This design comes from an exercise in tuning for small area, a short achievable clock period and few clock cycles per item on the open sky130 flow, not from production work.
RTL that was checked went through simulation tests only; none was proved equivalent to the original.
Some runs may be left out. An edit can pass the tests and still lose a function that they never use.
For runs 2 to 4, only the layout was checked, not whether the RTL still works.

[config.mk]
export PLATFORM = sky130hd
export DESIGN_NAME = EQ
export DESIGN_NICKNAME = EQ
export VERILOG_FILES = /design/flow/design.v
export SDC_FILE = /design/flow/constraint.sdc
export NUM_CORES = 4
export LEC_CHECK = 0
export CAP_MARGIN = 20
export CORE_MARGIN = 2
export CORE_UTILIZATION = 40
export SLEW_MARGIN = 20
[constraint.sdc]
create_clock -name core_clock -period 5.5 [get_ports {clk}]
set_input_delay 1.1000 -clock core_clock [delete_from_list [all_inputs] [get_ports {clk}]]
set_output_delay 1.1000 -clock core_clock [all_outputs]
set_load 0.01 [all_outputs]
[design.v]
module EQ(
    clk,
    rst_n,
    in_valid,
    in_row,
    in_col,
    out_valid,
    out
);
input clk, rst_n, in_valid;
input [2:0] in_row, in_col;
output logic out_valid;
output logic [2:0] out;
logic diaP [13:1];
logic diaM [13:1];
logic col [7:0];
logic [3:0] CS, NS;
logic [3:0] i;
logic [2:0] Irow [1:0];
logic [2:0] Icol [1:0];
logic [3:0] IdiaP [1:0];
logic [3:0] IdiaM [1:0];
logic [3:0] IdiaP_temp;
logic [3:0] IdiaM_temp;
logic [2:0] outTemp [7:0];
logic UPorDOWN;
logic [3:0] counter;
parameter IDLE = 0;
parameter GET0 = 1;
parameter GET1 = 12;
parameter CAL0 = 2;
parameter CAL1 = 3;
parameter CAL2 = 4;
parameter CAL3 = 5;
parameter CAL4 = 6;
parameter CAL5 = 7;
parameter CAL6 = 8;
parameter CAL7 = 9;
parameter OUT_0 = 10;
parameter OUT = 11;
parameter UP = 0;
parameter DOWN = 1;
always_ff @ ( posedge clk or negedge rst_n ) begin
	if( !rst_n ) begin
		out_valid <= 0;
		out <= 0;
		CS <= IDLE;
		counter <= 0;
	end
	else begin
		case( NS )
			IDLE: begin
				for( i = 0 ; i < 8 ; i = i + 1 ) begin
					col[i] <= 0;
				end
				for( i = 1 ; i < 14 ; i = i + 1 ) begin
					diaP[i] <= 0;
					diaM[i] <= 0;
				end
			end
			GET0: begin
				Irow[0] <= in_row;
				Icol[0] <= in_col;
				IdiaP[0] <= IdiaP_temp;
				IdiaM[0] <= IdiaM_temp;
				col[in_col] <= 1;
				diaP[ IdiaP_temp ] <= 1;
				diaM[ IdiaM_temp ] <= 1;
				outTemp[in_row] <= in_col;
				CS <= GET1;
			end
			GET1: begin
				Irow[1] <= in_row;
				Icol[1] <= in_col;
				IdiaP[1] <= IdiaP_temp;
				IdiaM[1] <= IdiaM_temp;
				col[in_col] <= 1;
				diaP[ IdiaP_temp ] <= 1;
				diaM[ IdiaM_temp ] <= 1;
				outTemp[in_row] <= in_col;
				CS <= CAL0;
				UPorDOWN <= DOWN;
				outTemp[0] <= 0;
			end
			CAL0: begin
				if( Irow[0] != 0 && Irow[1] != 0 ) begin
					case( outTemp[0] )
						0: begin
							if( UPorDOWN == UP ) begin
								col[0] <= 0;
								diaM[7] <= 0;
							end
						end
						1: begin
							col[1] <= 0;
							diaM[6] <= 0;
							diaP[1] <= 0;
						end
						2: begin
							col[2] <= 0;
							diaM[5] <= 0;
							diaP[2] <= 0;
						end
						3: begin
							col[3] <= 0;
							diaM[4] <= 0;
							diaP[3] <= 0;
						end
						4: begin
							col[4] <= 0;
							diaM[3] <= 0;
							diaP[4] <= 0;
						end
						5: begin
							col[5] <= 0;
							diaM[2] <= 0;
							diaP[5] <= 0;
						end
						6: begin
							col[6] <= 0;
							diaM[1] <= 0;
							diaP[6] <= 0;
						end
					endcase
					if( !col[0] && !diaM[7] && UPorDOWN == DOWN ) begin
						outTemp[0] <= 0;
						col[0] <= 1;
						diaM[7] <= 1;
					end
					else if( !col[1] && !diaM[6] && !diaP[1] && outTemp[0] == 0 ) begin
						outTemp[0] <= 1;
						col[1] <= 1;
						diaM[6] <= 1;
						diaP[1] <= 1;
					end
					else if( !col[2] && !diaM[5] && !diaP[2] && outTemp[0] <= 1 ) begin
						outTemp[0] <= 2;
						col[2] <= 1;
						diaM[5] <= 1;
						diaP[2] <= 1;
					end
					else if( !col[3] && !diaM[4] && !diaP[3] && outTemp[0] <= 2 ) begin
						outTemp[0] <= 3;
						col[3] <= 1;
						diaM[4] <= 1;
						diaP[3] <= 1;
					end
					else if( !col[4] && !diaM[3] && !diaP[4] && outTemp[0] <= 3 ) begin
						outTemp[0] <= 4;
						col[4] <= 1;
						diaM[3] <= 1;
						diaP[4] <= 1;
					end
					else if( !col[5] && !diaM[2] && !diaP[5] && outTemp[0] <= 4 ) begin
						outTemp[0] <= 5;
						col[5] <= 1;
						diaM[2] <= 1;
						diaP[5] <= 1;
					end
					else if( !col[6] && !diaM[1] && !diaP[6] && outTemp[0] <= 5 ) begin
						outTemp[0] <= 6;
						col[6] <= 1;
						diaM[1] <= 1;
						diaP[6] <= 1;
					end
					else if( !col[7] && !diaP[7] && outTemp[0] <= 6 ) begin
						outTemp[0] <= 7;
						col[7] <= 1;
						diaP[7] <= 1;
					end
					CS <= CAL1;
					UPorDOWN <= DOWN;
					outTemp[1] <= 0;
				end
				else begin
					CS <= CAL1;
					outTemp[1] <= 0;
				end
			end
			CAL1: begin
				if( Irow[0] != 1 && Irow[1] != 1 ) begin
					case( outTemp[1] )
						0: begin
							if( UPorDOWN == UP ) begin
								col[0] <= 0;
								diaM[8] <= 0;
								diaP[1] <= 0;
							end
						end
						1: begin
							col[1] <= 0;
							diaM[7] <= 0;
							diaP[2] <= 0;
						end
						2: begin
							col[2] <= 0;
							diaM[6] <= 0;
							diaP[3] <= 0;
						end
						3: begin
							col[3] <= 0;
							diaM[5] <= 0;
							diaP[4] <= 0;
						end
						4: begin
							col[4] <= 0;
							diaM[4] <= 0;
							diaP[5] <= 0;
						end
						5: begin
							col[5] <= 0;
							diaM[3] <= 0;
							diaP[6] <= 0;
						end
						6: begin
							col[6] <= 0;
							diaM[2] <= 0;
							diaP[7] <= 0;
						end
						7: begin
							col[7] <= 0;
							diaM[1] <= 0;
							diaP[8] <= 0;
						end
					endcase
					if( !col[0] && !diaM[8] && !diaP[1] && UPorDOWN == DOWN ) begin
						outTemp[1] <= 0;
						col[0] <= 1;
						diaM[8] <= 1;
						diaP[1] <= 1;
						CS <= CAL2;
						outTemp[2] <= 0;
						UPorDOWN <= DOWN;
					end
					else if( !col[1] && !diaM[7] && !diaP[2] && outTemp[1] == 0 ) begin						
						outTemp[1] <= 1;
						col[1] <= 1;
						diaM[7] <= 1;
						diaP[2] <= 1;
						CS <= CAL2;
						outTemp[2] <= 0;
						UPorDOWN <= DOWN;
					end
					else if( !col[2] && !diaM[6] && !diaP[3] && outTemp[1] <= 1 ) begin
						outTemp[1] <= 2;
						col[2] <= 1;
						diaM[6] <= 1;
						diaP[3] <= 1;
						CS <= CAL2;
						outTemp[2] <= 0;
						UPorDOWN <= DOWN;
					end
					else if( !col[3] && !diaM[5] && !diaP[4] && outTemp[1] <= 2 ) begin
						outTemp[1] <= 3;
						col[3] <= 1;
						diaM[5] <= 1;
						diaP[4] <= 1;
						CS <= CAL2;
						outTemp[2] <= 0;
						UPorDOWN <= DOWN;
					end
					else if( !col[4] && !diaM[4] && !diaP[5] && outTemp[1] <= 3 ) begin
						outTemp[1] <= 4;
						col[4] <= 1;
						diaM[4] <= 1;
						diaP[5] <= 1;
						CS <= CAL2;
						outTemp[2] <= 0;
						UPorDOWN <= DOWN;
					end
					else if( !col[5] && !diaM[3] && !diaP[6] && outTemp[1] <= 4 ) begin
						outTemp[1] <= 5;
						col[5] <= 1;
						diaM[3] <= 1;
						diaP[6] <= 1;
						CS <= CAL2;
						outTemp[2] <= 0;
						UPorDOWN <= DOWN;
					end
					else if( !col[6] && !diaM[2] && !diaP[7] && outTemp[1] <= 5 ) begin
						outTemp[1] <= 6;
						col[6] <= 1;
						diaM[2] <= 1;
						diaP[7] <= 1;
						CS <= CAL2;
						outTemp[2] <= 0;
						UPorDOWN <= DOWN;
					end
					else if( !col[7] && !diaM[1] && !diaP[8] && outTemp[1] <= 6 ) begin
						outTemp[1] <= 7;
						col[7] <= 1;
						diaM[1] <= 1;
						diaP[8] <= 1;
						CS <= CAL2;
						outTemp[2] <= 0;
						UPorDOWN <= DOWN;
					end
					else begin
						CS <= CAL0;
						UPorDOWN <= UP;
					end
				end
				else if( UPorDOWN == DOWN ) begin
					CS <= CAL2;
					outTemp[2] <= 0;
				end
				else begin
					CS <= CAL0;
				end
			end
			CAL2: begin
				if( Irow[0] != 2 && Irow[1] != 2 ) begin
					case( outTemp[2] )
						0: begin
							if( UPorDOWN == UP ) begin
								col[0] <= 0;
								diaM[9] <= 0;
								diaP[2] <= 0;
							end
						end
						1: begin
							col[1] <= 0;
							diaM[8] <= 0;
							diaP[3] <= 0;
						end
						2: begin
							col[2] <= 0;
							diaM[7] <= 0;
							diaP[4] <= 0;
						end
						3: begin
							col[3] <= 0;
							diaM[6] <= 0;
							diaP[5] <= 0;
						end
						4: begin
							col[4] <= 0;
							diaM[5] <= 0;
							diaP[6] <= 0;
						end
						5: begin
							col[5] <= 0;
							diaM[4] <= 0;
							diaP[7] <= 0;
						end
						6: begin
							col[6] <= 0;
							diaM[3] <= 0;
							diaP[8] <= 0;
						end
						7: begin
							col[7] <= 0;
							diaM[2] <= 0;
							diaP[9] <= 0;
						end
					endcase
					if( !col[0] && !diaM[9] && !diaP[2] && UPorDOWN == DOWN ) begin
						outTemp[2] <= 0;
						col[0] <= 1;
						diaM[9] <= 1;
						diaP[2] <= 1;
						CS <= CAL3;
						outTemp[3] <= 0;
						UPorDOWN <= DOWN;
					end
					else if( !col[1] && !diaM[8] && !diaP[3] && outTemp[2] == 0 ) begin
						outTemp[2] <= 1;
						col[1] <= 1;
						diaM[8] <= 1;
						diaP[3] <= 1;
						CS <= CAL3;
						outTemp[3] <= 0;
						UPorDOWN <= DOWN;
					end
					else if( !col[2] && !diaM[7] && !diaP[4] && outTemp[2] <= 1 ) begin
						outTemp[2] <= 2;
						col[2] <= 1;
						diaM[7] <= 1;
						diaP[4] <= 1;
						CS <= CAL3;
						outTemp[3] <= 0;
						UPorDOWN <= DOWN;
					end
					else if( !col[3] && !diaM[6] && !diaP[5] && outTemp[2] <= 2 ) begin
						outTemp[2] <= 3;
						col[3] <= 1;
						diaM[6] <= 1;
						diaP[5] <= 1;
						CS <= CAL3;
						outTemp[3] <= 0;
						UPorDOWN <= DOWN;
					end
					else if( !col[4] && !diaM[5] && !diaP[6] && outTemp[2] <= 3 ) begin
						outTemp[2] <= 4;
						col[4] <= 1;
						diaM[5] <= 1;
						diaP[6] <= 1;
						CS <= CAL3;
						outTemp[3] <= 0;
						UPorDOWN <= DOWN;
					end
					else if( !col[5] && !diaM[4] && !diaP[7] && outTemp[2] <= 4 ) begin
						outTemp[2] <= 5;
						col[5] <= 1;
						diaM[4] <= 1;
						diaP[7] <= 1;
						CS <= CAL3;
						outTemp[3] <= 0;
						UPorDOWN <= DOWN;
					end
					else if( !col[6] && !diaM[3] && !diaP[8] && outTemp[2] <= 5 ) begin
						outTemp[2] <= 6;
						col[6] <= 1;
						diaM[3] <= 1;
						diaP[8] <= 1;
						CS <= CAL3;
						outTemp[3] <= 0;
						UPorDOWN <= DOWN;
					end
					else if( !col[7] && !diaM[2] && !diaP[9] && outTemp[2] <= 6 ) begin
						outTemp[2] <= 7;
						col[7] <= 1;
						diaM[2] <= 1;
						diaP[9] <= 1;
						CS <= CAL3;
						outTemp[3] <= 0;
						UPorDOWN <= DOWN;
					end
					else begin
						CS <= CAL1;
						UPorDOWN <= UP;
					end
				end
				else if( UPorDOWN == DOWN ) begin
					CS <= CAL3;
					outTemp[3] <= 0;
				end
				else begin
					CS <= CAL1;
				end
			end
			CAL3: begin
				if( Irow[0] != 3 && Irow[1] != 3 ) begin
					case( outTemp[3] )
						0: begin
							if( UPorDOWN == UP ) begin
								col[0] <= 0;
								diaM[10] <= 0;
								diaP[3] <= 0;
							end
						end
						1: begin
							col[1] <= 0;
							diaM[9] <= 0;
							diaP[4] <= 0;
						end
						2: begin
							col[2] <= 0;
							diaM[8] <= 0;
							diaP[5] <= 0;
						end
						3: begin
							col[3] <= 0;
							diaM[7] <= 0;
							diaP[6] <= 0;
						end
						4: begin
							col[4] <= 0;
							diaM[6] <= 0;
							diaP[7] <= 0;
						end
						5: begin
							col[5] <= 0;
							diaM[5] <= 0;
							diaP[8] <= 0;
						end
						6: begin
							col[6] <= 0;
							diaM[4] <= 0;
							diaP[9] <= 0;
						end
						7: begin
							col[7] <= 0;
							diaM[3] <= 0;
							diaP[10] <= 0;
						end
					endcase
					if( !col[0] && !diaM[10] && !diaP[3] && UPorDOWN == DOWN ) begin
						outTemp[3] <= 0;
						col[0] <= 1;
						diaM[10] <= 1;
						diaP[3] <= 1;
						CS <= CAL4;
						outTemp[4] <= 0;
						UPorDOWN <= DOWN;
					end
					else if( !col[1] && !diaM[9] && !diaP[4] && outTemp[3] == 0 ) begin
						outTemp[3] <= 1;
						col[1] <= 1;
						diaM[9] <= 1;
						diaP[4] <= 1;
						CS <= CAL4;
						outTemp[4] <= 0;
						UPorDOWN <= DOWN;
					end
					else if( !col[2] && !diaM[8] && !diaP[5] && outTemp[3] <= 1 ) begin
						outTemp[3] <= 2;
						col[2] <= 1;
						diaM[8] <= 1;
						diaP[5] <= 1;
						CS <= CAL4;
						outTemp[4] <= 0;
						UPorDOWN <= DOWN;
					end
					else if( !col[3] && !diaM[7] && !diaP[6] && outTemp[3] <= 2 ) begin
						outTemp[3] <= 3;
						col[3] <= 1;
						diaM[7] <= 1;
						diaP[6] <= 1;
						CS <= CAL4;
						outTemp[4] <= 0;
						UPorDOWN <= DOWN;
					end
					else if( !col[4] && !diaM[6] && !diaP[7] && outTemp[3] <= 3 ) begin
						outTemp[3] <= 4;
						col[4] <= 1;
						diaM[6] <= 1;
						diaP[7] <= 1;
						CS <= CAL4;
						outTemp[4] <= 0;
						UPorDOWN <= DOWN;
					end
					else if( !col[5] && !diaM[5] && !diaP[8] && outTemp[3] <= 4 ) begin
						outTemp[3] <= 5;
						col[5] <= 1;
						diaM[5] <= 1;
						diaP[8] <= 1;
						CS <= CAL4;
						outTemp[4] <= 0;
						UPorDOWN <= DOWN;
					end
					else if( !col[6] && !diaM[4] && !diaP[9] && outTemp[3] <= 5 ) begin
						outTemp[3] <= 6;
						col[6] <= 1;
						diaM[4] <= 1;
						diaP[9] <= 1;
						CS <= CAL4;
						outTemp[4] <= 0;
						UPorDOWN <= DOWN;
					end
					else if( !col[7] && !diaM[3] && !diaP[10] && outTemp[3] <= 6 ) begin
						outTemp[3] <= 7;
						col[7] <= 1;
						diaM[3] <= 1;
						diaP[10] <= 1;
						CS <= CAL4;
						outTemp[4] <= 0;
						UPorDOWN <= DOWN;
					end
					else begin
						CS <= CAL2;
						UPorDOWN <= UP;
					end
				end
				else if( UPorDOWN == DOWN ) begin
					CS <= CAL4;
					outTemp[4] <= 0;
				end
				else begin
					CS <= CAL2;
				end
			end
			CAL4: begin
				if( Irow[0] != 4 && Irow[1] != 4 ) begin
					case( outTemp[4] )
						0: begin
							if( UPorDOWN == UP ) begin
								col[0] <= 0;
								diaM[11] <= 0;
								diaP[4] <= 0;
							end
						end
						1: begin
							col[1] <= 0;
							diaM[10] <= 0;
							diaP[5] <= 0;
						end
						2: begin
							col[2] <= 0;
							diaM[9] <= 0;
							diaP[6] <= 0;
						end
						3: begin
							col[3] <= 0;
							diaM[8] <= 0;
							diaP[7] <= 0;
						end
						4: begin
							col[4] <= 0;
							diaM[7] <= 0;
							diaP[8] <= 0;
						end
						5: begin
							col[5] <= 0;
							diaM[6] <= 0;
							diaP[9] <= 0;
						end
						6: begin
							col[6] <= 0;
							diaM[5] <= 0;
							diaP[10] <= 0;
						end
						7: begin
							col[7] <= 0;
							diaM[4] <= 0;
							diaP[11] <= 0;
						end
					endcase
					if( !col[0] && !diaM[11] && !diaP[4] && UPorDOWN == DOWN ) begin
						outTemp[4] <= 0;
						col[0] <= 1;
						diaM[11] <= 1;
						diaP[4] <= 1;
						CS <= CAL5;
						outTemp[5] <= 0;
						UPorDOWN <= DOWN;
					end
					else if( !col[1] && !diaM[10] && !diaP[5] && outTemp[4] == 0 ) begin
						outTemp[4] <= 1;
						col[1] <= 1;
						diaM[10] <= 1;
						diaP[5] <= 1;
						CS <= CAL5;
						outTemp[5] <= 0;
						UPorDOWN <= DOWN;
					end
					else if( !col[2] && !diaM[9] && !diaP[6] && outTemp[4] <= 1 ) begin
						outTemp[4] <= 2;
						col[2] <= 1;
						diaM[9] <= 1;
						diaP[6] <= 1;
						CS <= CAL5;
						outTemp[5] <= 0;
						UPorDOWN <= DOWN;
					end
					else if( !col[3] && !diaM[8] && !diaP[7] && outTemp[4] <= 2 ) begin
						outTemp[4] <= 3;
						col[3] <= 1;
						diaM[8] <= 1;
						diaP[7] <= 1;
						CS <= CAL5;
						outTemp[5] <= 0;
						UPorDOWN <= DOWN;
					end
					else if( !col[4] && !diaM[7] && !diaP[8] && outTemp[4] <= 3 ) begin
						outTemp[4] <= 4;
						col[4] <= 1;
						diaM[7] <= 1;
						diaP[8] <= 1;
						CS <= CAL5;
						outTemp[5] <= 0;
						UPorDOWN <= DOWN;
					end
					else if( !col[5] && !diaM[6] && !diaP[9] && outTemp[4] <= 4 ) begin
						outTemp[4] <= 5;
						col[5] <= 1;
						diaM[6] <= 1;
						diaP[9] <= 1;
						CS <= CAL5;
						outTemp[5] <= 0;
						UPorDOWN <= DOWN;
					end
					else if( !col[6] && !diaM[5] && !diaP[10] && outTemp[4] <= 5 ) begin
						outTemp[4] <= 6;
						col[6] <= 1;
						diaM[5] <= 1;
						diaP[10] <= 1;
						CS <= CAL5;
						outTemp[5] <= 0;
						UPorDOWN <= DOWN;
					end
					else if( !col[7] && !diaM[4] && !diaP[11] && outTemp[4] <= 6 ) begin
						outTemp[4] <= 7;
						col[7] <= 1;
						diaM[4] <= 1;
						diaP[11] <= 1;
						CS <= CAL5;
						outTemp[5] <= 0;
						UPorDOWN <= DOWN;
					end
					else begin
						CS <= CAL3;
						UPorDOWN <= UP;
					end
				end
				else if( UPorDOWN == DOWN ) begin
					CS <= CAL5;
					outTemp[5] <= 0;
				end
				else begin
					CS <= CAL3;
				end
			end
			CAL5: begin
				if( Irow[0] != 5 && Irow[1] != 5 ) begin
					case( outTemp[5] )
						0: begin
							if( UPorDOWN == UP ) begin
								col[0] <= 0;
								diaM[12] <= 0;
								diaP[5] <= 0;
							end
						end
						1: begin
							col[1] <= 0;
							diaM[11] <= 0;
							diaP[6] <= 0;
						end
						2: begin
							col[2] <= 0;
							diaM[10] <= 0;
							diaP[7] <= 0;
						end
						3: begin
							col[3] <= 0;
							diaM[9] <= 0;
							diaP[8] <= 0;
						end
						4: begin
							col[4] <= 0;
							diaM[8] <= 0;
							diaP[9] <= 0;
						end
						5: begin
							col[5] <= 0;
							diaM[7] <= 0;
							diaP[10] <= 0;
						end
						6: begin
							col[6] <= 0;
							diaM[6] <= 0;
							diaP[11] <= 0;
						end
						7: begin
							col[7] <= 0;
							diaM[5] <= 0;
							diaP[12] <= 0;
						end
					endcase						
					if( !col[0] && !diaM[12] && !diaP[5] && UPorDOWN == DOWN ) begin
						outTemp[5] <= 0;
						col[0] <= 1;
						diaM[12] <= 1;
						diaP[5] <= 1;
						CS <= CAL6;
						outTemp[6] <= 0;
						UPorDOWN <= DOWN;
					end
					else if( !col[1] && !diaM[11] && !diaP[6] && outTemp[5] == 0 ) begin
						outTemp[5] <= 1;
						col[1] <= 1;
						diaM[11] <= 1;
						diaP[6] <= 1;
						CS <= CAL6;
						outTemp[6] <= 0;
						UPorDOWN <= DOWN;
					end
					else if( !col[2] && !diaM[10] && !diaP[7] && outTemp[5] <= 1 ) begin
						outTemp[5] <= 2;
						col[2] <= 1;
						diaM[10] <= 1;
						diaP[7] <= 1;
						CS <= CAL6;
						outTemp[6] <= 0;
						UPorDOWN <= DOWN;
					end
					else if( !col[3] && !diaM[9] && !diaP[8] && outTemp[5] <= 2 ) begin
						outTemp[5] <= 3;
						col[3] <= 1;
						diaM[9] <= 1;
						diaP[8] <= 1;
						CS <= CAL6;
						outTemp[6] <= 0;
						UPorDOWN <= DOWN;
					end
					else if( !col[4] && !diaM[8] && !diaP[9] && outTemp[5] <= 3 ) begin
						outTemp[5] <= 4;
						col[4] <= 1;
						diaM[8] <= 1;
						diaP[9] <= 1;
						CS <= CAL6;
						outTemp[6] <= 0;
						UPorDOWN <= DOWN;
					end
					else if( !col[5] && !diaM[7] && !diaP[10] && outTemp[5] <= 4 ) begin
						outTemp[5] <= 5;
						col[5] <= 1;
						diaM[7] <= 1;
						diaP[10] <= 1;
						CS <= CAL6;
						outTemp[6] <= 0;
						UPorDOWN <= DOWN;
					end
					else if( !col[6] && !diaM[6] && !diaP[11] && outTemp[5] <= 5 ) begin
						outTemp[5] <= 6;
						col[6] <= 1;
						diaM[6] <= 1;
						diaP[11] <= 1;
						CS <= CAL6;
						outTemp[6] <= 0;
						UPorDOWN <= DOWN;
					end
					else if( !col[7] && !diaM[5] && !diaP[12] && outTemp[5] <= 6 ) begin
						outTemp[5] <= 7;
						col[7] <= 1;
						diaM[5] <= 1;
						diaP[12] <= 1;
						CS <= CAL6;
						outTemp[6] <= 0;
						UPorDOWN <= DOWN;
					end
					else begin
						CS <= CAL4;
						UPorDOWN <= UP;
					end
				end
				else if( UPorDOWN == DOWN ) begin
					CS <= CAL6;
					outTemp[6] <= 0;
				end
				else begin
					CS <= CAL4;
				end
			end
			CAL6: begin
				if( Irow[0] != 6 && Irow[1] != 6 ) begin
					case( outTemp[6] )
						0: begin
							if( UPorDOWN == UP ) begin
								col[0] <= 0;
								diaM[13] <= 0;
								diaP[6] <= 0;
							end
						end
						1: begin
							col[1] <= 0;
							diaM[12] <= 0;
							diaP[7] <= 0;
						end
						2: begin
							col[2] <= 0;
							diaM[11] <= 0;
							diaP[8] <= 0;
						end
						3: begin
							col[3] <= 0;
							diaM[10] <= 0;
							diaP[9] <= 0;
						end
						4: begin
							col[4] <= 0;
							diaM[9] <= 0;
							diaP[10] <= 0;
						end
						5: begin
							col[5] <= 0;
							diaM[8] <= 0;
							diaP[11] <= 0;
						end
						6: begin
							col[6] <= 0;
							diaM[7] <= 0;
							diaP[12] <= 0;
						end
						7: begin
							col[7] <= 0;
							diaM[6] <= 0;
							diaP[13] <= 0;
						end
					endcase
					if( !col[0] && !diaM[13] && !diaP[6] && UPorDOWN == DOWN ) begin
						outTemp[6] <= 0;
						col[0] <= 1;
						diaM[13] <= 1;
						diaP[6] <= 1;
						CS <= CAL7;
						outTemp[7] <= 0;
						UPorDOWN <= DOWN;
					end
					else if( !col[1] && !diaM[12] && !diaP[7] && outTemp[6] == 0 ) begin
						outTemp[6] <= 1;
						col[1] <= 1;
						diaM[12] <= 1;
						diaP[7] <= 1;
						CS <= CAL7;
						outTemp[7] <= 0;
						UPorDOWN <= DOWN;
					end
					else if( !col[2] && !diaM[11] && !diaP[8] && outTemp[6] <= 1 ) begin
						outTemp[6] <= 2;
						col[2] <= 1;
						diaM[11] <= 1;
						diaP[8] <= 1;
						CS <= CAL7;
						outTemp[7] <= 0;
						UPorDOWN <= DOWN;
					end
					else if( !col[3] && !diaM[10] && !diaP[9] && outTemp[6] <= 2 ) begin
						outTemp[6] <= 3;
						col[3] <= 1;
						diaM[10] <= 1;
						diaP[9] <= 1;
						CS <= CAL7;
						outTemp[7] <= 0;
						UPorDOWN <= DOWN;
					end
					else if( !col[4] && !diaM[9] && !diaP[10] && outTemp[6] <= 3 ) begin
						outTemp[6] <= 4;
						col[4] <= 1;
						diaM[9] <= 1;
						diaP[10] <= 1;
						CS <= CAL7;
						outTemp[7] <= 0;
						UPorDOWN <= DOWN;
					end
					else if( !col[5] && !diaM[8] && !diaP[11] && outTemp[6] <= 4 ) begin
						outTemp[6] <= 5;
						col[5] <= 1;
						diaM[8] <= 1;
						diaP[11] <= 1;
						CS <= CAL7;
						outTemp[7] <= 0;
						UPorDOWN <= DOWN;
					end
					else if( !col[6] && !diaM[7] && !diaP[12] && outTemp[6] <= 5 ) begin
						outTemp[6] <= 6;
						col[6] <= 1;
						diaM[7] <= 1;
						diaP[12] <= 1;
						CS <= CAL7;
						outTemp[7] <= 0;
						UPorDOWN <= DOWN;
					end
					else if( !col[7] && !diaM[6] && !diaP[13] && outTemp[6] <= 6 ) begin
						outTemp[6] <= 7;
						col[7] <= 1;
						diaM[6] <= 1;
						diaP[13] <= 1;
						CS <= CAL7;
						outTemp[7] <= 0;
						UPorDOWN <= DOWN;
					end
					else begin
						CS <= CAL5;
						UPorDOWN <= UP;
					end
				end
				else if( UPorDOWN == DOWN ) begin
					CS <= CAL7;
					outTemp[7] <= 0;
				end
				else begin
					CS <= CAL5;
				end
			end	
			CAL7: begin				
				if( Irow[0] != 7 && Irow[1] != 7 ) begin
					if( !col[0] && !diaP[7] ) begin
						outTemp[7] <= 0;
						CS <= OUT_0;
					end
					else if( !col[1] && !diaM[13] && !diaP[8]) begin
						outTemp[7] <= 1;
						CS <= OUT_0;
					end
					else if( !col[2] && !diaM[12] && !diaP[9] ) begin
						outTemp[7] <= 2;
						CS <= OUT_0;
					end
					else if( !col[3] && !diaM[11] && !diaP[10] ) begin
						outTemp[7] <= 3;
						CS <= OUT_0;
					end
					else if( !col[4] && !diaM[10] && !diaP[11] ) begin
						outTemp[7] <= 4;
						CS <= OUT_0;
					end
					else if( !col[5] && !diaM[9] && !diaP[12] ) begin
						outTemp[7] <= 5;
						CS <= OUT_0;
					end
					else if( !col[6] && !diaM[8] && !diaP[13] ) begin
						outTemp[7] <= 6;
						CS <= OUT_0;
					end
					else if( !col[7] && !diaM[7] ) begin
						outTemp[7] <= 7;
						CS <= OUT_0;
					end
					else begin
						CS <= CAL6;
						UPorDOWN <= UP;
					end
				end
				else begin
					CS <= OUT_0;
				end
			end	
			OUT_0: begin
				outTemp[ Irow[0] ] <= Icol[0];
				outTemp[ Irow[1] ] <= Icol[1];
				CS <= OUT;
			end
			OUT: begin
				out_valid <= 1;
				out <= outTemp[counter];
				counter <= counter + 1;
				if( counter > 7 ) begin
					CS <= IDLE;
					out_valid <= 0;
					out <= 0;
					counter <= 0;
				end
			end
		endcase
	end
end
always_comb begin
	NS = CS;
	IdiaP_temp = 0;
	IdiaM_temp = 0;
	case( CS )
		IDLE: begin
			if( in_valid ) begin
				IdiaP_temp = in_col + in_row;
				IdiaM_temp = 7 + in_row - in_col;
				NS = GET0;
			end
		end
		GET1: begin
			IdiaP_temp = in_col + in_row;
			IdiaM_temp = 7 + in_row - in_col;
		end
	endcase
end
endmodule
[run.sh]
#!/bin/bash
# synth_recipe.tcl (not shown) runs the flow's synth.tcl, then flattens the netlist and writes it again
# the make line also repeats each setting of config.mk as NAME=value (left out here)
make -C /OpenROAD-flow-scripts/flow DESIGN_CONFIG=/design/flow/config.mk WORK_HOME=/design/flow/orfs CLKGATE_MAP_FILE= SYNTH_SCRIPT=/design/flow/synth_recipe.tcl finish
run_1/congestion.png
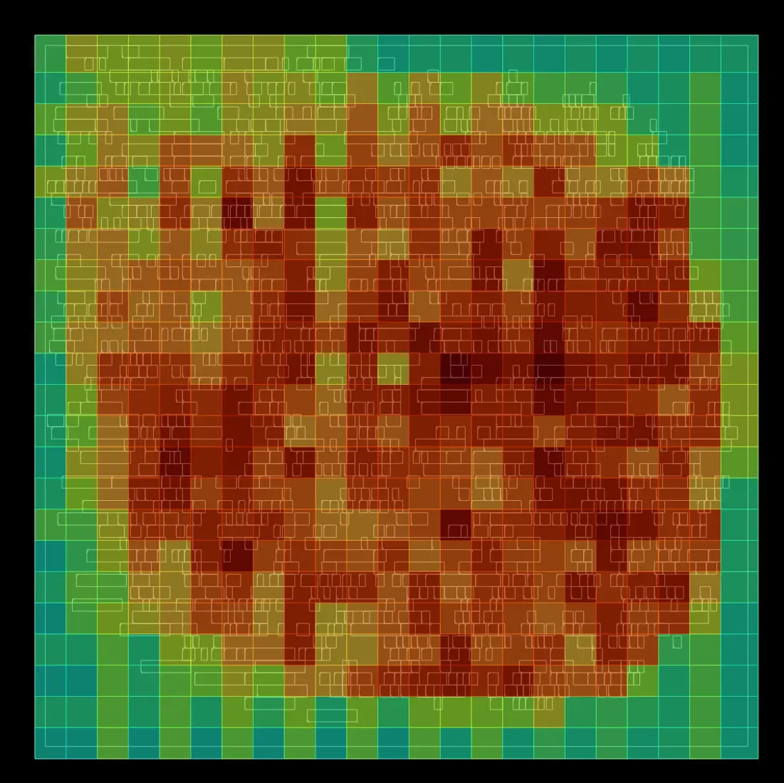
global-route layer with the greatest usage: met2
global routing usage on met2: 0.556
final standard cell utilization of the core: 0.430

run_1/io_placement.png
Pins as bars across the die edge, other pins in gray.
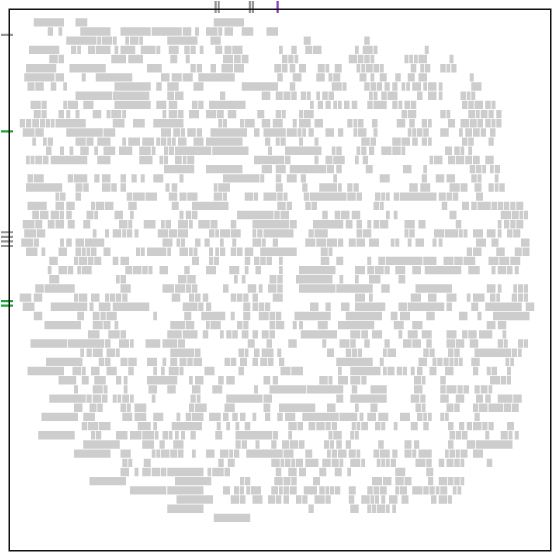
- purple: rst_n (pins 1; direction input; edge top)
- green: in_col (pins 3; direction input; edge left)
- all pins by edge: 8 left, 5 top

==> qor.yml, run 1 <==
cp_data_required_time_ns: 5.55
floorplan.io_pins: 13
synth-warning-count: 9
path_class: "in -> reg"
cp-endpoint: "diaM[7]"
synth_area_leader_cell: "edfxtp_1"
setup.reg_to_reg.worst_slack_ns: 1.89
reg2reg_depth: 6
cts.sink_count: 83
hold_depth: 2
run_status: "complete, no violations"
timing_max_transition_violations_final: 0
relative_area_change_from_synthesis_to_final_layout_pct: 6.36
dominant_cells_by_area_after_synthesis: "edfxtp_1, a21oi_1, nand2_1"
total_congestion_overflow: 0
postSynth.asyncResetShare: 0.145
worstPathArrival_ns: 3.74
timing.max_slew.rel_slack: 0.229
floorplan.rows: 57
timing_hold_violations_final: 0
final_layout_size_suffix_gt1_frac: 0.0727
final_cell_area_sq_um: 10400
starting_density_of_the_core: 0.404
post_synthesis_sequential_element_count: 83
post-synth-top-count-cell: "nand2_1"
hold-worst-slack_ns: 0.487
rsz_0062_raised_after_global_routing: "no"
cts_resized: 0
crit_path_setup_slack_layout_ns: 1.81
r2r-start: "UPorDOWN"
fin_crit_ns: 3.69
synth_compound_gate_area_share: 0.305
yosysSeqAreaShare: 0.250
finalSetupViolations: 0
place_congestion: 1.06
yosys-top-cells-count: "nand2_1, a21oi_1, clkbuf_1, nor2_1, edfxtp_1"
final_common_cell: "nand2_1"
initial_antenna_violation_count: 1
synth_edf_count: 71
wl_mm: 50.5
worstHoldPathType: "reg -> reg"
post_cts_hold_buffers: 0
cts_htree_levels: 3
syn-num-nets: 1384
synth_top_flop_cell: "edfxtp_1"
Testbench counts for the RTL of run 1, summed over its fixed seeds: cycles 20,746, puzzles 384.
run_1/layer_met1.png
Supply wires on this layer in gray.
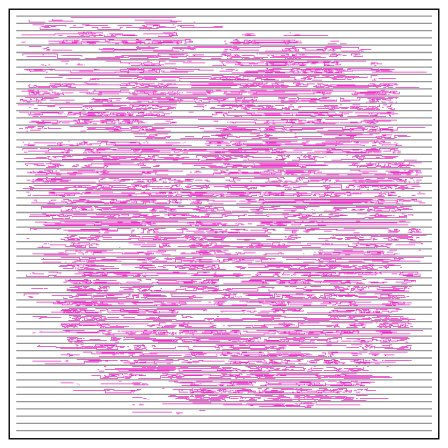
- main direction: horizontal
- nets with wire on the layer: 1244
- share of all routed wire: 38%
- wire length on this layer: 19000 um

==> run 1: final cells by class <==
cell class / count / area [sq um]
Fill cell: 2565 / 13700
Multi-Input combinational cell: 1138 / 6780
Sequential cell: 83 / 2430
Tap cell: 324 / 405
Timing Repair Buffer: 45 / 368
Clock buffer: 9 / 225
Inverter: 24 / 90.1
Clock inverter: 7 / 58.8
==> run 1: registers in the layout, indices dropped and copies added (netlist names) <==
name and cells:
col 8, Icol 6, outTemp 24, Irow 6, out 3, diaM 13, counter 4, diaP 13
CS 4, out_valid 1, UPorDOWN 1
==> run 1: layer usage <==
layer | global-route usage | share of wire | vias up
li1 | - | - | 5094
met1 | 0.512 | 0.38 | 5523
met2 | 0.556 | 0.41 | 1046
met3 | 0.0992 | 0.14 | 209
met4 | 0.231 | 0.072 | 0
met5 | 0 | 0 | -
==> run 1: critical path, cell delays in order <==
cell,delay [ns]
clkdlybuf4s50_1,0.45
buf_4,0.25
inv_1,0.16
ha_1,0.24
fa_1,0.42
nor3_1,0.19
a21oi_1,0.06
nor3_1,0.44
a41oi_1,0.19
nor3_1,0.23
run_1/power_grid.png
Pins as bars on the die edge.
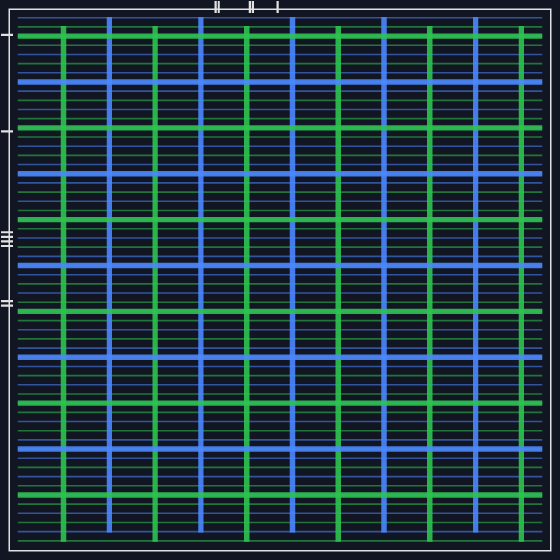

## Run 2: files that changed since run 1, shown whole
==> design.v <==
module EQ(
    clk,
    rst_n,
    in_valid,
    in_row,
    in_col,
    out_valid,
    out
);
input clk, rst_n, in_valid;
input [2:0] in_row, in_col;
output logic out_valid;
output logic [2:0] out;
logic       got_a;       
logic       calc;        
logic [2:0] k;           
logic [2:0] ra, ca;      
logic [2:0] rb, cb;      
logic [6:0] s;           
logic [63:0] da, db;     
logic [91:0] m;          
logic [6:0] s_next;
always_comb begin rb = in_row; cb = in_col; end
always_ff @(posedge clk) begin
    if (in_valid && !got_a) begin ra <= in_row; ca <= in_col; end
    if (in_valid && got_a) s <= s_next;
end
always_ff @(posedge clk or negedge rst_n) begin
    if (!rst_n) begin
        got_a <= 1'b0; out_valid <= 1'b0; k <= 3'd0;
    end else begin
        got_a <= in_valid && !got_a;
        if (in_valid && got_a) begin out_valid <= 1'b1; k <= 3'd0; end
        else if (out_valid) begin k <= k + 3'd1; if (k == 3'd7) out_valid <= 1'b0; end
    end
end
assign calc = 1'b0;
always_comb begin
    da = 64'd0; da[{ra, ca}] = 1'b1;
    db = 64'd0; db[{rb, cb}] = 1'b1;
    m[0] = |(da & 64'h0802400420801001) && |(db & 64'h0802400420801001);
    m[1] = |(da & 64'h1002084004802001) && |(db & 64'h1002084004802001);
    m[2] = |(da & 64'h0410028020084001) && |(db & 64'h0410028020084001);
    m[3] = |(da & 64'h0420080280104001) && |(db & 64'h0420080280104001);
    m[4] = |(da & 64'h1040010480200802) && |(db & 64'h1040010480200802);
    m[5] = |(da & 64'h0820800401401002) && |(db & 64'h0820800401401002);
    m[6] = |(da & 64'h0420800108401002) && |(db & 64'h0420800108401002);
    m[7] = |(da & 64'h1004800840012002) && |(db & 64'h1004800840012002);
    m[8] = |(da & 64'h1040080104802002) && |(db & 64'h1040080104802002);
    m[9] = |(da & 64'h0801108020044002) && |(db & 64'h0801108020044002);
    m[10] = |(da & 64'h0420080180104002) && |(db & 64'h0420080180104002);
    m[11] = |(da & 64'h0840100401208002) && |(db & 64'h0840100401208002);
    m[12] = |(da & 64'h2008028010400104) && |(db & 64'h2008028010400104);
    m[13] = |(da & 64'h2008400180021004) && |(db & 64'h2008400180021004);
    m[14] = |(da & 64'h0140082080021004) && |(db & 64'h0140082080021004);
    m[15] = |(da & 64'h2080020801401004) && |(db & 64'h2080020801401004);
    m[16] = |(da & 64'h2002400108801004) && |(db & 64'h2002400108801004);
    m[17] = |(da & 64'h0840018010022004) && |(db & 64'h0840018010022004);
    m[18] = |(da & 64'h1080080140022004) && |(db & 64'h1080080140022004);
    m[19] = |(da & 64'h0880011040022004) && |(db & 64'h0880011040022004);
    m[20] = |(da & 64'h0240108001082004) && |(db & 64'h0240108001082004);
    m[21] = |(da & 64'h0140108002082004) && |(db & 64'h0140108002082004);
    m[22] = |(da & 64'h0210400801802004) && |(db & 64'h0210400801802004);
    m[23] = |(da & 64'h0802401001802004) && |(db & 64'h0802401001802004);
    m[24] = |(da & 64'h1040010802802004) && |(db & 64'h1040010802802004);
    m[25] = |(da & 64'h2008011080024004) && |(db & 64'h2008011080024004);
    m[26] = |(da & 64'h1001082080024004) && |(db & 64'h1001082080024004);
    m[27] = |(da & 64'h1002200140088004) && |(db & 64'h1002200140088004);
    m[28] = |(da & 64'h2004400280100108) && |(db & 64'h2004400280100108);
    m[29] = |(da & 64'h0240042080100108) && |(db & 64'h0240042080100108);
    m[30] = |(da & 64'h4004012080100208) && |(db & 64'h4004012080100208);
    m[31] = |(da & 64'h1001802004400208) && |(db & 64'h1001802004400208);
    m[32] = |(da & 64'h0110802004400208) && |(db & 64'h0110802004400208);
    m[33] = |(da & 64'h0420800110400208) && |(db & 64'h0420800110400208);
    m[34] = |(da & 64'h2004014010800208) && |(db & 64'h2004014010800208);
    m[35] = |(da & 64'h4010040120800208) && |(db & 64'h4010040120800208);
    m[36] = |(da & 64'h4004800210012008) && |(db & 64'h4004800210012008);
    m[37] = |(da & 64'h1004014002802008) && |(db & 64'h1004014002802008);
    m[38] = |(da & 64'h0210400104802008) && |(db & 64'h0210400104802008);
    m[39] = |(da & 64'h0420021080014008) && |(db & 64'h0420021080014008);
    m[40] = |(da & 64'h2001100280044008) && |(db & 64'h2001100280044008);
    m[41] = |(da & 64'h8004012002104008) && |(db & 64'h8004012002104008);
    m[42] = |(da & 64'h0280200104104008) && |(db & 64'h0280200104104008);
    m[43] = |(da & 64'h1040022004018008) && |(db & 64'h1040022004018008);
    m[44] = |(da & 64'h0420024010018008) && |(db & 64'h0420024010018008);
    m[45] = |(da & 64'h2002400104108008) && |(db & 64'h2002400104108008);
    m[46] = |(da & 64'h0440028020080110) && |(db & 64'h0440028020080110);
    m[47] = |(da & 64'h2004400208800110) && |(db & 64'h2004400208800110);
    m[48] = |(da & 64'h0802400420800110) && |(db & 64'h0802400420800110);
    m[49] = |(da & 64'h4001048020080210) && |(db & 64'h4001048020080210);
    m[50] = |(da & 64'h0120800440080210) && |(db & 64'h0120800440080210);
    m[51] = |(da & 64'h0480084001200210) && |(db & 64'h0480084001200210);
    m[52] = |(da & 64'h2004400801800210) && |(db & 64'h2004400801800210);
    m[53] = |(da & 64'h4008028020010410) && |(db & 64'h4008028020010410);
    m[54] = |(da & 64'h0820800240010410) && |(db & 64'h0820800240010410);
    m[55] = |(da & 64'h0220014008800410) && |(db & 64'h0220014008800410);
    m[56] = |(da & 64'h0208208004014010) && |(db & 64'h0208208004014010);
    m[57] = |(da & 64'h0420800208014010) && |(db & 64'h0420800208014010);
    m[58] = |(da & 64'h2004018008024010) && |(db & 64'h2004018008024010);
    m[59] = |(da & 64'h8008010420024010) && |(db & 64'h8008010420024010);
    m[60] = |(da & 64'h0880010420024010) && |(db & 64'h0880010420024010);
    m[61] = |(da & 64'h0220800401084010) && |(db & 64'h0220800401084010);
    m[62] = |(da & 64'h4002200401088010) && |(db & 64'h4002200401088010);
    m[63] = |(da & 64'h0420024001088010) && |(db & 64'h0420024001088010);
    m[64] = |(da & 64'h0840048002100120) && |(db & 64'h0840048002100120);
    m[65] = |(da & 64'h0880100401400220) && |(db & 64'h0880100401400220);
    m[66] = |(da & 64'h0410800801400220) && |(db & 64'h0410800801400220);
    m[67] = |(da & 64'h0802801040010420) && |(db & 64'h0802801040010420);
    m[68] = |(da & 64'h1040020880010420) && |(db & 64'h1040020880010420);
    m[69] = |(da & 64'h4008021080010420) && |(db & 64'h4008021080010420);
    m[70] = |(da & 64'h8002080140100420) && |(db & 64'h8002080140100420);
    m[71] = |(da & 64'h4002080180100420) && |(db & 64'h4002080180100420);
    m[72] = |(da & 64'h1001800802400420) && |(db & 64'h1001800802400420);
    m[73] = |(da & 64'h0801108002400420) && |(db & 64'h0801108002400420);
    m[74] = |(da & 64'h1002800108400420) && |(db & 64'h1002800108400420);
    m[75] = |(da & 64'h0440028010010820) && |(db & 64'h0440028010010820);
    m[76] = |(da & 64'h0401401080020820) && |(db & 64'h0401401080020820);
    m[77] = |(da & 64'h8002100401400820) && |(db & 64'h8002100401400820);
    m[78] = |(da & 64'h0410028001400820) && |(db & 64'h0410028001400820);
    m[79] = |(da & 64'h0410400108028020) && |(db & 64'h0410400108028020);
    m[80] = |(da & 64'h1002082080040140) && |(db & 64'h1002082080040140);
    m[81] = |(da & 64'h2004108001080240) && |(db & 64'h2004108001080240);
    m[82] = |(da & 64'h1080080104200240) && |(db & 64'h1080080104200240);
    m[83] = |(da & 64'h0802108020010440) && |(db & 64'h0802108020010440);
    m[84] = |(da & 64'h0820011002800440) && |(db & 64'h0820011002800440);
    m[85] = |(da & 64'h2004018010020840) && |(db & 64'h2004018010020840);
    m[86] = |(da & 64'h1004012080020840) && |(db & 64'h1004012080020840);
    m[87] = |(da & 64'h0802802001041040) && |(db & 64'h0802802001041040);
    m[88] = |(da & 64'h2004104001080280) && |(db & 64'h2004104001080280);
    m[89] = |(da & 64'h2008400104100280) && |(db & 64'h2008400104100280);
    m[90] = |(da & 64'h0840100220010480) && |(db & 64'h0840100220010480);
    m[91] = |(da & 64'h1040022004010880) && |(db & 64'h1040022004010880);
    s_next = 7'd0;
    for (int i = 91; i >= 0; i--) if (m[i]) s_next = 7'(i);
end
always_comb begin
    case ({s, k})
        10'd0: out = 3'd0;
        10'd1: out = 3'd4;
        10'd2: out = 3'd7;
        10'd3: out = 3'd5;
        10'd4: out = 3'd2;
        10'd5: out = 3'd6;
        10'd6: out = 3'd1;
        10'd7: out = 3'd3;
        10'd8: out = 3'd0;
        10'd9: out = 3'd5;
        10'd10: out = 3'd7;
        10'd11: out = 3'd2;
        10'd12: out = 3'd6;
        10'd13: out = 3'd3;
        10'd14: out = 3'd1;
        10'd15: out = 3'd4;
        10'd16: out = 3'd0;
        10'd17: out = 3'd6;
        10'd18: out = 3'd3;
        10'd19: out = 3'd5;
        10'd20: out = 3'd7;
        10'd21: out = 3'd1;
        10'd22: out = 3'd4;
        10'd23: out = 3'd2;
        10'd24: out = 3'd0;
        10'd25: out = 3'd6;
        10'd26: out = 3'd4;
        10'd27: out = 3'd7;
        10'd28: out = 3'd1;
        10'd29: out = 3'd3;
        10'd30: out = 3'd5;
        10'd31: out = 3'd2;
        10'd32: out = 3'd1;
        10'd33: out = 3'd3;
        10'd34: out = 3'd5;
        10'd35: out = 3'd7;
        10'd36: out = 3'd2;
        10'd37: out = 3'd0;
        10'd38: out = 3'd6;
        10'd39: out = 3'd4;
        10'd40: out = 3'd1;
        10'd41: out = 3'd4;
        10'd42: out = 3'd6;
        10'd43: out = 3'd0;
        10'd44: out = 3'd2;
        10'd45: out = 3'd7;
        10'd46: out = 3'd5;
        10'd47: out = 3'd3;
        10'd48: out = 3'd1;
        10'd49: out = 3'd4;
        10'd50: out = 3'd6;
        10'd51: out = 3'd3;
        10'd52: out = 3'd0;
        10'd53: out = 3'd7;
        10'd54: out = 3'd5;
        10'd55: out = 3'd2;
        10'd56: out = 3'd1;
        10'd57: out = 3'd5;
        10'd58: out = 3'd0;
        10'd59: out = 3'd6;
        10'd60: out = 3'd3;
        10'd61: out = 3'd7;
        10'd62: out = 3'd2;
        10'd63: out = 3'd4;
        10'd64: out = 3'd1;
        10'd65: out = 3'd5;
        10'd66: out = 3'd7;
        10'd67: out = 3'd2;
        10'd68: out = 3'd0;
        10'd69: out = 3'd3;
        10'd70: out = 3'd6;
        10'd71: out = 3'd4;
        10'd72: out = 3'd1;
        10'd73: out = 3'd6;
        10'd74: out = 3'd2;
        10'd75: out = 3'd5;
        10'd76: out = 3'd7;
        10'd77: out = 3'd4;
        10'd78: out = 3'd0;
        10'd79: out = 3'd3;
        10'd80: out = 3'd1;
        10'd81: out = 3'd6;
        10'd82: out = 3'd4;
        10'd83: out = 3'd7;
        10'd84: out = 3'd0;
        10'd85: out = 3'd3;
        10'd86: out = 3'd5;
        10'd87: out = 3'd2;
        10'd88: out = 3'd1;
        10'd89: out = 3'd7;
        10'd90: out = 3'd5;
        10'd91: out = 3'd0;
        10'd92: out = 3'd2;
        10'd93: out = 3'd4;
        10'd94: out = 3'd6;
        10'd95: out = 3'd3;
        10'd96: out = 3'd2;
        10'd97: out = 3'd0;
        10'd98: out = 3'd6;
        10'd99: out = 3'd4;
        10'd100: out = 3'd7;
        10'd101: out = 3'd1;
        10'd102: out = 3'd3;
        10'd103: out = 3'd5;
        10'd104: out = 3'd2;
        10'd105: out = 3'd4;
        10'd106: out = 3'd1;
        10'd107: out = 3'd7;
        10'd108: out = 3'd0;
        10'd109: out = 3'd6;
        10'd110: out = 3'd3;
        10'd111: out = 3'd5;
        10'd112: out = 3'd2;
        10'd113: out = 3'd4;
        10'd114: out = 3'd1;
        10'd115: out = 3'd7;
        10'd116: out = 3'd5;
        10'd117: out = 3'd3;
        10'd118: out = 3'd6;
        10'd119: out = 3'd0;
        10'd120: out = 3'd2;
        10'd121: out = 3'd4;
        10'd122: out = 3'd6;
        10'd123: out = 3'd0;
        10'd124: out = 3'd3;
        10'd125: out = 3'd1;
        10'd126: out = 3'd7;
        10'd127: out = 3'd5;
        10'd128: out = 3'd2;
        10'd129: out = 3'd4;
        10'd130: out = 3'd7;
        10'd131: out = 3'd3;
        10'd132: out = 3'd0;
        10'd133: out = 3'd6;
        10'd134: out = 3'd1;
        10'd135: out = 3'd5;
        10'd136: out = 3'd2;
        10'd137: out = 3'd5;
        10'd138: out = 3'd1;
        10'd139: out = 3'd4;
        10'd140: out = 3'd7;
        10'd141: out = 3'd0;
        10'd142: out = 3'd6;
        10'd143: out = 3'd3;
        10'd144: out = 3'd2;
        10'd145: out = 3'd5;
        10'd146: out = 3'd1;
        10'd147: out = 3'd6;
        10'd148: out = 3'd0;
        10'd149: out = 3'd3;
        10'd150: out = 3'd7;
        10'd151: out = 3'd4;
        10'd152: out = 3'd2;
        10'd153: out = 3'd5;
        10'd154: out = 3'd1;
        10'd155: out = 3'd6;
        10'd156: out = 3'd4;
        10'd157: out = 3'd0;
        10'd158: out = 3'd7;
        10'd159: out = 3'd3;
        10'd160: out = 3'd2;
        10'd161: out = 3'd5;
        10'd162: out = 3'd3;
        10'd163: out = 3'd0;
        10'd164: out = 3'd7;
        10'd165: out = 3'd4;
        10'd166: out = 3'd6;
        10'd167: out = 3'd1;
        10'd168: out = 3'd2;
        10'd169: out = 3'd5;
        10'd170: out = 3'd3;
        10'd171: out = 3'd1;
        10'd172: out = 3'd7;
        10'd173: out = 3'd4;
        10'd174: out = 3'd6;
        10'd175: out = 3'd0;
        10'd176: out = 3'd2;
        10'd177: out = 3'd5;
        10'd178: out = 3'd7;
        10'd179: out = 3'd0;
        10'd180: out = 3'd3;
        10'd181: out = 3'd6;
        10'd182: out = 3'd4;
        10'd183: out = 3'd1;
        10'd184: out = 3'd2;
        10'd185: out = 3'd5;
        10'd186: out = 3'd7;
        10'd187: out = 3'd0;
        10'd188: out = 3'd4;
        10'd189: out = 3'd6;
        10'd190: out = 3'd1;
        10'd191: out = 3'd3;
        10'd192: out = 3'd2;
        10'd193: out = 3'd5;
        10'd194: out = 3'd7;
        10'd195: out = 3'd1;
        10'd196: out = 3'd3;
        10'd197: out = 3'd0;
        10'd198: out = 3'd6;
        10'd199: out = 3'd4;
        10'd200: out = 3'd2;
        10'd201: out = 3'd6;
        10'd202: out = 3'd1;
        10'd203: out = 3'd7;
        10'd204: out = 3'd4;
        10'd205: out = 3'd0;
        10'd206: out = 3'd3;
        10'd207: out = 3'd5;
        10'd208: out = 3'd2;
        10'd209: out = 3'd6;
        10'd210: out = 3'd1;
        10'd211: out = 3'd7;
        10'd212: out = 3'd5;
        10'd213: out = 3'd3;
        10'd214: out = 3'd0;
        10'd215: out = 3'd4;
        10'd216: out = 3'd2;
        10'd217: out = 3'd7;
        10'd218: out = 3'd3;
        10'd219: out = 3'd6;
        10'd220: out = 3'd0;
        10'd221: out = 3'd5;
        10'd222: out = 3'd1;
        10'd223: out = 3'd4;
        10'd224: out = 3'd3;
        10'd225: out = 3'd0;
        10'd226: out = 3'd4;
        10'd227: out = 3'd7;
        10'd228: out = 3'd1;
        10'd229: out = 3'd6;
        10'd230: out = 3'd2;
        10'd231: out = 3'd5;
        10'd232: out = 3'd3;
        10'd233: out = 3'd0;
        10'd234: out = 3'd4;
        10'd235: out = 3'd7;
        10'd236: out = 3'd5;
        10'd237: out = 3'd2;
        10'd238: out = 3'd6;
        10'd239: out = 3'd1;
        10'd240: out = 3'd3;
        10'd241: out = 3'd1;
        10'd242: out = 3'd4;
        10'd243: out = 3'd7;
        10'd244: out = 3'd5;
        10'd245: out = 3'd0;
        10'd246: out = 3'd2;
        10'd247: out = 3'd6;
        10'd248: out = 3'd3;
        10'd249: out = 3'd1;
        10'd250: out = 3'd6;
        10'd251: out = 3'd2;
        10'd252: out = 3'd5;
        10'd253: out = 3'd7;
        10'd254: out = 3'd0;
        10'd255: out = 3'd4;
        10'd256: out = 3'd3;
        10'd257: out = 3'd1;
        10'd258: out = 3'd6;
        10'd259: out = 3'd2;
        10'd260: out = 3'd5;
        10'd261: out = 3'd7;
        10'd262: out = 3'd4;
        10'd263: out = 3'd0;
        10'd264: out = 3'd3;
        10'd265: out = 3'd1;
        10'd266: out = 3'd6;
        10'd267: out = 3'd4;
        10'd268: out = 3'd0;
        10'd269: out = 3'd7;
        10'd270: out = 3'd5;
        10'd271: out = 3'd2;
        10'd272: out = 3'd3;
        10'd273: out = 3'd1;
        10'd274: out = 3'd7;
        10'd275: out = 3'd4;
        10'd276: out = 3'd6;
        10'd277: out = 3'd0;
        10'd278: out = 3'd2;
        10'd279: out = 3'd5;
        10'd280: out = 3'd3;
        10'd281: out = 3'd1;
        10'd282: out = 3'd7;
        10'd283: out = 3'd5;
        10'd284: out = 3'd0;
        10'd285: out = 3'd2;
        10'd286: out = 3'd4;
        10'd287: out = 3'd6;
        10'd288: out = 3'd3;
        10'd289: out = 3'd5;
        10'd290: out = 3'd0;
        10'd291: out = 3'd4;
        10'd292: out = 3'd1;
        10'd293: out = 3'd7;
        10'd294: out = 3'd2;
        10'd295: out = 3'd6;
        10'd296: out = 3'd3;
        10'd297: out = 3'd5;
        10'd298: out = 3'd7;
        10'd299: out = 3'd1;
        10'd300: out = 3'd6;
        10'd301: out = 3'd0;
        10'd302: out = 3'd2;
        10'd303: out = 3'd4;
        10'd304: out = 3'd3;
        10'd305: out = 3'd5;
        10'd306: out = 3'd7;
        10'd307: out = 3'd2;
        10'd308: out = 3'd0;
        10'd309: out = 3'd6;
        10'd310: out = 3'd4;
        10'd311: out = 3'd1;
        10'd312: out = 3'd3;
        10'd313: out = 3'd6;
        10'd314: out = 3'd0;
        10'd315: out = 3'd7;
        10'd316: out = 3'd4;
        10'd317: out = 3'd1;
        10'd318: out = 3'd5;
        10'd319: out = 3'd2;
        10'd320: out = 3'd3;
        10'd321: out = 3'd6;
        10'd322: out = 3'd2;
        10'd323: out = 3'd7;
        10'd324: out = 3'd1;
        10'd325: out = 3'd4;
        10'd326: out = 3'd0;
        10'd327: out = 3'd5;
        10'd328: out = 3'd3;
        10'd329: out = 3'd6;
        10'd330: out = 3'd4;
        10'd331: out = 3'd1;
        10'd332: out = 3'd5;
        10'd333: out = 3'd0;
        10'd334: out = 3'd2;
        10'd335: out = 3'd7;
        10'd336: out = 3'd3;
        10'd337: out = 3'd6;
        10'd338: out = 3'd4;
        10'd339: out = 3'd2;
        10'd340: out = 3'd0;
        10'd341: out = 3'd5;
        10'd342: out = 3'd7;
        10'd343: out = 3'd1;
        10'd344: out = 3'd3;
        10'd345: out = 3'd7;
        10'd346: out = 3'd0;
        10'd347: out = 3'd2;
        10'd348: out = 3'd5;
        10'd349: out = 3'd1;
        10'd350: out = 3'd6;
        10'd351: out = 3'd4;
        10'd352: out = 3'd3;
        10'd353: out = 3'd7;
        10'd354: out = 3'd0;
        10'd355: out = 3'd4;
        10'd356: out = 3'd6;
        10'd357: out = 3'd1;
        10'd358: out = 3'd5;
        10'd359: out = 3'd2;
        10'd360: out = 3'd3;
        10'd361: out = 3'd7;
        10'd362: out = 3'd4;
        10'd363: out = 3'd2;
        10'd364: out = 3'd0;
        10'd365: out = 3'd6;
        10'd366: out = 3'd1;
        10'd367: out = 3'd5;
        10'd368: out = 3'd4;
        10'd369: out = 3'd0;
        10'd370: out = 3'd3;
        10'd371: out = 3'd5;
        10'd372: out = 3'd7;
        10'd373: out = 3'd1;
        10'd374: out = 3'd6;
        10'd375: out = 3'd2;
        10'd376: out = 3'd4;
        10'd377: out = 3'd0;
        10'd378: out = 3'd7;
        10'd379: out = 3'd3;
        10'd380: out = 3'd1;
        10'd381: out = 3'd6;
        10'd382: out = 3'd2;
        10'd383: out = 3'd5;
        10'd384: out = 3'd4;
        10'd385: out = 3'd0;
        10'd386: out = 3'd7;
        10'd387: out = 3'd5;
        10'd388: out = 3'd2;
        10'd389: out = 3'd6;
        10'd390: out = 3'd1;
        10'd391: out = 3'd3;
        10'd392: out = 3'd4;
        10'd393: out = 3'd1;
        10'd394: out = 3'd3;
        10'd395: out = 3'd5;
        10'd396: out = 3'd7;
        10'd397: out = 3'd2;
        10'd398: out = 3'd0;
        10'd399: out = 3'd6;
        10'd400: out = 3'd4;
        10'd401: out = 3'd1;
        10'd402: out = 3'd3;
        10'd403: out = 3'd6;
        10'd404: out = 3'd2;
        10'd405: out = 3'd7;
        10'd406: out = 3'd5;
        10'd407: out = 3'd0;
        10'd408: out = 3'd4;
        10'd409: out = 3'd1;
        10'd410: out = 3'd5;
        10'd411: out = 3'd0;
        10'd412: out = 3'd6;
        10'd413: out = 3'd3;
        10'd414: out = 3'd7;
        10'd415: out = 3'd2;
        10'd416: out = 3'd4;
        10'd417: out = 3'd1;
        10'd418: out = 3'd7;
        10'd419: out = 3'd0;
        10'd420: out = 3'd3;
        10'd421: out = 3'd6;
        10'd422: out = 3'd2;
        10'd423: out = 3'd5;
        10'd424: out = 3'd4;
        10'd425: out = 3'd2;
        10'd426: out = 3'd0;
        10'd427: out = 3'd5;
        10'd428: out = 3'd7;
        10'd429: out = 3'd1;
        10'd430: out = 3'd3;
        10'd431: out = 3'd6;
        10'd432: out = 3'd4;
        10'd433: out = 3'd2;
        10'd434: out = 3'd0;
        10'd435: out = 3'd6;
        10'd436: out = 3'd1;
        10'd437: out = 3'd7;
        10'd438: out = 3'd5;
        10'd439: out = 3'd3;
        10'd440: out = 3'd4;
        10'd441: out = 3'd2;
        10'd442: out = 3'd7;
        10'd443: out = 3'd3;
        10'd444: out = 3'd6;
        10'd445: out = 3'd0;
        10'd446: out = 3'd5;
        10'd447: out = 3'd1;
        10'd448: out = 3'd4;
        10'd449: out = 3'd6;
        10'd450: out = 3'd0;
        10'd451: out = 3'd2;
        10'd452: out = 3'd7;
        10'd453: out = 3'd5;
        10'd454: out = 3'd3;
        10'd455: out = 3'd1;
        10'd456: out = 3'd4;
        10'd457: out = 3'd6;
        10'd458: out = 3'd0;
        10'd459: out = 3'd3;
        10'd460: out = 3'd1;
        10'd461: out = 3'd7;
        10'd462: out = 3'd5;
        10'd463: out = 3'd2;
        10'd464: out = 3'd4;
        10'd465: out = 3'd6;
        10'd466: out = 3'd1;
        10'd467: out = 3'd3;
        10'd468: out = 3'd7;
        10'd469: out = 3'd0;
        10'd470: out = 3'd2;
        10'd471: out = 3'd5;
        10'd472: out = 3'd4;
        10'd473: out = 3'd6;
        10'd474: out = 3'd1;
        10'd475: out = 3'd5;
        10'd476: out = 3'd2;
        10'd477: out = 3'd0;
        10'd478: out = 3'd3;
        10'd479: out = 3'd7;
        10'd480: out = 3'd4;
        10'd481: out = 3'd6;
        10'd482: out = 3'd1;
        10'd483: out = 3'd5;
        10'd484: out = 3'd2;
        10'd485: out = 3'd0;
        10'd486: out = 3'd7;
        10'd487: out = 3'd3;
        10'd488: out = 3'd4;
        10'd489: out = 3'd6;
        10'd490: out = 3'd3;
        10'd491: out = 3'd0;
        10'd492: out = 3'd2;
        10'd493: out = 3'd7;
        10'd494: out = 3'd5;
        10'd495: out = 3'd1;
        10'd496: out = 3'd4;
        10'd497: out = 3'd7;
        10'd498: out = 3'd3;
        10'd499: out = 3'd0;
        10'd500: out = 3'd2;
        10'd501: out = 3'd5;
        10'd502: out = 3'd1;
        10'd503: out = 3'd6;
        10'd504: out = 3'd4;
        10'd505: out = 3'd7;
        10'd506: out = 3'd3;
        10'd507: out = 3'd0;
        10'd508: out = 3'd6;
        10'd509: out = 3'd1;
        10'd510: out = 3'd5;
        10'd511: out = 3'd2;
        10'd512: out = 3'd5;
        10'd513: out = 3'd0;
        10'd514: out = 3'd4;
        10'd515: out = 3'd1;
        10'd516: out = 3'd7;
        10'd517: out = 3'd2;
        10'd518: out = 3'd6;
        10'd519: out = 3'd3;
        10'd520: out = 3'd5;
        10'd521: out = 3'd1;
        10'd522: out = 3'd6;
        10'd523: out = 3'd0;
        10'd524: out = 3'd2;
        10'd525: out = 3'd4;
        10'd526: out = 3'd7;
        10'd527: out = 3'd3;
        10'd528: out = 3'd5;
        10'd529: out = 3'd1;
        10'd530: out = 3'd6;
        10'd531: out = 3'd0;
        10'd532: out = 3'd3;
        10'd533: out = 3'd7;
        10'd534: out = 3'd4;
        10'd535: out = 3'd2;
        10'd536: out = 3'd5;
        10'd537: out = 3'd2;
        10'd538: out = 3'd0;
        10'd539: out = 3'd6;
        10'd540: out = 3'd4;
        10'd541: out = 3'd7;
        10'd542: out = 3'd1;
        10'd543: out = 3'd3;
        10'd544: out = 3'd5;
        10'd545: out = 3'd2;
        10'd546: out = 3'd0;
        10'd547: out = 3'd7;
        10'd548: out = 3'd3;
        10'd549: out = 3'd1;
        10'd550: out = 3'd6;
        10'd551: out = 3'd4;
        10'd552: out = 3'd5;
        10'd553: out = 3'd2;
        10'd554: out = 3'd0;
        10'd555: out = 3'd7;
        10'd556: out = 3'd4;
        10'd557: out = 3'd1;
        10'd558: out = 3'd3;
        10'd559: out = 3'd6;
        10'd560: out = 3'd5;
        10'd561: out = 3'd2;
        10'd562: out = 3'd4;
        10'd563: out = 3'd6;
        10'd564: out = 3'd0;
        10'd565: out = 3'd3;
        10'd566: out = 3'd1;
        10'd567: out = 3'd7;
        10'd568: out = 3'd5;
        10'd569: out = 3'd2;
        10'd570: out = 3'd4;
        10'd571: out = 3'd7;
        10'd572: out = 3'd0;
        10'd573: out = 3'd3;
        10'd574: out = 3'd1;
        10'd575: out = 3'd6;
        10'd576: out = 3'd5;
        10'd577: out = 3'd2;
        10'd578: out = 3'd6;
        10'd579: out = 3'd1;
        10'd580: out = 3'd3;
        10'd581: out = 3'd7;
        10'd582: out = 3'd0;
        10'd583: out = 3'd4;
        10'd584: out = 3'd5;
        10'd585: out = 3'd2;
        10'd586: out = 3'd6;
        10'd587: out = 3'd1;
        10'd588: out = 3'd7;
        10'd589: out = 3'd4;
        10'd590: out = 3'd0;
        10'd591: out = 3'd3;
        10'd592: out = 3'd5;
        10'd593: out = 3'd2;
        10'd594: out = 3'd6;
        10'd595: out = 3'd3;
        10'd596: out = 3'd0;
        10'd597: out = 3'd7;
        10'd598: out = 3'd1;
        10'd599: out = 3'd4;
        10'd600: out = 3'd5;
        10'd601: out = 3'd3;
        10'd602: out = 3'd0;
        10'd603: out = 3'd4;
        10'd604: out = 3'd7;
        10'd605: out = 3'd1;
        10'd606: out = 3'd6;
        10'd607: out = 3'd2;
        10'd608: out = 3'd5;
        10'd609: out = 3'd3;
        10'd610: out = 3'd1;
        10'd611: out = 3'd7;
        10'd612: out = 3'd4;
        10'd613: out = 3'd6;
        10'd614: out = 3'd0;
        10'd615: out = 3'd2;
        10'd616: out = 3'd5;
        10'd617: out = 3'd3;
        10'd618: out = 3'd6;
        10'd619: out = 3'd0;
        10'd620: out = 3'd2;
        10'd621: out = 3'd4;
        10'd622: out = 3'd1;
        10'd623: out = 3'd7;
        10'd624: out = 3'd5;
        10'd625: out = 3'd3;
        10'd626: out = 3'd6;
        10'd627: out = 3'd0;
        10'd628: out = 3'd7;
        10'd629: out = 3'd1;
        10'd630: out = 3'd4;
        10'd631: out = 3'd2;
        10'd632: out = 3'd5;
        10'd633: out = 3'd7;
        10'd634: out = 3'd1;
        10'd635: out = 3'd3;
        10'd636: out = 3'd0;
        10'd637: out = 3'd6;
        10'd638: out = 3'd4;
        10'd639: out = 3'd2;
        10'd640: out = 3'd6;
        10'd641: out = 3'd0;
        10'd642: out = 3'd2;
        10'd643: out = 3'd7;
        10'd644: out = 3'd5;
        10'd645: out = 3'd3;
        10'd646: out = 3'd1;
        10'd647: out = 3'd4;
        10'd648: out = 3'd6;
        10'd649: out = 3'd1;
        10'd650: out = 3'd3;
        10'd651: out = 3'd0;
        10'd652: out = 3'd7;
        10'd653: out = 3'd4;
        10'd654: out = 3'd2;
        10'd655: out = 3'd5;
        10'd656: out = 3'd6;
        10'd657: out = 3'd1;
        10'd658: out = 3'd5;
        10'd659: out = 3'd2;
        10'd660: out = 3'd0;
        10'd661: out = 3'd3;
        10'd662: out = 3'd7;
        10'd663: out = 3'd4;
        10'd664: out = 3'd6;
        10'd665: out = 3'd2;
        10'd666: out = 3'd0;
        10'd667: out = 3'd5;
        10'd668: out = 3'd7;
        10'd669: out = 3'd4;
        10'd670: out = 3'd1;
        10'd671: out = 3'd3;
        10'd672: out = 3'd6;
        10'd673: out = 3'd2;
        10'd674: out = 3'd7;
        10'd675: out = 3'd1;
        10'd676: out = 3'd4;
        10'd677: out = 3'd0;
        10'd678: out = 3'd5;
        10'd679: out = 3'd3;
        10'd680: out = 3'd6;
        10'd681: out = 3'd3;
        10'd682: out = 3'd1;
        10'd683: out = 3'd4;
        10'd684: out = 3'd7;
        10'd685: out = 3'd0;
        10'd686: out = 3'd2;
        10'd687: out = 3'd5;
        10'd688: out = 3'd6;
        10'd689: out = 3'd3;
        10'd690: out = 3'd1;
        10'd691: out = 3'd7;
        10'd692: out = 3'd5;
        10'd693: out = 3'd0;
        10'd694: out = 3'd2;
        10'd695: out = 3'd4;
        10'd696: out = 3'd6;
        10'd697: out = 3'd4;
        10'd698: out = 3'd2;
        10'd699: out = 3'd0;
        10'd700: out = 3'd5;
        10'd701: out = 3'd7;
        10'd702: out = 3'd1;
        10'd703: out = 3'd3;
        10'd704: out = 3'd7;
        10'd705: out = 3'd1;
        10'd706: out = 3'd3;
        10'd707: out = 3'd0;
        10'd708: out = 3'd6;
        10'd709: out = 3'd4;
        10'd710: out = 3'd2;
        10'd711: out = 3'd5;
        10'd712: out = 3'd7;
        10'd713: out = 3'd1;
        10'd714: out = 3'd4;
        10'd715: out = 3'd2;
        10'd716: out = 3'd0;
        10'd717: out = 3'd6;
        10'd718: out = 3'd3;
        10'd719: out = 3'd5;
        10'd720: out = 3'd7;
        10'd721: out = 3'd2;
        10'd722: out = 3'd0;
        10'd723: out = 3'd5;
        10'd724: out = 3'd1;
        10'd725: out = 3'd4;
        10'd726: out = 3'd6;
        10'd727: out = 3'd3;
        10'd728: out = 3'd7;
        10'd729: out = 3'd3;
        10'd730: out = 3'd0;
        10'd731: out = 3'd2;
        10'd732: out = 3'd5;
        10'd733: out = 3'd1;
        10'd734: out = 3'd6;
        10'd735: out = 3'd4;
        default: out = 3'd0;
    endcase
end
endmodule
run_2/power_grid.png
Pins as bars on the die edge.
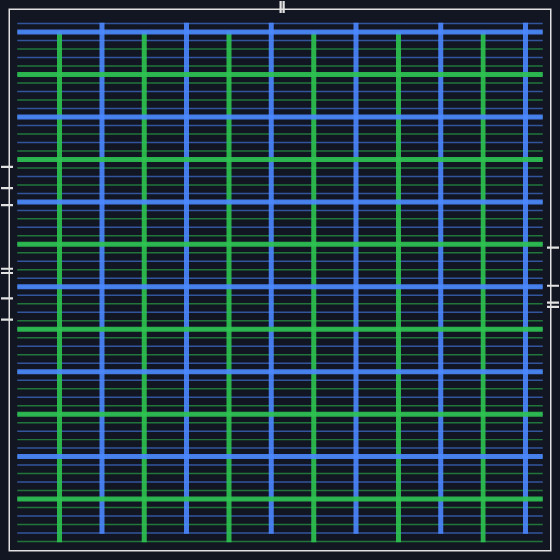
- green: VSS
- blue: VDD
- rows: 61
- met4 straps: 12
- signal pins: 13
- met5 straps: 12

run_2/congestion.png
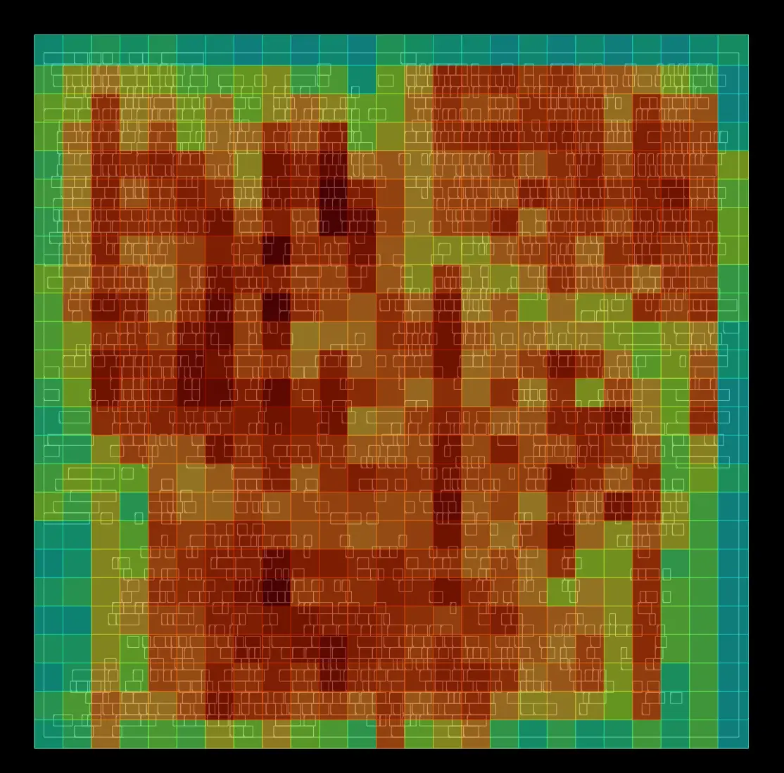
global routing usage on met2: 0.635
final standard cell utilization of the core: 0.474
average wire per standard cell: 30.6 um

==> run 2 against run 1 <==
  * Via count increased by 41%
  * First-iteration DRC count grew 66%
  * Synthesized area is 17% higher
  * Worst setup slack lost 1.7 ns
  * Die area is 17% higher
  * Fmax is 31% lower
  * Flip-flop and latch count decreased by 65
  * Final cell count grew 38%
  * Final area is 28% higher
==> qor.yml, run 2 <==
mostFrequentLayoutCells: "buf_4, a21oi_1, nor2_1, nand2_1, o21ai_0"  # was nand2_1, a21oi_1, nor2_1, edfxtp_1, nor3_1
yosys-top-cells-count: "a21oi_1, nor2_1, nand2_1"  # was nand2_1, a21oi_1, clkbuf_1, nor2_1, edfxtp_1
place_area_sq_um: 13100  # was 10100 sq um
synth_edf_count: 13  # was 71
multi_input_comb_cells: 1560  # was 1138
worstSkewPairLatency_ns: 0.28  # was 0.36 ns
path_class: "reg -> out"  # was in -> reg
cts_resized: 0  # unchanged
floorplan.io_pins: 13  # unchanged
final_layout_size_suffix_gt1_frac: 0.209  # was 0.0727
setup.reg_to_reg.worst_slack_ns: 0.50  # was 1.89 ns
final_common_cell: "buf_4"  # was nand2_1
total_congestion_overflow: 0  # unchanged
post_layout_nonfiller_instances: 2247  # was 1630
postSynth.asyncResetShare: 0.278  # was 0.145
grt_pass1_vias: 15018  # was 10.8k
hold-worst-slack_ns: 0.630  # was 0.487 ns
placed_cells_incl_taps: 2241  # was 1614
non_clock_buffer_count: 261  # was 45
antenna_violating_nets_post_route: 0  # unchanged
multi_input_comb_area_sq_um: 10000  # was 6780 sq um
antenna_cells_inserted: 2  # was 0
critPathBufInv: 3  # unchanged
portion_of_the_layout_cell_area_used_by_non_clock_buffers: 0.157  # was 0.0355
drt_drc_violations_left: 0  # unchanged
timing.fmax_mhz: 187  # was 271 MHz
yosysUniqueCellTypes: 132  # was 83
final.clkbuf_count: 4  # was 9
synth_area_leader_cell: "a21oi_1"  # was edfxtp_1
final_cell_area_sq_um: 13200  # was 10400 sq um
timing.max_slew.rel_slack: 0.283  # was 0.229
flops_and_latches: 18  # was 83
cp_data_required_time_ns: 4.40  # was 5.55 ns
timing_hold_violations_final: 0  # unchanged
worstHoldPathType: "reg -> reg"  # unchanged
floorplan.rows: 61  # was 57
design.die.area_sq_um: 29900  # was 25600 sq um
timing_max_transition_violations_final: 0  # unchanged
avg_vias_per_cell: 7.45  # was 7.28
post_synthesis_sequential_element_count: 18  # was 83
worstPathArrival_ns: 4.26  # was 3.74 ns
synth_top_area_frac: 0.0846  # was 0.219
initial_antenna_violation_count: 3  # was 1
relative_area_change_from_synthesis_to_final_layout_pct: 16.0  # was 6.36%
critPathSlowestCell: "clkdlybuf4s50_1"  # unchanged
rsz_0062_raised_after_global_routing: "no"  # unchanged
timing.critical_path.max_delay_family: "buffers and inverters"  # unchanged
fillerInstances: 2939  # was 2565
synthesized_netlist_cell_count: 1760  # was 1361
drt-initial-drc-count: 3589  # was 2157
tritoncts: "built"  # unchanged
run_status: "complete, no violations"  # unchanged
finalSetupViolations: 0  # unchanged
multi_input_area_share: 0.755  # was 0.654
syn-num-nets: 1784  # was 1384
yosysSeqAreaShare: 0.0451  # was 0.250
largest_register_ff_count: 7  # was 24
drt_pass1_iterations: 11  # was 7
post-synth-top-count-cell: "a21oi_1"  # was nand2_1
postCtsSetupBuffers: 0  # unchanged
synth-warning-count: 1  # was 9
area.sequential_sq_um: 517  # was 2430 sq um
wl_mm: 68.9  # was 50.5 mm
fin_crit_ns: 5.36  # was 3.69 ns
synth_top_flop_cell: "edfxtp_1"  # unchanged
place_congestion: 1.19  # was 1.06
layout.cells.largest_class: "multi-input gates"  # unchanged
clk_pin_slew_worst_paths_ns: 0.06  # was 0.08 ns
nets: 1892  # was 1324
dpl_worst_slack_ns: -0.245  # was 1.52 ns
cts_htree_levels: 1  # was 3
seq_share: 0.0390  # was 0.235
dominant_cells_by_area_after_synthesis: "a21oi_1, o21ai_0, nor2_1"  # was edfxtp_1, a21oi_1, nand2_1
post_cts_hold_buffers: 0  # unchanged
tightestPinTransition_ns: 1.08  # was 1.15 ns
n_tap_cell: 378  # was 324
clock_skew_ns: 0.0143  # was 0.0116 ns
inv_count: 24  # unchanged
cp_max_fo: 9  # was 16
cts.sink_count: 18  # was 83
starting_density_of_the_core: 0.409  # was 0.404
critical_path.max_stage_delay_ns: 0.63  # was 0.45 ns
crit_path_setup_slack_layout_ns: 0.140  # was 1.81 ns
cp-end-kind: "output pin"  # was register
die_y_um: 173  # was 160 um
worstPathCellList: "inv_1 > ha_1 > buf_4 > nor2_1 > o311ai_0 > o21ai_0 > a21oi_1 > mux4_2 > and2_1 > o32ai_1 > clkdlybuf4s50_1"  # was clkdlybuf4s50_1 > buf_4 > inv_1 > ha_1 > fa_1 > nor3_1 > a21oi_1 > nor3_1 > a41oi_1 > nor3_1
largest-register: "s"  # was outTemp
pin_count_of_the_biggest_net_entering_global_routing: 96  # was 38
clock_tree_area_fraction: 0.00671  # was 0.0274
## run 2: cell count changes after synthesis, sizes merged, moves of 20 or more
cell	before	now
buf	23	85
o21ai	65	182
a31oi	16	37
a211oi	11	41
clkbuf	93	73
nand2	207	162
nor2	93	201
a21oi	175	206
edfxtp	71	13
o22ai	11	41
## run 2: path summary, 6_finish.rpt
check / startpoint / to / cells after the start
worst max-delay path: k[0] / out[2] / 11
worst min-delay path: out_valid / out_valid / 1
worst max register to register: ca[1] / s[1] / 16
worst min register to register: out_valid / out_valid / 1
max in group asynchronous: rst_n / k[2] / 1
min in group asynchronous: rst_n / out_valid / 1
## run 2: logic make-up after synthesis
family / count (synthesis) / synth area share
AOI/OAI and AO/OA: 783 / 0.474
and+or+nand+nor: 720 / 0.338
muxes: 18 / 0.0226
DFF: 18 / 0.0451
adders and majority gates: 15 / 0.0164
buffers and inverters: 182 / 0.0836
xor gates and xnor gates: 24 / 0.0200
## run 2: layer usage
layer / global-route usage / part of all wire / vias to the layer above
li1: - / - / 7072
met1: 0.570 / 0.38 / 7730
met2: 0.635 / 0.40 / 1579
met3: 0.157 / 0.16 / 356
met4: 0.194 / 0.064 / 4
met5: 0.0160 / 0.00074 / -
run_2/wires.png
Bar = 50 um.
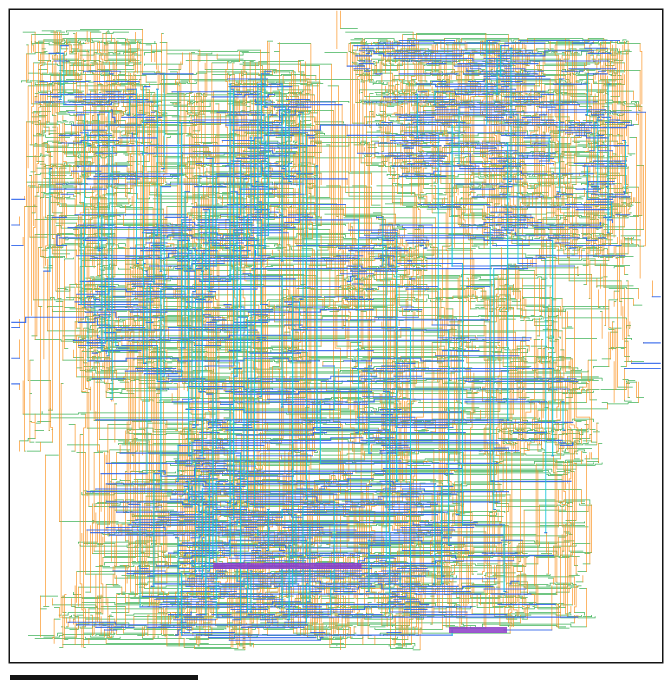

==> run 3: too many edits to list; what changed since run 2 <==
design.v: 877 -> 2385 lines; modules unchanged: 0
  EQ: edited, 877 -> 64 lines
  EQ_stage1: new, 1550 lines
  EQ_stage2: new, 156 lines
  EQ_rom: new, 615 lines
==> module EQ_stage2 as of run 3 <==
module EQ_stage2(any, loc, dir, hit, idx, col0);
  input [5:0] any;
  wire [5:0] any;
  input [17:0] loc;
  wire [17:0] loc;
  input dir;
  wire dir;
  output hit;
  wire hit;
  output [5:0] idx;
  wire [5:0] idx;
  output [2:0] col0;
  wire [2:0] col0;
  wire _000_;
  wire _001_;
  wire _002_;
  wire _003_;
  wire _004_;
  wire _005_;
  wire _006_;
  wire _007_;
  wire _008_;
  wire _009_;
  wire _010_;
  wire _011_;
  wire _012_;
  wire _013_;
  wire _014_;
  wire _015_;
  wire _016_;
  wire _017_;
  wire _018_;
  wire _019_;
  wire _020_;
  wire _021_;
  wire _022_;
  wire _023_;
  wire _024_;
  wire _025_;
  wire _026_;
  wire _027_;
  wire _028_;
  wire _029_;
  wire _030_;
  wire _031_;
  wire _032_;
  wire _033_;
  wire _034_;
  wire _035_;
  wire _036_;
  wire _037_;
  wire _038_;
  wire _039_;
  wire _040_;
  wire _041_;
  wire _042_;
  wire _043_;
  wire _044_;
  wire _045_;
  wire _046_;
  wire _047_;
  wire _048_;
  wire _049_;
  wire _050_;
  wire _051_;
  wire _052_;
  wire _053_;
  wire _054_;
  wire _055_;
  wire _056_;
  wire _057_;
  wire _058_;
  wire _059_;
  wire _060_;
  wire _061_;
  wire _062_;
  wire _063_;
  wire _064_;
  wire [2:0] gs;
  assign _006_ = 4'h1 >> any[1:0];
  assign _007_ = 4'h1 >> { _006_, dir };
  assign _008_ = 4'h1 >> { any[2], any[3] };
  assign _009_ = 4'h1 >> { _008_, _007_ };
  assign _010_ = 4'h1 >> any[5:4];
  assign _011_ = 4'h8 >> { _008_, _006_ };
  assign _012_ = 4'h1 >> { _011_, dir };
  assign idx[5] = 4'h1 >> { _012_, _010_ };
  assign idx[4] = 4'h2 >> { idx[5], _009_ };
  assign _013_ = 4'h4 >> { any[2], any[3] };
  assign _014_ = 4'h1 >> { _013_, any[4] };
  assign _015_ = 4'h2 >> { _014_, dir };
  assign _016_ = 4'h1 >> { any[1], any[3] };
  assign _017_ = 4'h1 >> { _016_, _015_ };
  assign _018_ = 4'h1 >> { _017_, any[5] };
  assign _019_ = 4'h2 >> { any[3], any[4] };
  assign _020_ = 4'h1 >> { _019_, any[2] };
  assign _021_ = 4'h1 >> { _020_, any[1] };
  assign _022_ = 4'h1 >> { _021_, any[0] };
  assign _023_ = 4'h1 >> { _022_, dir };
  assign idx[3] = 4'h1 >> { _023_, _018_ };
  assign _024_ = 4'h1 >> { idx[5], _009_ };
  assign _025_ = 4'h4 >> { _024_, idx[3] };
  assign _026_ = 4'h4 >> { _025_, loc[2] };
  assign _027_ = 4'h2 >> { idx[3], idx[4] };
  assign _028_ = 4'h4 >> { _009_, loc[11] };
  assign _029_ = 4'h1 >> { _028_, _027_ };
  assign _030_ = 4'h4 >> { _029_, _026_ };
  assign _031_ = 4'h8 >> { _024_, idx[3] };
  assign _032_ = 4'h1 >> { _031_, idx[5] };
  assign _033_ = 4'h8 >> { _032_, _030_ };
  assign _034_ = 4'h8 >> { _027_, loc[8] };
  assign _035_ = 4'h8 >> { _031_, loc[5] };
  assign _036_ = 4'h1 >> { _035_, _034_ };
  assign _037_ = 4'h2 >> { idx[3], idx[5] };
  assign _038_ = 4'h8 >> { _037_, loc[14] };
  assign _039_ = 4'h8 >> { idx[3], idx[5] };
  assign _040_ = 4'h8 >> { _039_, loc[17] };
  assign _041_ = 4'h1 >> { _040_, _038_ };
  assign _042_ = 4'h8 >> { _041_, _036_ };
  assign idx[2] = 4'hb >> { _042_, _033_ };
  assign _043_ = 4'h8 >> { _037_, loc[13] };
  assign _044_ = 4'h8 >> { idx[3], idx[4] };
  assign _045_ = 4'h8 >> { _044_, loc[10] };
  assign _046_ = 4'h1 >> { _045_, _043_ };
  assign _047_ = 4'h8 >> { _025_, loc[1] };
  assign _048_ = 4'h8 >> { _031_, loc[4] };
  assign _049_ = 4'h1 >> { _048_, _047_ };
  assign _050_ = 4'h8 >> { _027_, loc[7] };
  assign _051_ = 4'h8 >> { _039_, loc[16] };
  assign _052_ = 4'h1 >> { _051_, _050_ };
  assign _053_ = 4'h8 >> { _052_, _049_ };
  assign idx[1] = 4'h7 >> { _053_, _046_ };
  assign _054_ = 4'h4 >> { _044_, loc[9] };
  assign _055_ = 4'h4 >> { _039_, loc[15] };
  assign _056_ = 4'h1 >> { _055_, _054_ };
  assign _057_ = 4'h4 >> { _025_, loc[0] };
  assign _058_ = 4'h4 >> { _027_, loc[6] };
  assign _059_ = 4'h1 >> { _058_, _057_ };
  assign _060_ = 4'h4 >> { _031_, loc[3] };
  assign _061_ = 4'h4 >> { _037_, loc[12] };
  assign _062_ = 4'h1 >> { _061_, _060_ };
  assign _063_ = 4'h8 >> { _062_, _059_ };
  assign idx[0] = 4'h8 >> { _063_, _056_ };
  assign _064_ = 4'h2 >> { _035_, _030_ };
  assign _000_ = 4'h8 >> { _010_, dir };
  assign _001_ = 4'h1 >> { _000_, _064_ };
  assign _002_ = 4'h8 >> { _064_, dir };
  assign col0[0] = 4'h1 >> { _002_, _001_ };
  assign _003_ = 4'h2 >> { _035_, _024_ };
  assign _004_ = 4'h8 >> { _003_, dir };
  assign _005_ = 4'h1 >> { _003_, dir };
  assign col0[1] = 4'he >> { _005_, _004_ };
  assign hit = 4'h7 >> { _011_, _010_ };
  assign gs = idx[5:3];
  assign col0[2] = dir;
endmodule
==> module EQ as of run 3 <==
module EQ(
    clk,
    rst_n,
    in_valid,
    in_row,
    in_col,
    out_valid,
    out
);
input clk, rst_n, in_valid;
input [2:0] in_row, in_col;
output logic out_valid;
output logic [2:0] out;
logic       got_a;       
logic       c1;          
logic       c2;          
logic       c3;          
logic [2:0] k;           
logic [7:0] ra, ca;      
logic [7:0] rb, cb;      
logic [7:0] in_r, in_c;  
logic [5:0] s1_any;      
logic [17:0] s1_loc;     
logic [5:0] idx;         
logic       h;
logic       hit;         
logic       done;        
logic [5:0] idx_next;
logic [2:0] col0;        
logic [2:0] col;         
logic [5:0] any_next;
logic [17:0] loc_next;
EQ_stage1 u_stage1 (.ra(ra), .ca(ca), .rb(rb), .cb(cb), .dir(c2), .any(any_next), .loc(loc_next));
EQ_stage2 u_stage2 (.any(s1_any), .loc(s1_loc), .dir(c3), .hit(hit), .idx(idx_next), .col0(col0));
EQ_rom u_rom (.idx(idx), .k(k), .h(h), .col(col));
assign done = (c2 && hit) || c3;
always_comb begin
    in_r = 8'd0; in_r[in_row] = 1'b1;
    in_c = 8'd0; in_c[in_col] = 1'b1;
end
always_ff @(posedge clk) begin
    if (!got_a && !c1 && !c2) begin ra <= in_r; ca <= in_c; end
    else if (c1) ca <= {ca[0], ca[1], ca[2], ca[3], ca[4], ca[5], ca[6], ca[7]};
    if (!c1 && !c2) begin rb <= in_r; cb <= in_c; end
    else if (c1) cb <= {cb[0], cb[1], cb[2], cb[3], cb[4], cb[5], cb[6], cb[7]};
    s1_any <= any_next;
    s1_loc <= loc_next;
    if (done) begin idx <= idx_next; h <= c3; end
    if (done) out <= col0;
    else if (out_valid) out <= col;
end
always_ff @(posedge clk or negedge rst_n) begin
    if (!rst_n) begin
        got_a <= 1'b0; c1 <= 1'b0; c2 <= 1'b0; c3 <= 1'b0; out_valid <= 1'b0; k <= 3'd0;
    end else begin
        got_a <= in_valid && !got_a;
        c1 <= in_valid && got_a;
        c2 <= c1;
        c3 <= c2 && !hit;
        if (done) begin out_valid <= 1'b1; k <= 3'd0; end
        else if (out_valid) begin k <= k + 3'd1; if (k == 3'd7) out_valid <= 1'b0; end
    end
end
endmodule
--- a/config.mk
+++ b/config.mk
@@ -6,6 +6,7 @@
 export NUM_CORES = 4
 export LEC_CHECK = 0
+export ABC_AREA = 1
 export CAP_MARGIN = 20
 export CORE_MARGIN = 2
-export CORE_UTILIZATION = 40
+export CORE_UTILIZATION = 50
 export SLEW_MARGIN = 20
run_3/wires.png
Bar = 20 um.
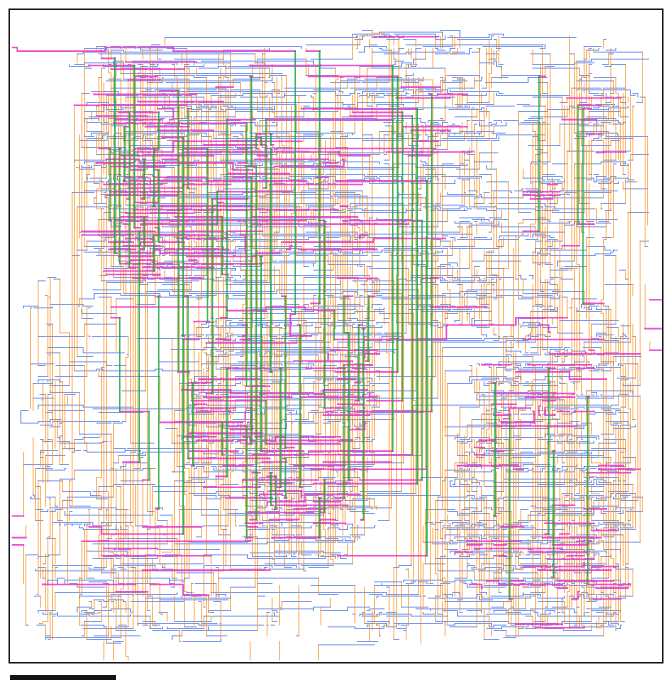
- green: metal 4 (wire length 2070 um)
- magenta: metal 3 (wire length 2830 um)
- blue: metal 1 (wire length 10900 um)
- orange: metal 2 (wire length 12500 um)

==> run 3 against run 2 <==
  * Register-to-register slack better by 2.1 ns
  * Non-clock buffer count is 248 lower
  * Largest cell class unchanged
  * Global-route usage is 5.0 points lower
  * Final area is 43% lower
  * Final cell count is 40% lower
  * Utilization is 7.3 points higher
  * Still clean on timing, DRC and antenna
  * Synthesized cell count is 34% lower
==> qor.yml, run 3 <==
run_status: "complete, no violations"  # unchanged
synth-warning-count: 1  # unchanged
reg2reg_depth: 6  # was 16
mostFrequentLayoutCells: "nand2_1, inv_1, nand3_1, nor2_1, o21ai_0"  # was buf_4, a21oi_1, nor2_1, nand2_1, o21ai_0
multi_input_comb_area_sq_um: 4430  # was 10000 sq um
wl_mm: 28.3  # was 68.9 mm
crit_path_setup_slack_layout_ns: 2.58  # was 0.140 ns
final_cell_area_sq_um: 7590  # was 13200 sq um
cp-start-kind: "register"  # unchanged
non_clock_buffer_count: 13  # was 261
global_routing_usage_on_met2: 0.599  # was 0.635
detailedPlacementHpwl_mm: 22.0  # was 55.6 mm
postSynth.asyncResetShare: 0.108  # was 0.278
multi_input_area_share: 0.584  # was 0.755
clk_pin_slew_worst_paths_ns: 0.06  # about the same
final_common_cell: "nand2_1"  # was buf_4
yosysSeqAreaShare: 0.274  # was 0.0451
cts.sink_count: 74  # was 18
worstHoldPathType: "reg -> reg"  # unchanged
timing.max_slew.rel_slack: 0.405  # was 0.283
tritoncts: "built"  # unchanged
place_congestion: 1.10  # was 1.19
dominant_cells_by_area_after_synthesis: "nand2_1, edfxtp_1, dfxtp_1"  # was a21oi_1, o21ai_0, nor2_1
r2r-start: "c2"  # was ca[1]
hold_depth: 0  # was 1
tightestPinTransition_ns: 0.881  # was 1.08 ns
floorplan.io_pins: 13  # unchanged
cp_max_fo: 23  # was 9
critical_path.max_stage_delay_ns: 0.62  # was 0.63 ns
post_layout_nonfiller_instances: 1338  # was 2247
global_route_layer_with_the_greatest_usage: "met2"  # unchanged
timing_hold_violations_final: 0  # unchanged
n_tap_cell: 180  # was 378
largest_register_ff_count: 18  # was 7
final_layout_size_suffix_gt1_frac: 0.0760  # was 0.209
area.sequential_sq_um: 1940  # was 517 sq um
postCtsSetupBuffers: 0  # unchanged
cp-end-kind: "register"  # was output pin
cts_resized: 0  # unchanged
floorplan.rows: 43  # was 61
pin_count_of_the_biggest_net_entering_global_routing: 24  # was 96
timing_max_transition_violations_final: 0  # unchanged
relative_area_change_from_synthesis_to_final_layout_pct: 7.15  # was 16.0%
multi_input_comb_cells: 918  # was 1560
synth_edf_count: 42  # was 13
yosysUniqueCellTypes: 50  # was 132
drt_pass1_iterations: 8  # was 11
timing.critical_path.max_delay_family: "simple AND/OR/NAND/NOR gates"  # was buffers and inverters
clock_tree_area_fraction: 0.0457  # was 0.00671
drt-initial-drc-count: 1155  # was 3589
drt_drc_violations_left: 0  # unchanged
hold_start: "c1"  # was out_valid
largest-register: "s1_loc"  # was s
post_synthesis_sequential_element_count: 74  # was 18
inv_count: 137  # was 24
grt_pass1_vias: 7603  # was 15.0k
rsz_0062_raised_after_global_routing: "no"  # unchanged
endpoint_of_the_worst_register_to_register_path: "ca[3]"  # was s[1]
dpl_worst_slack_ns: 2.44  # was -0.245 ns
worstPathArrival_ns: 2.92  # was 4.26 ns
initial_antenna_violation_count: 0  # was 3
antenna_cells_inserted: 0  # was 2
design.die.area_sq_um: 15100  # was 29900 sq um
post-synth-top-count-cell: "nand2_1"  # was a21oi_1
finalCoreUtilization: 0.547  # was 0.474
finalSetupViolations: 0  # unchanged
seq_share: 0.256  # was 0.0390
post_cts_hold_buffers: 0  # unchanged
dr_wl_met3_mm: 2.83  # was 10.9 mm
flops_and_latches: 74  # was 18
routedWlPerCell_um: 21.1  # was 30.6 um
path_class: "reg -> reg"  # was reg -> out
timing.fmax_mhz: 342  # was 187 MHz
fin_crit_ns: 2.92  # was 5.36 ns
clock_skew_ns: 0.0129  # was 0.0143 ns
synth_top_area_frac: 0.226  # was 0.0846
met2RoutedLength_mm: 12.5  # was 27.4 mm
synthesized_netlist_cell_count: 1164  # was 1760
final.clkbuf_count: 14  # was 4
worstPathCellList: "buf_4 > nor2_2 > inv_2 > nor2_2 > inv_2 > nand2_1"  # was inv_1 > ha_1 > buf_4 > nor2_1 > o311ai_0 > o21ai_0 > a21oi_1 > mux4_2 > and2_1 > o32ai_1 > clkdlybuf4s50_1
nets: 1176  # was 1892
avg_vias_per_cell: 6.19  # was 7.45
synth_area_leader_cell: "nand2_1"  # was a21oi_1
antenna_violating_nets_post_route: 0  # unchanged
fillerInstances: 1408  # was 2939
cts_htree_levels: 3  # was 1
synth_top_flop_cell: "edfxtp_1"  # unchanged
hold_end: "c2"  # was out_valid
critPathSlowestCell: "nor2_2"  # was clkdlybuf4s50_1
layout.cells.largest_class: "multi-input gates"  # unchanged
total_congestion_overflow: 0  # unchanged
wl_met1_mm: 10.9  # was 26.0 mm
yosys-top-cells-count: "nand2_1, inv_1, nand3_1"  # was a21oi_1, nor2_1, nand2_1
die_y_um: 123  # was 173 um
portion_of_the_layout_cell_area_used_by_non_clock_buffers: 0.0168  # was 0.157
run_3/power_grid.png
Pins as bars on the die edge.
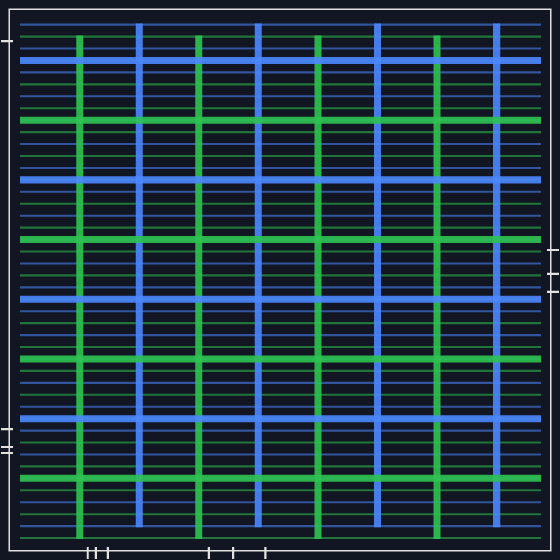
- green: VSS
- blue: VDD
- met1 rails: 44
- rows: 43
- signal pins: 13
- met5 straps: 8

-- run 3: changes by cell type in the layout (fill, tap and decap cells not counted), moves of 34 or more --
cell      before  now
nor3_1        47    6
o21ai_0      151   59
nor2_1       190   91
nand3_1       41   92
nand2_1      162  426
inv_1         21  121
a21oi_1      192   56
buf_4        242    1
nor4_1        37    3
a211oi_1      38    0
-- run 3: cell families after synthesis --
kind of cell	share of synthesized area
AOI/OAI and AO/OA	0.168
and+or+nand+nor	0.431
xor gates and xnor gates	0.00247
adders and majority gates	0.0247
DFF	0.274
buffers and inverters	0.0998
-- run 3: worst max-delay path by stage --
stage               startpoint  endpoint  slack [ns]  cells past startpoint
finish                      c2     ca[3]        2.58                      6
global route                c2     ca[3]        2.25                      6
CTS                         c2     ca[3]        2.56                      6
detailed placement   in_col[0]     cb[0]        2.44                      7
global placement     in_col[0]     cb[0]        2.45                      7
floorplan            in_col[0]     cb[0]        3.27                      6
run_3/io_placement.png
Pins as bars across the die edge, other pins in gray.
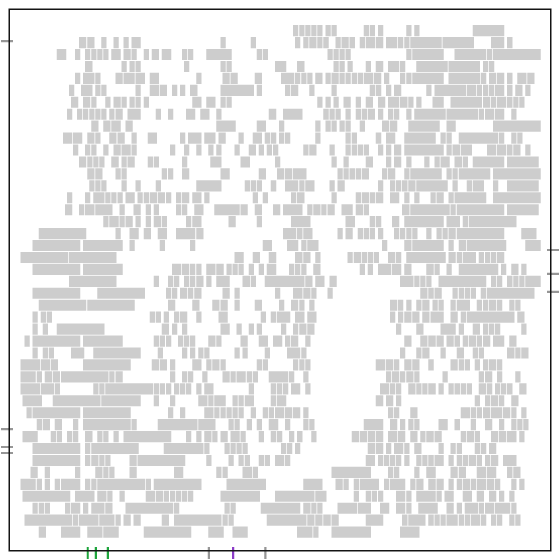

==> run 4: too many edits to list; what changed since run 3 <==
design.v: 2385 -> 2472 lines; modules unchanged: 1
  EQ: edited, 64 -> 59 lines
  EQ_stage1: edited, 1550 -> 1644 lines
  EQ_stage2: edited, 156 -> 154 lines
==> module EQ as of run 4 <==
module EQ(
    clk,
    rst_n,
    in_valid,
    in_row,
    in_col,
    out_valid,
    out
);
input clk, rst_n, in_valid;
input [2:0] in_row, in_col;
output logic out_valid;
output logic [2:0] out;
logic       got_a;       
logic       c1;          
logic       c2;          
logic       c3;          
logic [2:0] k;           
logic [2:0] ra, ca;      
logic [2:0] rb, cb;      
logic [5:0] s1_any;      
logic [17:0] s1_loc;     
logic [5:0] idx;         
logic       h;
logic       hit;         
logic       done;        
logic [5:0] idx_next;
logic [2:0] col0;        
logic [2:0] col;         
logic [5:0] any_next;
logic [17:0] loc_next;
EQ_stage1 u_stage1 (.ra(ra), .ca(ca), .rb(rb), .cb(cb), .dir(c2), .any(any_next), .loc(loc_next));
EQ_stage2 u_stage2 (.any(s1_any), .loc(s1_loc), .dir(c3), .hit(hit), .idx(idx_next), .col0(col0));
EQ_rom u_rom (.idx(idx), .k(k), .h(h), .col(col));
assign done = (c2 && hit) || c3;
always_ff @(posedge clk) begin
    if (!got_a && !c1 && !c2) begin ra <= in_row; ca <= in_col; end
    else if (c1) ca <= ~ca;
    if (!c1 && !c2) begin rb <= in_row; cb <= in_col; end
    else if (c1) cb <= ~cb;
    s1_any <= any_next;
    s1_loc <= loc_next;
    if (done) begin idx <= idx_next; h <= c3; end
    if (done) out <= col0;
    else if (out_valid) out <= col;
end
always_ff @(posedge clk or negedge rst_n) begin
    if (!rst_n) begin
        got_a <= 1'b0; c1 <= 1'b0; c2 <= 1'b0; c3 <= 1'b0; out_valid <= 1'b0; k <= 3'd0;
    end else begin
        got_a <= in_valid && !got_a;
        c1 <= in_valid && got_a;
        c2 <= c1;
        c3 <= c2 && !hit;
        if (done) begin out_valid <= 1'b1; k <= 3'd0; end
        else if (out_valid) begin k <= k + 3'd1; if (k == 3'd7) out_valid <= 1'b0; end
    end
end
endmodule
==> module EQ_stage2 as of run 4 <==
module EQ_stage2(any, loc, dir, hit, idx, col0);
  input [5:0] any;
  wire [5:0] any;
  input [17:0] loc;
  wire [17:0] loc;
  input dir;
  wire dir;
  output hit;
  wire hit;
  output [5:0] idx;
  wire [5:0] idx;
  output [2:0] col0;
  wire [2:0] col0;
  wire _000_;
  wire _001_;
  wire _002_;
  wire _003_;
  wire _004_;
  wire _005_;
  wire _006_;
  wire _007_;
  wire _008_;
  wire _009_;
  wire _010_;
  wire _011_;
  wire _012_;
  wire _013_;
  wire _014_;
  wire _015_;
  wire _016_;
  wire _017_;
  wire _018_;
  wire _019_;
  wire _020_;
  wire _021_;
  wire _022_;
  wire _023_;
  wire _024_;
  wire _025_;
  wire _026_;
  wire _027_;
  wire _028_;
  wire _029_;
  wire _030_;
  wire _031_;
  wire _032_;
  wire _033_;
  wire _034_;
  wire _035_;
  wire _036_;
  wire _037_;
  wire _038_;
  wire _039_;
  wire _040_;
  wire _041_;
  wire _042_;
  wire _043_;
  wire _044_;
  wire _045_;
  wire _046_;
  wire _047_;
  wire _048_;
  wire _049_;
  wire _050_;
  wire _051_;
  wire _052_;
  wire _053_;
  wire _054_;
  wire _055_;
  wire _056_;
  wire _057_;
  wire _058_;
  wire _059_;
  wire _060_;
  wire _061_;
  wire _062_;
  wire [2:0] gs;
  wire s_r4;
  assign _004_ = 4'h1 >> { any[2], any[3] };
  assign _005_ = 4'h1 >> { any[0], any[1] };
  assign _006_ = 4'h4 >> { _005_, any[4] };
  assign _007_ = 4'h8 >> { _006_, _004_ };
  assign _008_ = 4'h1 >> { _007_, dir };
  assign _009_ = 4'h2 >> { any[5], dir };
  assign _010_ = 4'h1 >> { _009_, _008_ };
  assign _011_ = 4'h8 >> { any[2], dir };
  assign _012_ = 4'h2 >> { _011_, any[1] };
  assign _013_ = 4'h1 >> { _012_, any[3] };
  assign _014_ = 4'h4 >> any[2:1];
  assign _015_ = 4'h1 >> { _014_, any[0] };
  assign _016_ = 4'h1 >> { _015_, dir };
  assign _017_ = 4'h8 >> { any[4], dir };
  assign _018_ = 4'h1 >> { _017_, _016_ };
  assign _019_ = 4'h4 >> { _018_, _013_ };
  assign idx[3] = 4'he >> { _019_, _010_ };
  assign _020_ = 4'h2 >> { _016_, any[4] };
  assign _021_ = 4'h4 >> { _020_, idx[3] };
  assign s_r4 = 4'he >> { _021_, _010_ };
  assign _022_ = 4'h1 >> { _005_, dir };
  assign _023_ = 4'h1 >> { _022_, _004_ };
  assign idx[4] = 4'h4 >> { _023_, s_r4 };
  assign _024_ = 4'h1 >> { _023_, s_r4 };
  assign _025_ = 4'h8 >> { _024_, _019_ };
  assign _026_ = 4'h8 >> { _025_, loc[5] };
  assign _027_ = 4'h8 >> { idx[4], _019_ };
  assign _028_ = 4'h4 >> { _027_, loc[11] };
  assign _029_ = 4'h4 >> { _024_, _019_ };
  assign _030_ = 4'h4 >> { _029_, loc[2] };
  assign _031_ = 4'h1 >> { _030_, _028_ };
  assign _032_ = 4'h4 >> { idx[4], _019_ };
  assign _033_ = 4'h4 >> { _032_, loc[8] };
  assign _034_ = 4'h4 >> { _010_, loc[17] };
  assign _035_ = 4'h4 >> { _021_, loc[14] };
  assign _036_ = 4'h1 >> { _035_, _034_ };
  assign _037_ = 4'h4 >> { _036_, _025_ };
  assign _038_ = 4'h4 >> { _037_, _033_ };
  assign _039_ = 4'h8 >> { _038_, _031_ };
  assign idx[2] = 4'he >> { _039_, _026_ };
  assign _040_ = 4'h4 >> { _032_, loc[7] };
  assign _041_ = 4'h4 >> { _021_, loc[13] };
  assign _042_ = 4'h4 >> { _010_, loc[16] };
  assign _043_ = 4'h1 >> { _042_, _041_ };
  assign _044_ = 4'h4 >> { _043_, _040_ };
  assign _045_ = 4'h4 >> { _025_, loc[4] };
  assign _046_ = 4'h4 >> { _027_, loc[10] };
  assign _047_ = 4'h4 >> { _029_, loc[1] };
  assign _048_ = 4'h1 >> { _047_, _046_ };
  assign _049_ = 4'h4 >> { _048_, _045_ };
  assign idx[1] = 4'h8 >> { _049_, _044_ };
  assign _050_ = 4'h4 >> { _025_, loc[3] };
  assign _051_ = 4'h4 >> { _021_, loc[12] };
  assign _052_ = 4'h4 >> { _010_, loc[15] };
  assign _053_ = 4'h1 >> { _052_, _051_ };
  assign _054_ = 4'h4 >> { _053_, _050_ };
  assign _055_ = 4'h4 >> { _032_, loc[6] };
  assign _056_ = 4'h4 >> { _027_, loc[9] };
  assign _057_ = 4'h4 >> { _029_, loc[0] };
  assign _058_ = 4'h1 >> { _057_, _056_ };
  assign _059_ = 4'h4 >> { _058_, _055_ };
  assign idx[0] = 4'h8 >> { _059_, _054_ };
  assign _060_ = 4'h1 >> { _032_, _026_ };
  assign _061_ = 4'h8 >> { _060_, _031_ };
  assign _062_ = 4'h2 >> { _061_, dir };
  assign _000_ = 4'h4 >> { _061_, dir };
  assign col0[0] = 4'he >> { _000_, _062_ };
  assign _001_ = 4'h2 >> { _026_, _024_ };
  assign _002_ = 4'h2 >> { _001_, dir };
  assign _003_ = 4'h4 >> { _001_, dir };
  assign col0[1] = 4'h1 >> { _003_, _002_ };
  assign hit = 4'hb >> { _007_, any[5] };
  assign gs = { s_r4, idx[4:3] };
  assign col0[2] = dir;
  assign idx[5] = s_r4;
endmodule
run_4/io_placement.png
Pins as bars across the die edge, other pins in gray.
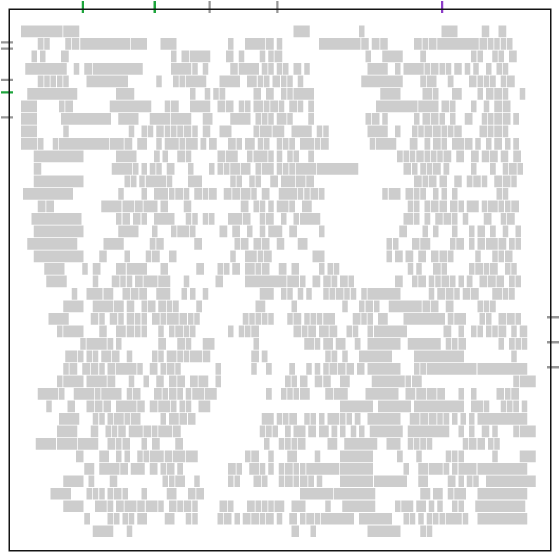
- green: in_col (pins 3; direction input; edge 2 top, 1 left)
- purple: rst_n (pins 1; direction input; edge top)
- all pins by edge: 5 left, 5 top, 3 right

run_4/power_grid.png
Pins as bars on the die edge.
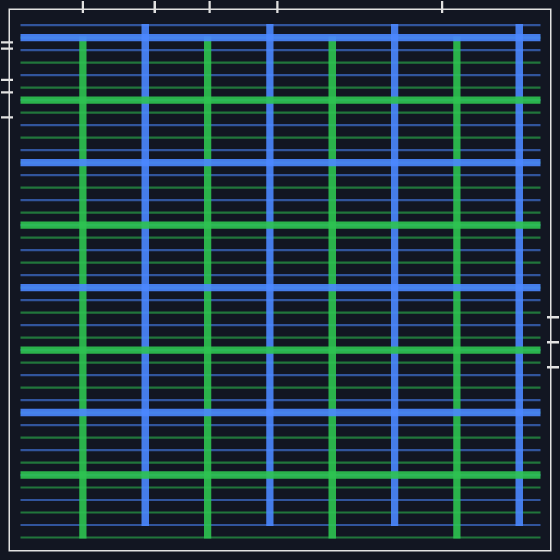
- blue: VDD
- green: VSS
- signal pins: 13
- met5 straps: 8

==> run 4 against run 3 <==
  * Synthesized area decreased by 9.0%
  * Critical path type unchanged
  * Flip-flop and latch count decreased by 20
  * Still clean on timing, DRC and antenna
  * Global-route usage decreased by 3.3 points
  * Worst hold slack got worse by 0.041 ns
  * Synthesized cell count decreased by 7.8%
  * Critical path depth increased by 10
  * Final cell count decreased by 7.3%
  * Worst setup slack got worse by 0.43 ns
==> qor.yml, run 4 <==
run_status: "complete, no violations"  # unchanged
relative_area_change_from_synthesis_to_final_layout_pct: 5.32  # was 7.15%
final_cell_area_sq_um: 6790  # was 7590 sq um
worstSkewPairLatency_ns: 0.32  # was 0.34 ns
worstPathArrival_ns: 3.62  # was 2.92 ns
grt_pass1_vias: 7072  # was 7603
final_layout_size_suffix_gt1_frac: 0.0290  # was 0.0760
floorplan.io_pins: 13  # unchanged
wl_mm: 24.8  # was 28.3 mm
place_congestion: 1.16  # was 1.10
drt_drc_violations_left: 0  # unchanged
avg_vias_per_cell: 6.25  # was 6.19
hold_start: "c1"  # unchanged
worstPathCellList: "inv_1 > ha_1 > nand2_1 > o21ai_2 > inv_1 > nor2_2 > nand3b_1 > nand3b_1 > nand2_1 > nand2_1 > nor2_1 > nor2_1 > nor2_2 > nor2_1 > o21ai_0 > nand2_1"  # was buf_4 > nor2_2 > inv_2 > nor2_2 > inv_2 > nand2_1
reg2reg_depth: 16  # was 6
post_layout_nonfiller_instances: 1240  # was 1338
synth_area_leader_cell: "nand2_1"  # unchanged
critical_path.max_stage_delay_ns: 0.71  # was 0.62 ns
timing_max_transition_violations_final: 0  # unchanged
worstHoldPathType: "reg -> reg"  # unchanged
endpoint_of_the_worst_register_to_register_path: "s1_loc[9]"  # was ca[3]
cts.sink_count: 54  # was 74
antenna_violating_nets_post_route: 0  # unchanged
largest-register: "s1_loc"  # unchanged
cp_data_required_time_ns: 5.77  # was 5.50 ns
placed_cells_incl_taps: 1232  # was 1322
critPathBufInv: 2  # was 3
clock_skew_ns: 0.0174  # was 0.0129 ns
post-synth-top-count-cell: "nand2_1"  # unchanged
yosysUniqueCellTypes: 52  # was 50
wl_met1_mm: 9.26  # was 10.9 mm
hold_depth: 0  # unchanged
fin_crit_ns: 3.35  # was 2.92 ns
crit_cells: 16  # was 6
post_synthesis_sequential_element_count: 54  # was 74
fillerInstances: 1327  # was 1408
critPathSlowestCell: "edfxtp_1"  # was nor2_2
cts_htree_levels: 2  # was 3
timing.critical_path.max_delay_family: "simple AND/OR/NAND/NOR gates"  # unchanged
largest_register_ff_count: 18  # unchanged
met2RoutedLength_mm: 11.0  # was 12.5 mm
synth_top_family_by_area: "simple AND/OR/NAND/NOR gates"  # unchanged
die_y_um: 118  # was 123 um
design.die.area_sq_um: 13800  # was 15100 sq um
topRoutingLayerUsed: "met4"  # unchanged
synth-warning-count: 1  # unchanged
synth_fa_ha_area_frac: 0.105  # was 0.0247
finalCoreUtilization: 0.538  # was 0.547
pin_count_of_the_biggest_net_entering_global_routing: 25  # was 24
reg_top3: "s1_loc: 18 flops, idx: 6 flops, s1_any: 6 flops"
drt_pass1_iterations: 9  # was 8
mostFrequentLayoutCells: "nand2_1, inv_1, nand3_1, nor2_1, o21ai_0"  # unchanged
detailedPlacementHpwl_mm: 19.5  # was 22.0 mm
drt-initial-drc-count: 1337  # was 1155
syn-num-nets: 1136  # was 1187
dr_wl_met3_mm: 2.43  # was 2.83 mm
floorplan.rows: 41  # was 43
cts_resized: 0  # unchanged
clk_pin_slew_worst_paths_ns: 0.08  # was 0.06 ns
synth_mux_area_frac: 0  # unchanged
nets: 1130  # was 1176
tritoncts: "built"  # unchanged
yosysSeqAreaShare: 0.208  # was 0.274
initial_antenna_violation_count: 0  # unchanged
cp-end-kind: "register"  # unchanged
timing.max_slew.rel_slack: 0.459  # was 0.405
synth_top_flop_cell: "dfxtp_1"  # was edfxtp_1
synthesized_netlist_cell_count: 1073  # was 1164
synth_compound_gate_area_share: 0.177  # was 0.168
hold_end: "c2"  # unchanged
post_cts_hold_buffers: 0  # unchanged
timing_hold_violations_final: 0  # unchanged
synth_top_area_frac: 0.189  # was 0.226
setup.reg_to_reg.worst_slack_ns: 2.15  # was 2.58 ns
xor_and_xnor_fraction_of_the_mapped_netlist_area: 0.00408  # was 0.00247
rsz_0062_raised_after_global_routing: "no"  # unchanged
cp-start-kind: "register"  # unchanged
final_common_cell: "nand2_1"  # unchanged
timing.critical_path.from: "rb[0]"  # was c2
finalSetupViolations: 0  # unchanged
cp_max_fo: 15  # was 23
run 4: cell type report:
| class | count | area [sq um] | share of cell area |
|---|---|---|---|
| multi-input cells | 856 | 4440 | 0.654 |
| clock buffers | 5 | 125 | 0.0184 |
| flip-flops and latches | 54 | 1340 | 0.198 |
| repair buffers | 12 | 120 | 0.0177 |
| well taps | 172 | 215 | 0.0317 |
| inverters | 138 | 518 | 0.0763 |
| clock inverters | 3 | 28.8 | 0.00424 |
run 4: metrics by stage:
| step | setup slack (ns) | hold slack, ns |
|---|---|---|
| after floorplan | 3.09 | 0.375 |
| after global placement | 2.18 | 0.386 |
| after detailed placement | 2.32 | 0.390 |
| after CTS | 2.33 | 0.406 |
| after global routing | 2.01 | 0.426 |
| final | 2.15 | 0.406 |
run 4: layer usage:
metal,track usage,vias up
li1,-,3602
met1,0.421,3404
met2,0.572,588
met3,0.0673,150
met4,0.242,0
met5,0,-

## Gallery

The metal 1 layer.
Supply wires on this layer in gray.
image #1
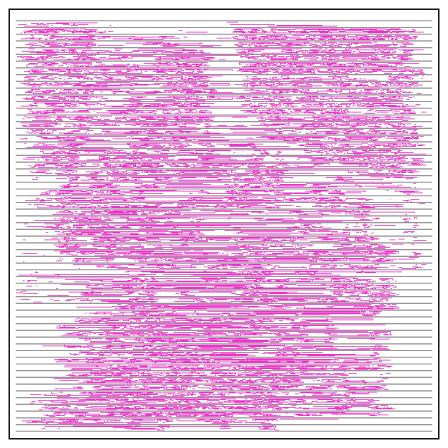
image #2
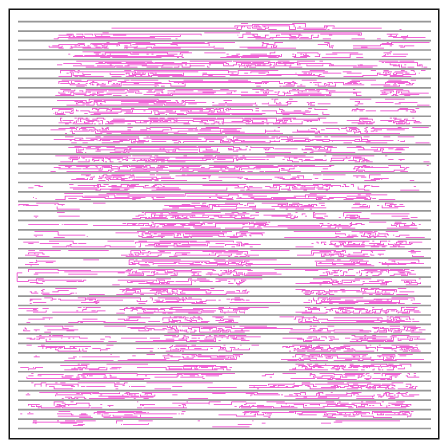
image #3
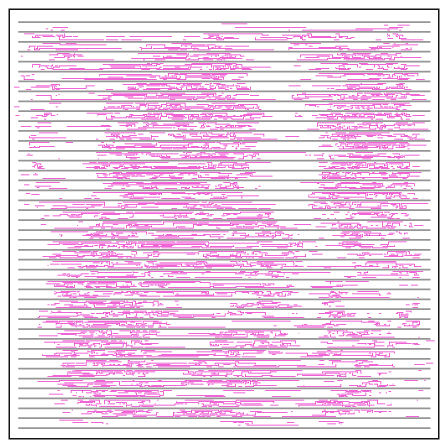
- run 2 = image #1
- run 3 = image #2
- run 4 = image #3

separate check: timing with driven ports:
In the flow no input, the clock included, has a driving cell. The finished layouts below were timed again as built, in two steps. Step 1 (the two cells are an assumption about what drives the block):
set clk [get_ports {clk}]
set_driving_cell -lib_cell sky130_fd_sc_hd__clkbuf_16 $clk
set_driving_cell -lib_cell sky130_fd_sc_hd__buf_2 [delete_from_list [all_inputs] $clk]
Step 2 moves the port delays by t, midway between the first and last clock arrival at a register: inputs arrive t later, outputs are due t later. That takes back most of the time a late clock gives input paths. Three values: ideal ports, drivers, drivers and shift; two values: the first two.
| run | t (ns) | setup WS [ns] | slew at the worst register clock pin (ns) | worst slew at a driven data input, ns |
|---|---|---|---|---|
| run 1 | 0.404 | 1.808 / 1.833 / 1.429 | 0.08 / 0.08 | 0.03 |
| run 2 | 0.317 | 0.140 / 0.097 / -0.080 | 0.07 / 0.07 | 0.04 |
| run 3 | 0.382 | 2.580 / 2.580 / 2.414 | 0.07 / 0.07 | 0.03 |
| run 4 | 0.353 | 2.150 / 2.150 / 2.150 | 0.08 / 0.08 | 0.03 |
Met with ideal ports but missed after step 2: setup timing in run 2. For run 1, which loses most, drivers alone change the setup slack by +0.025 ns; drivers and shift together by -0.379 ns.
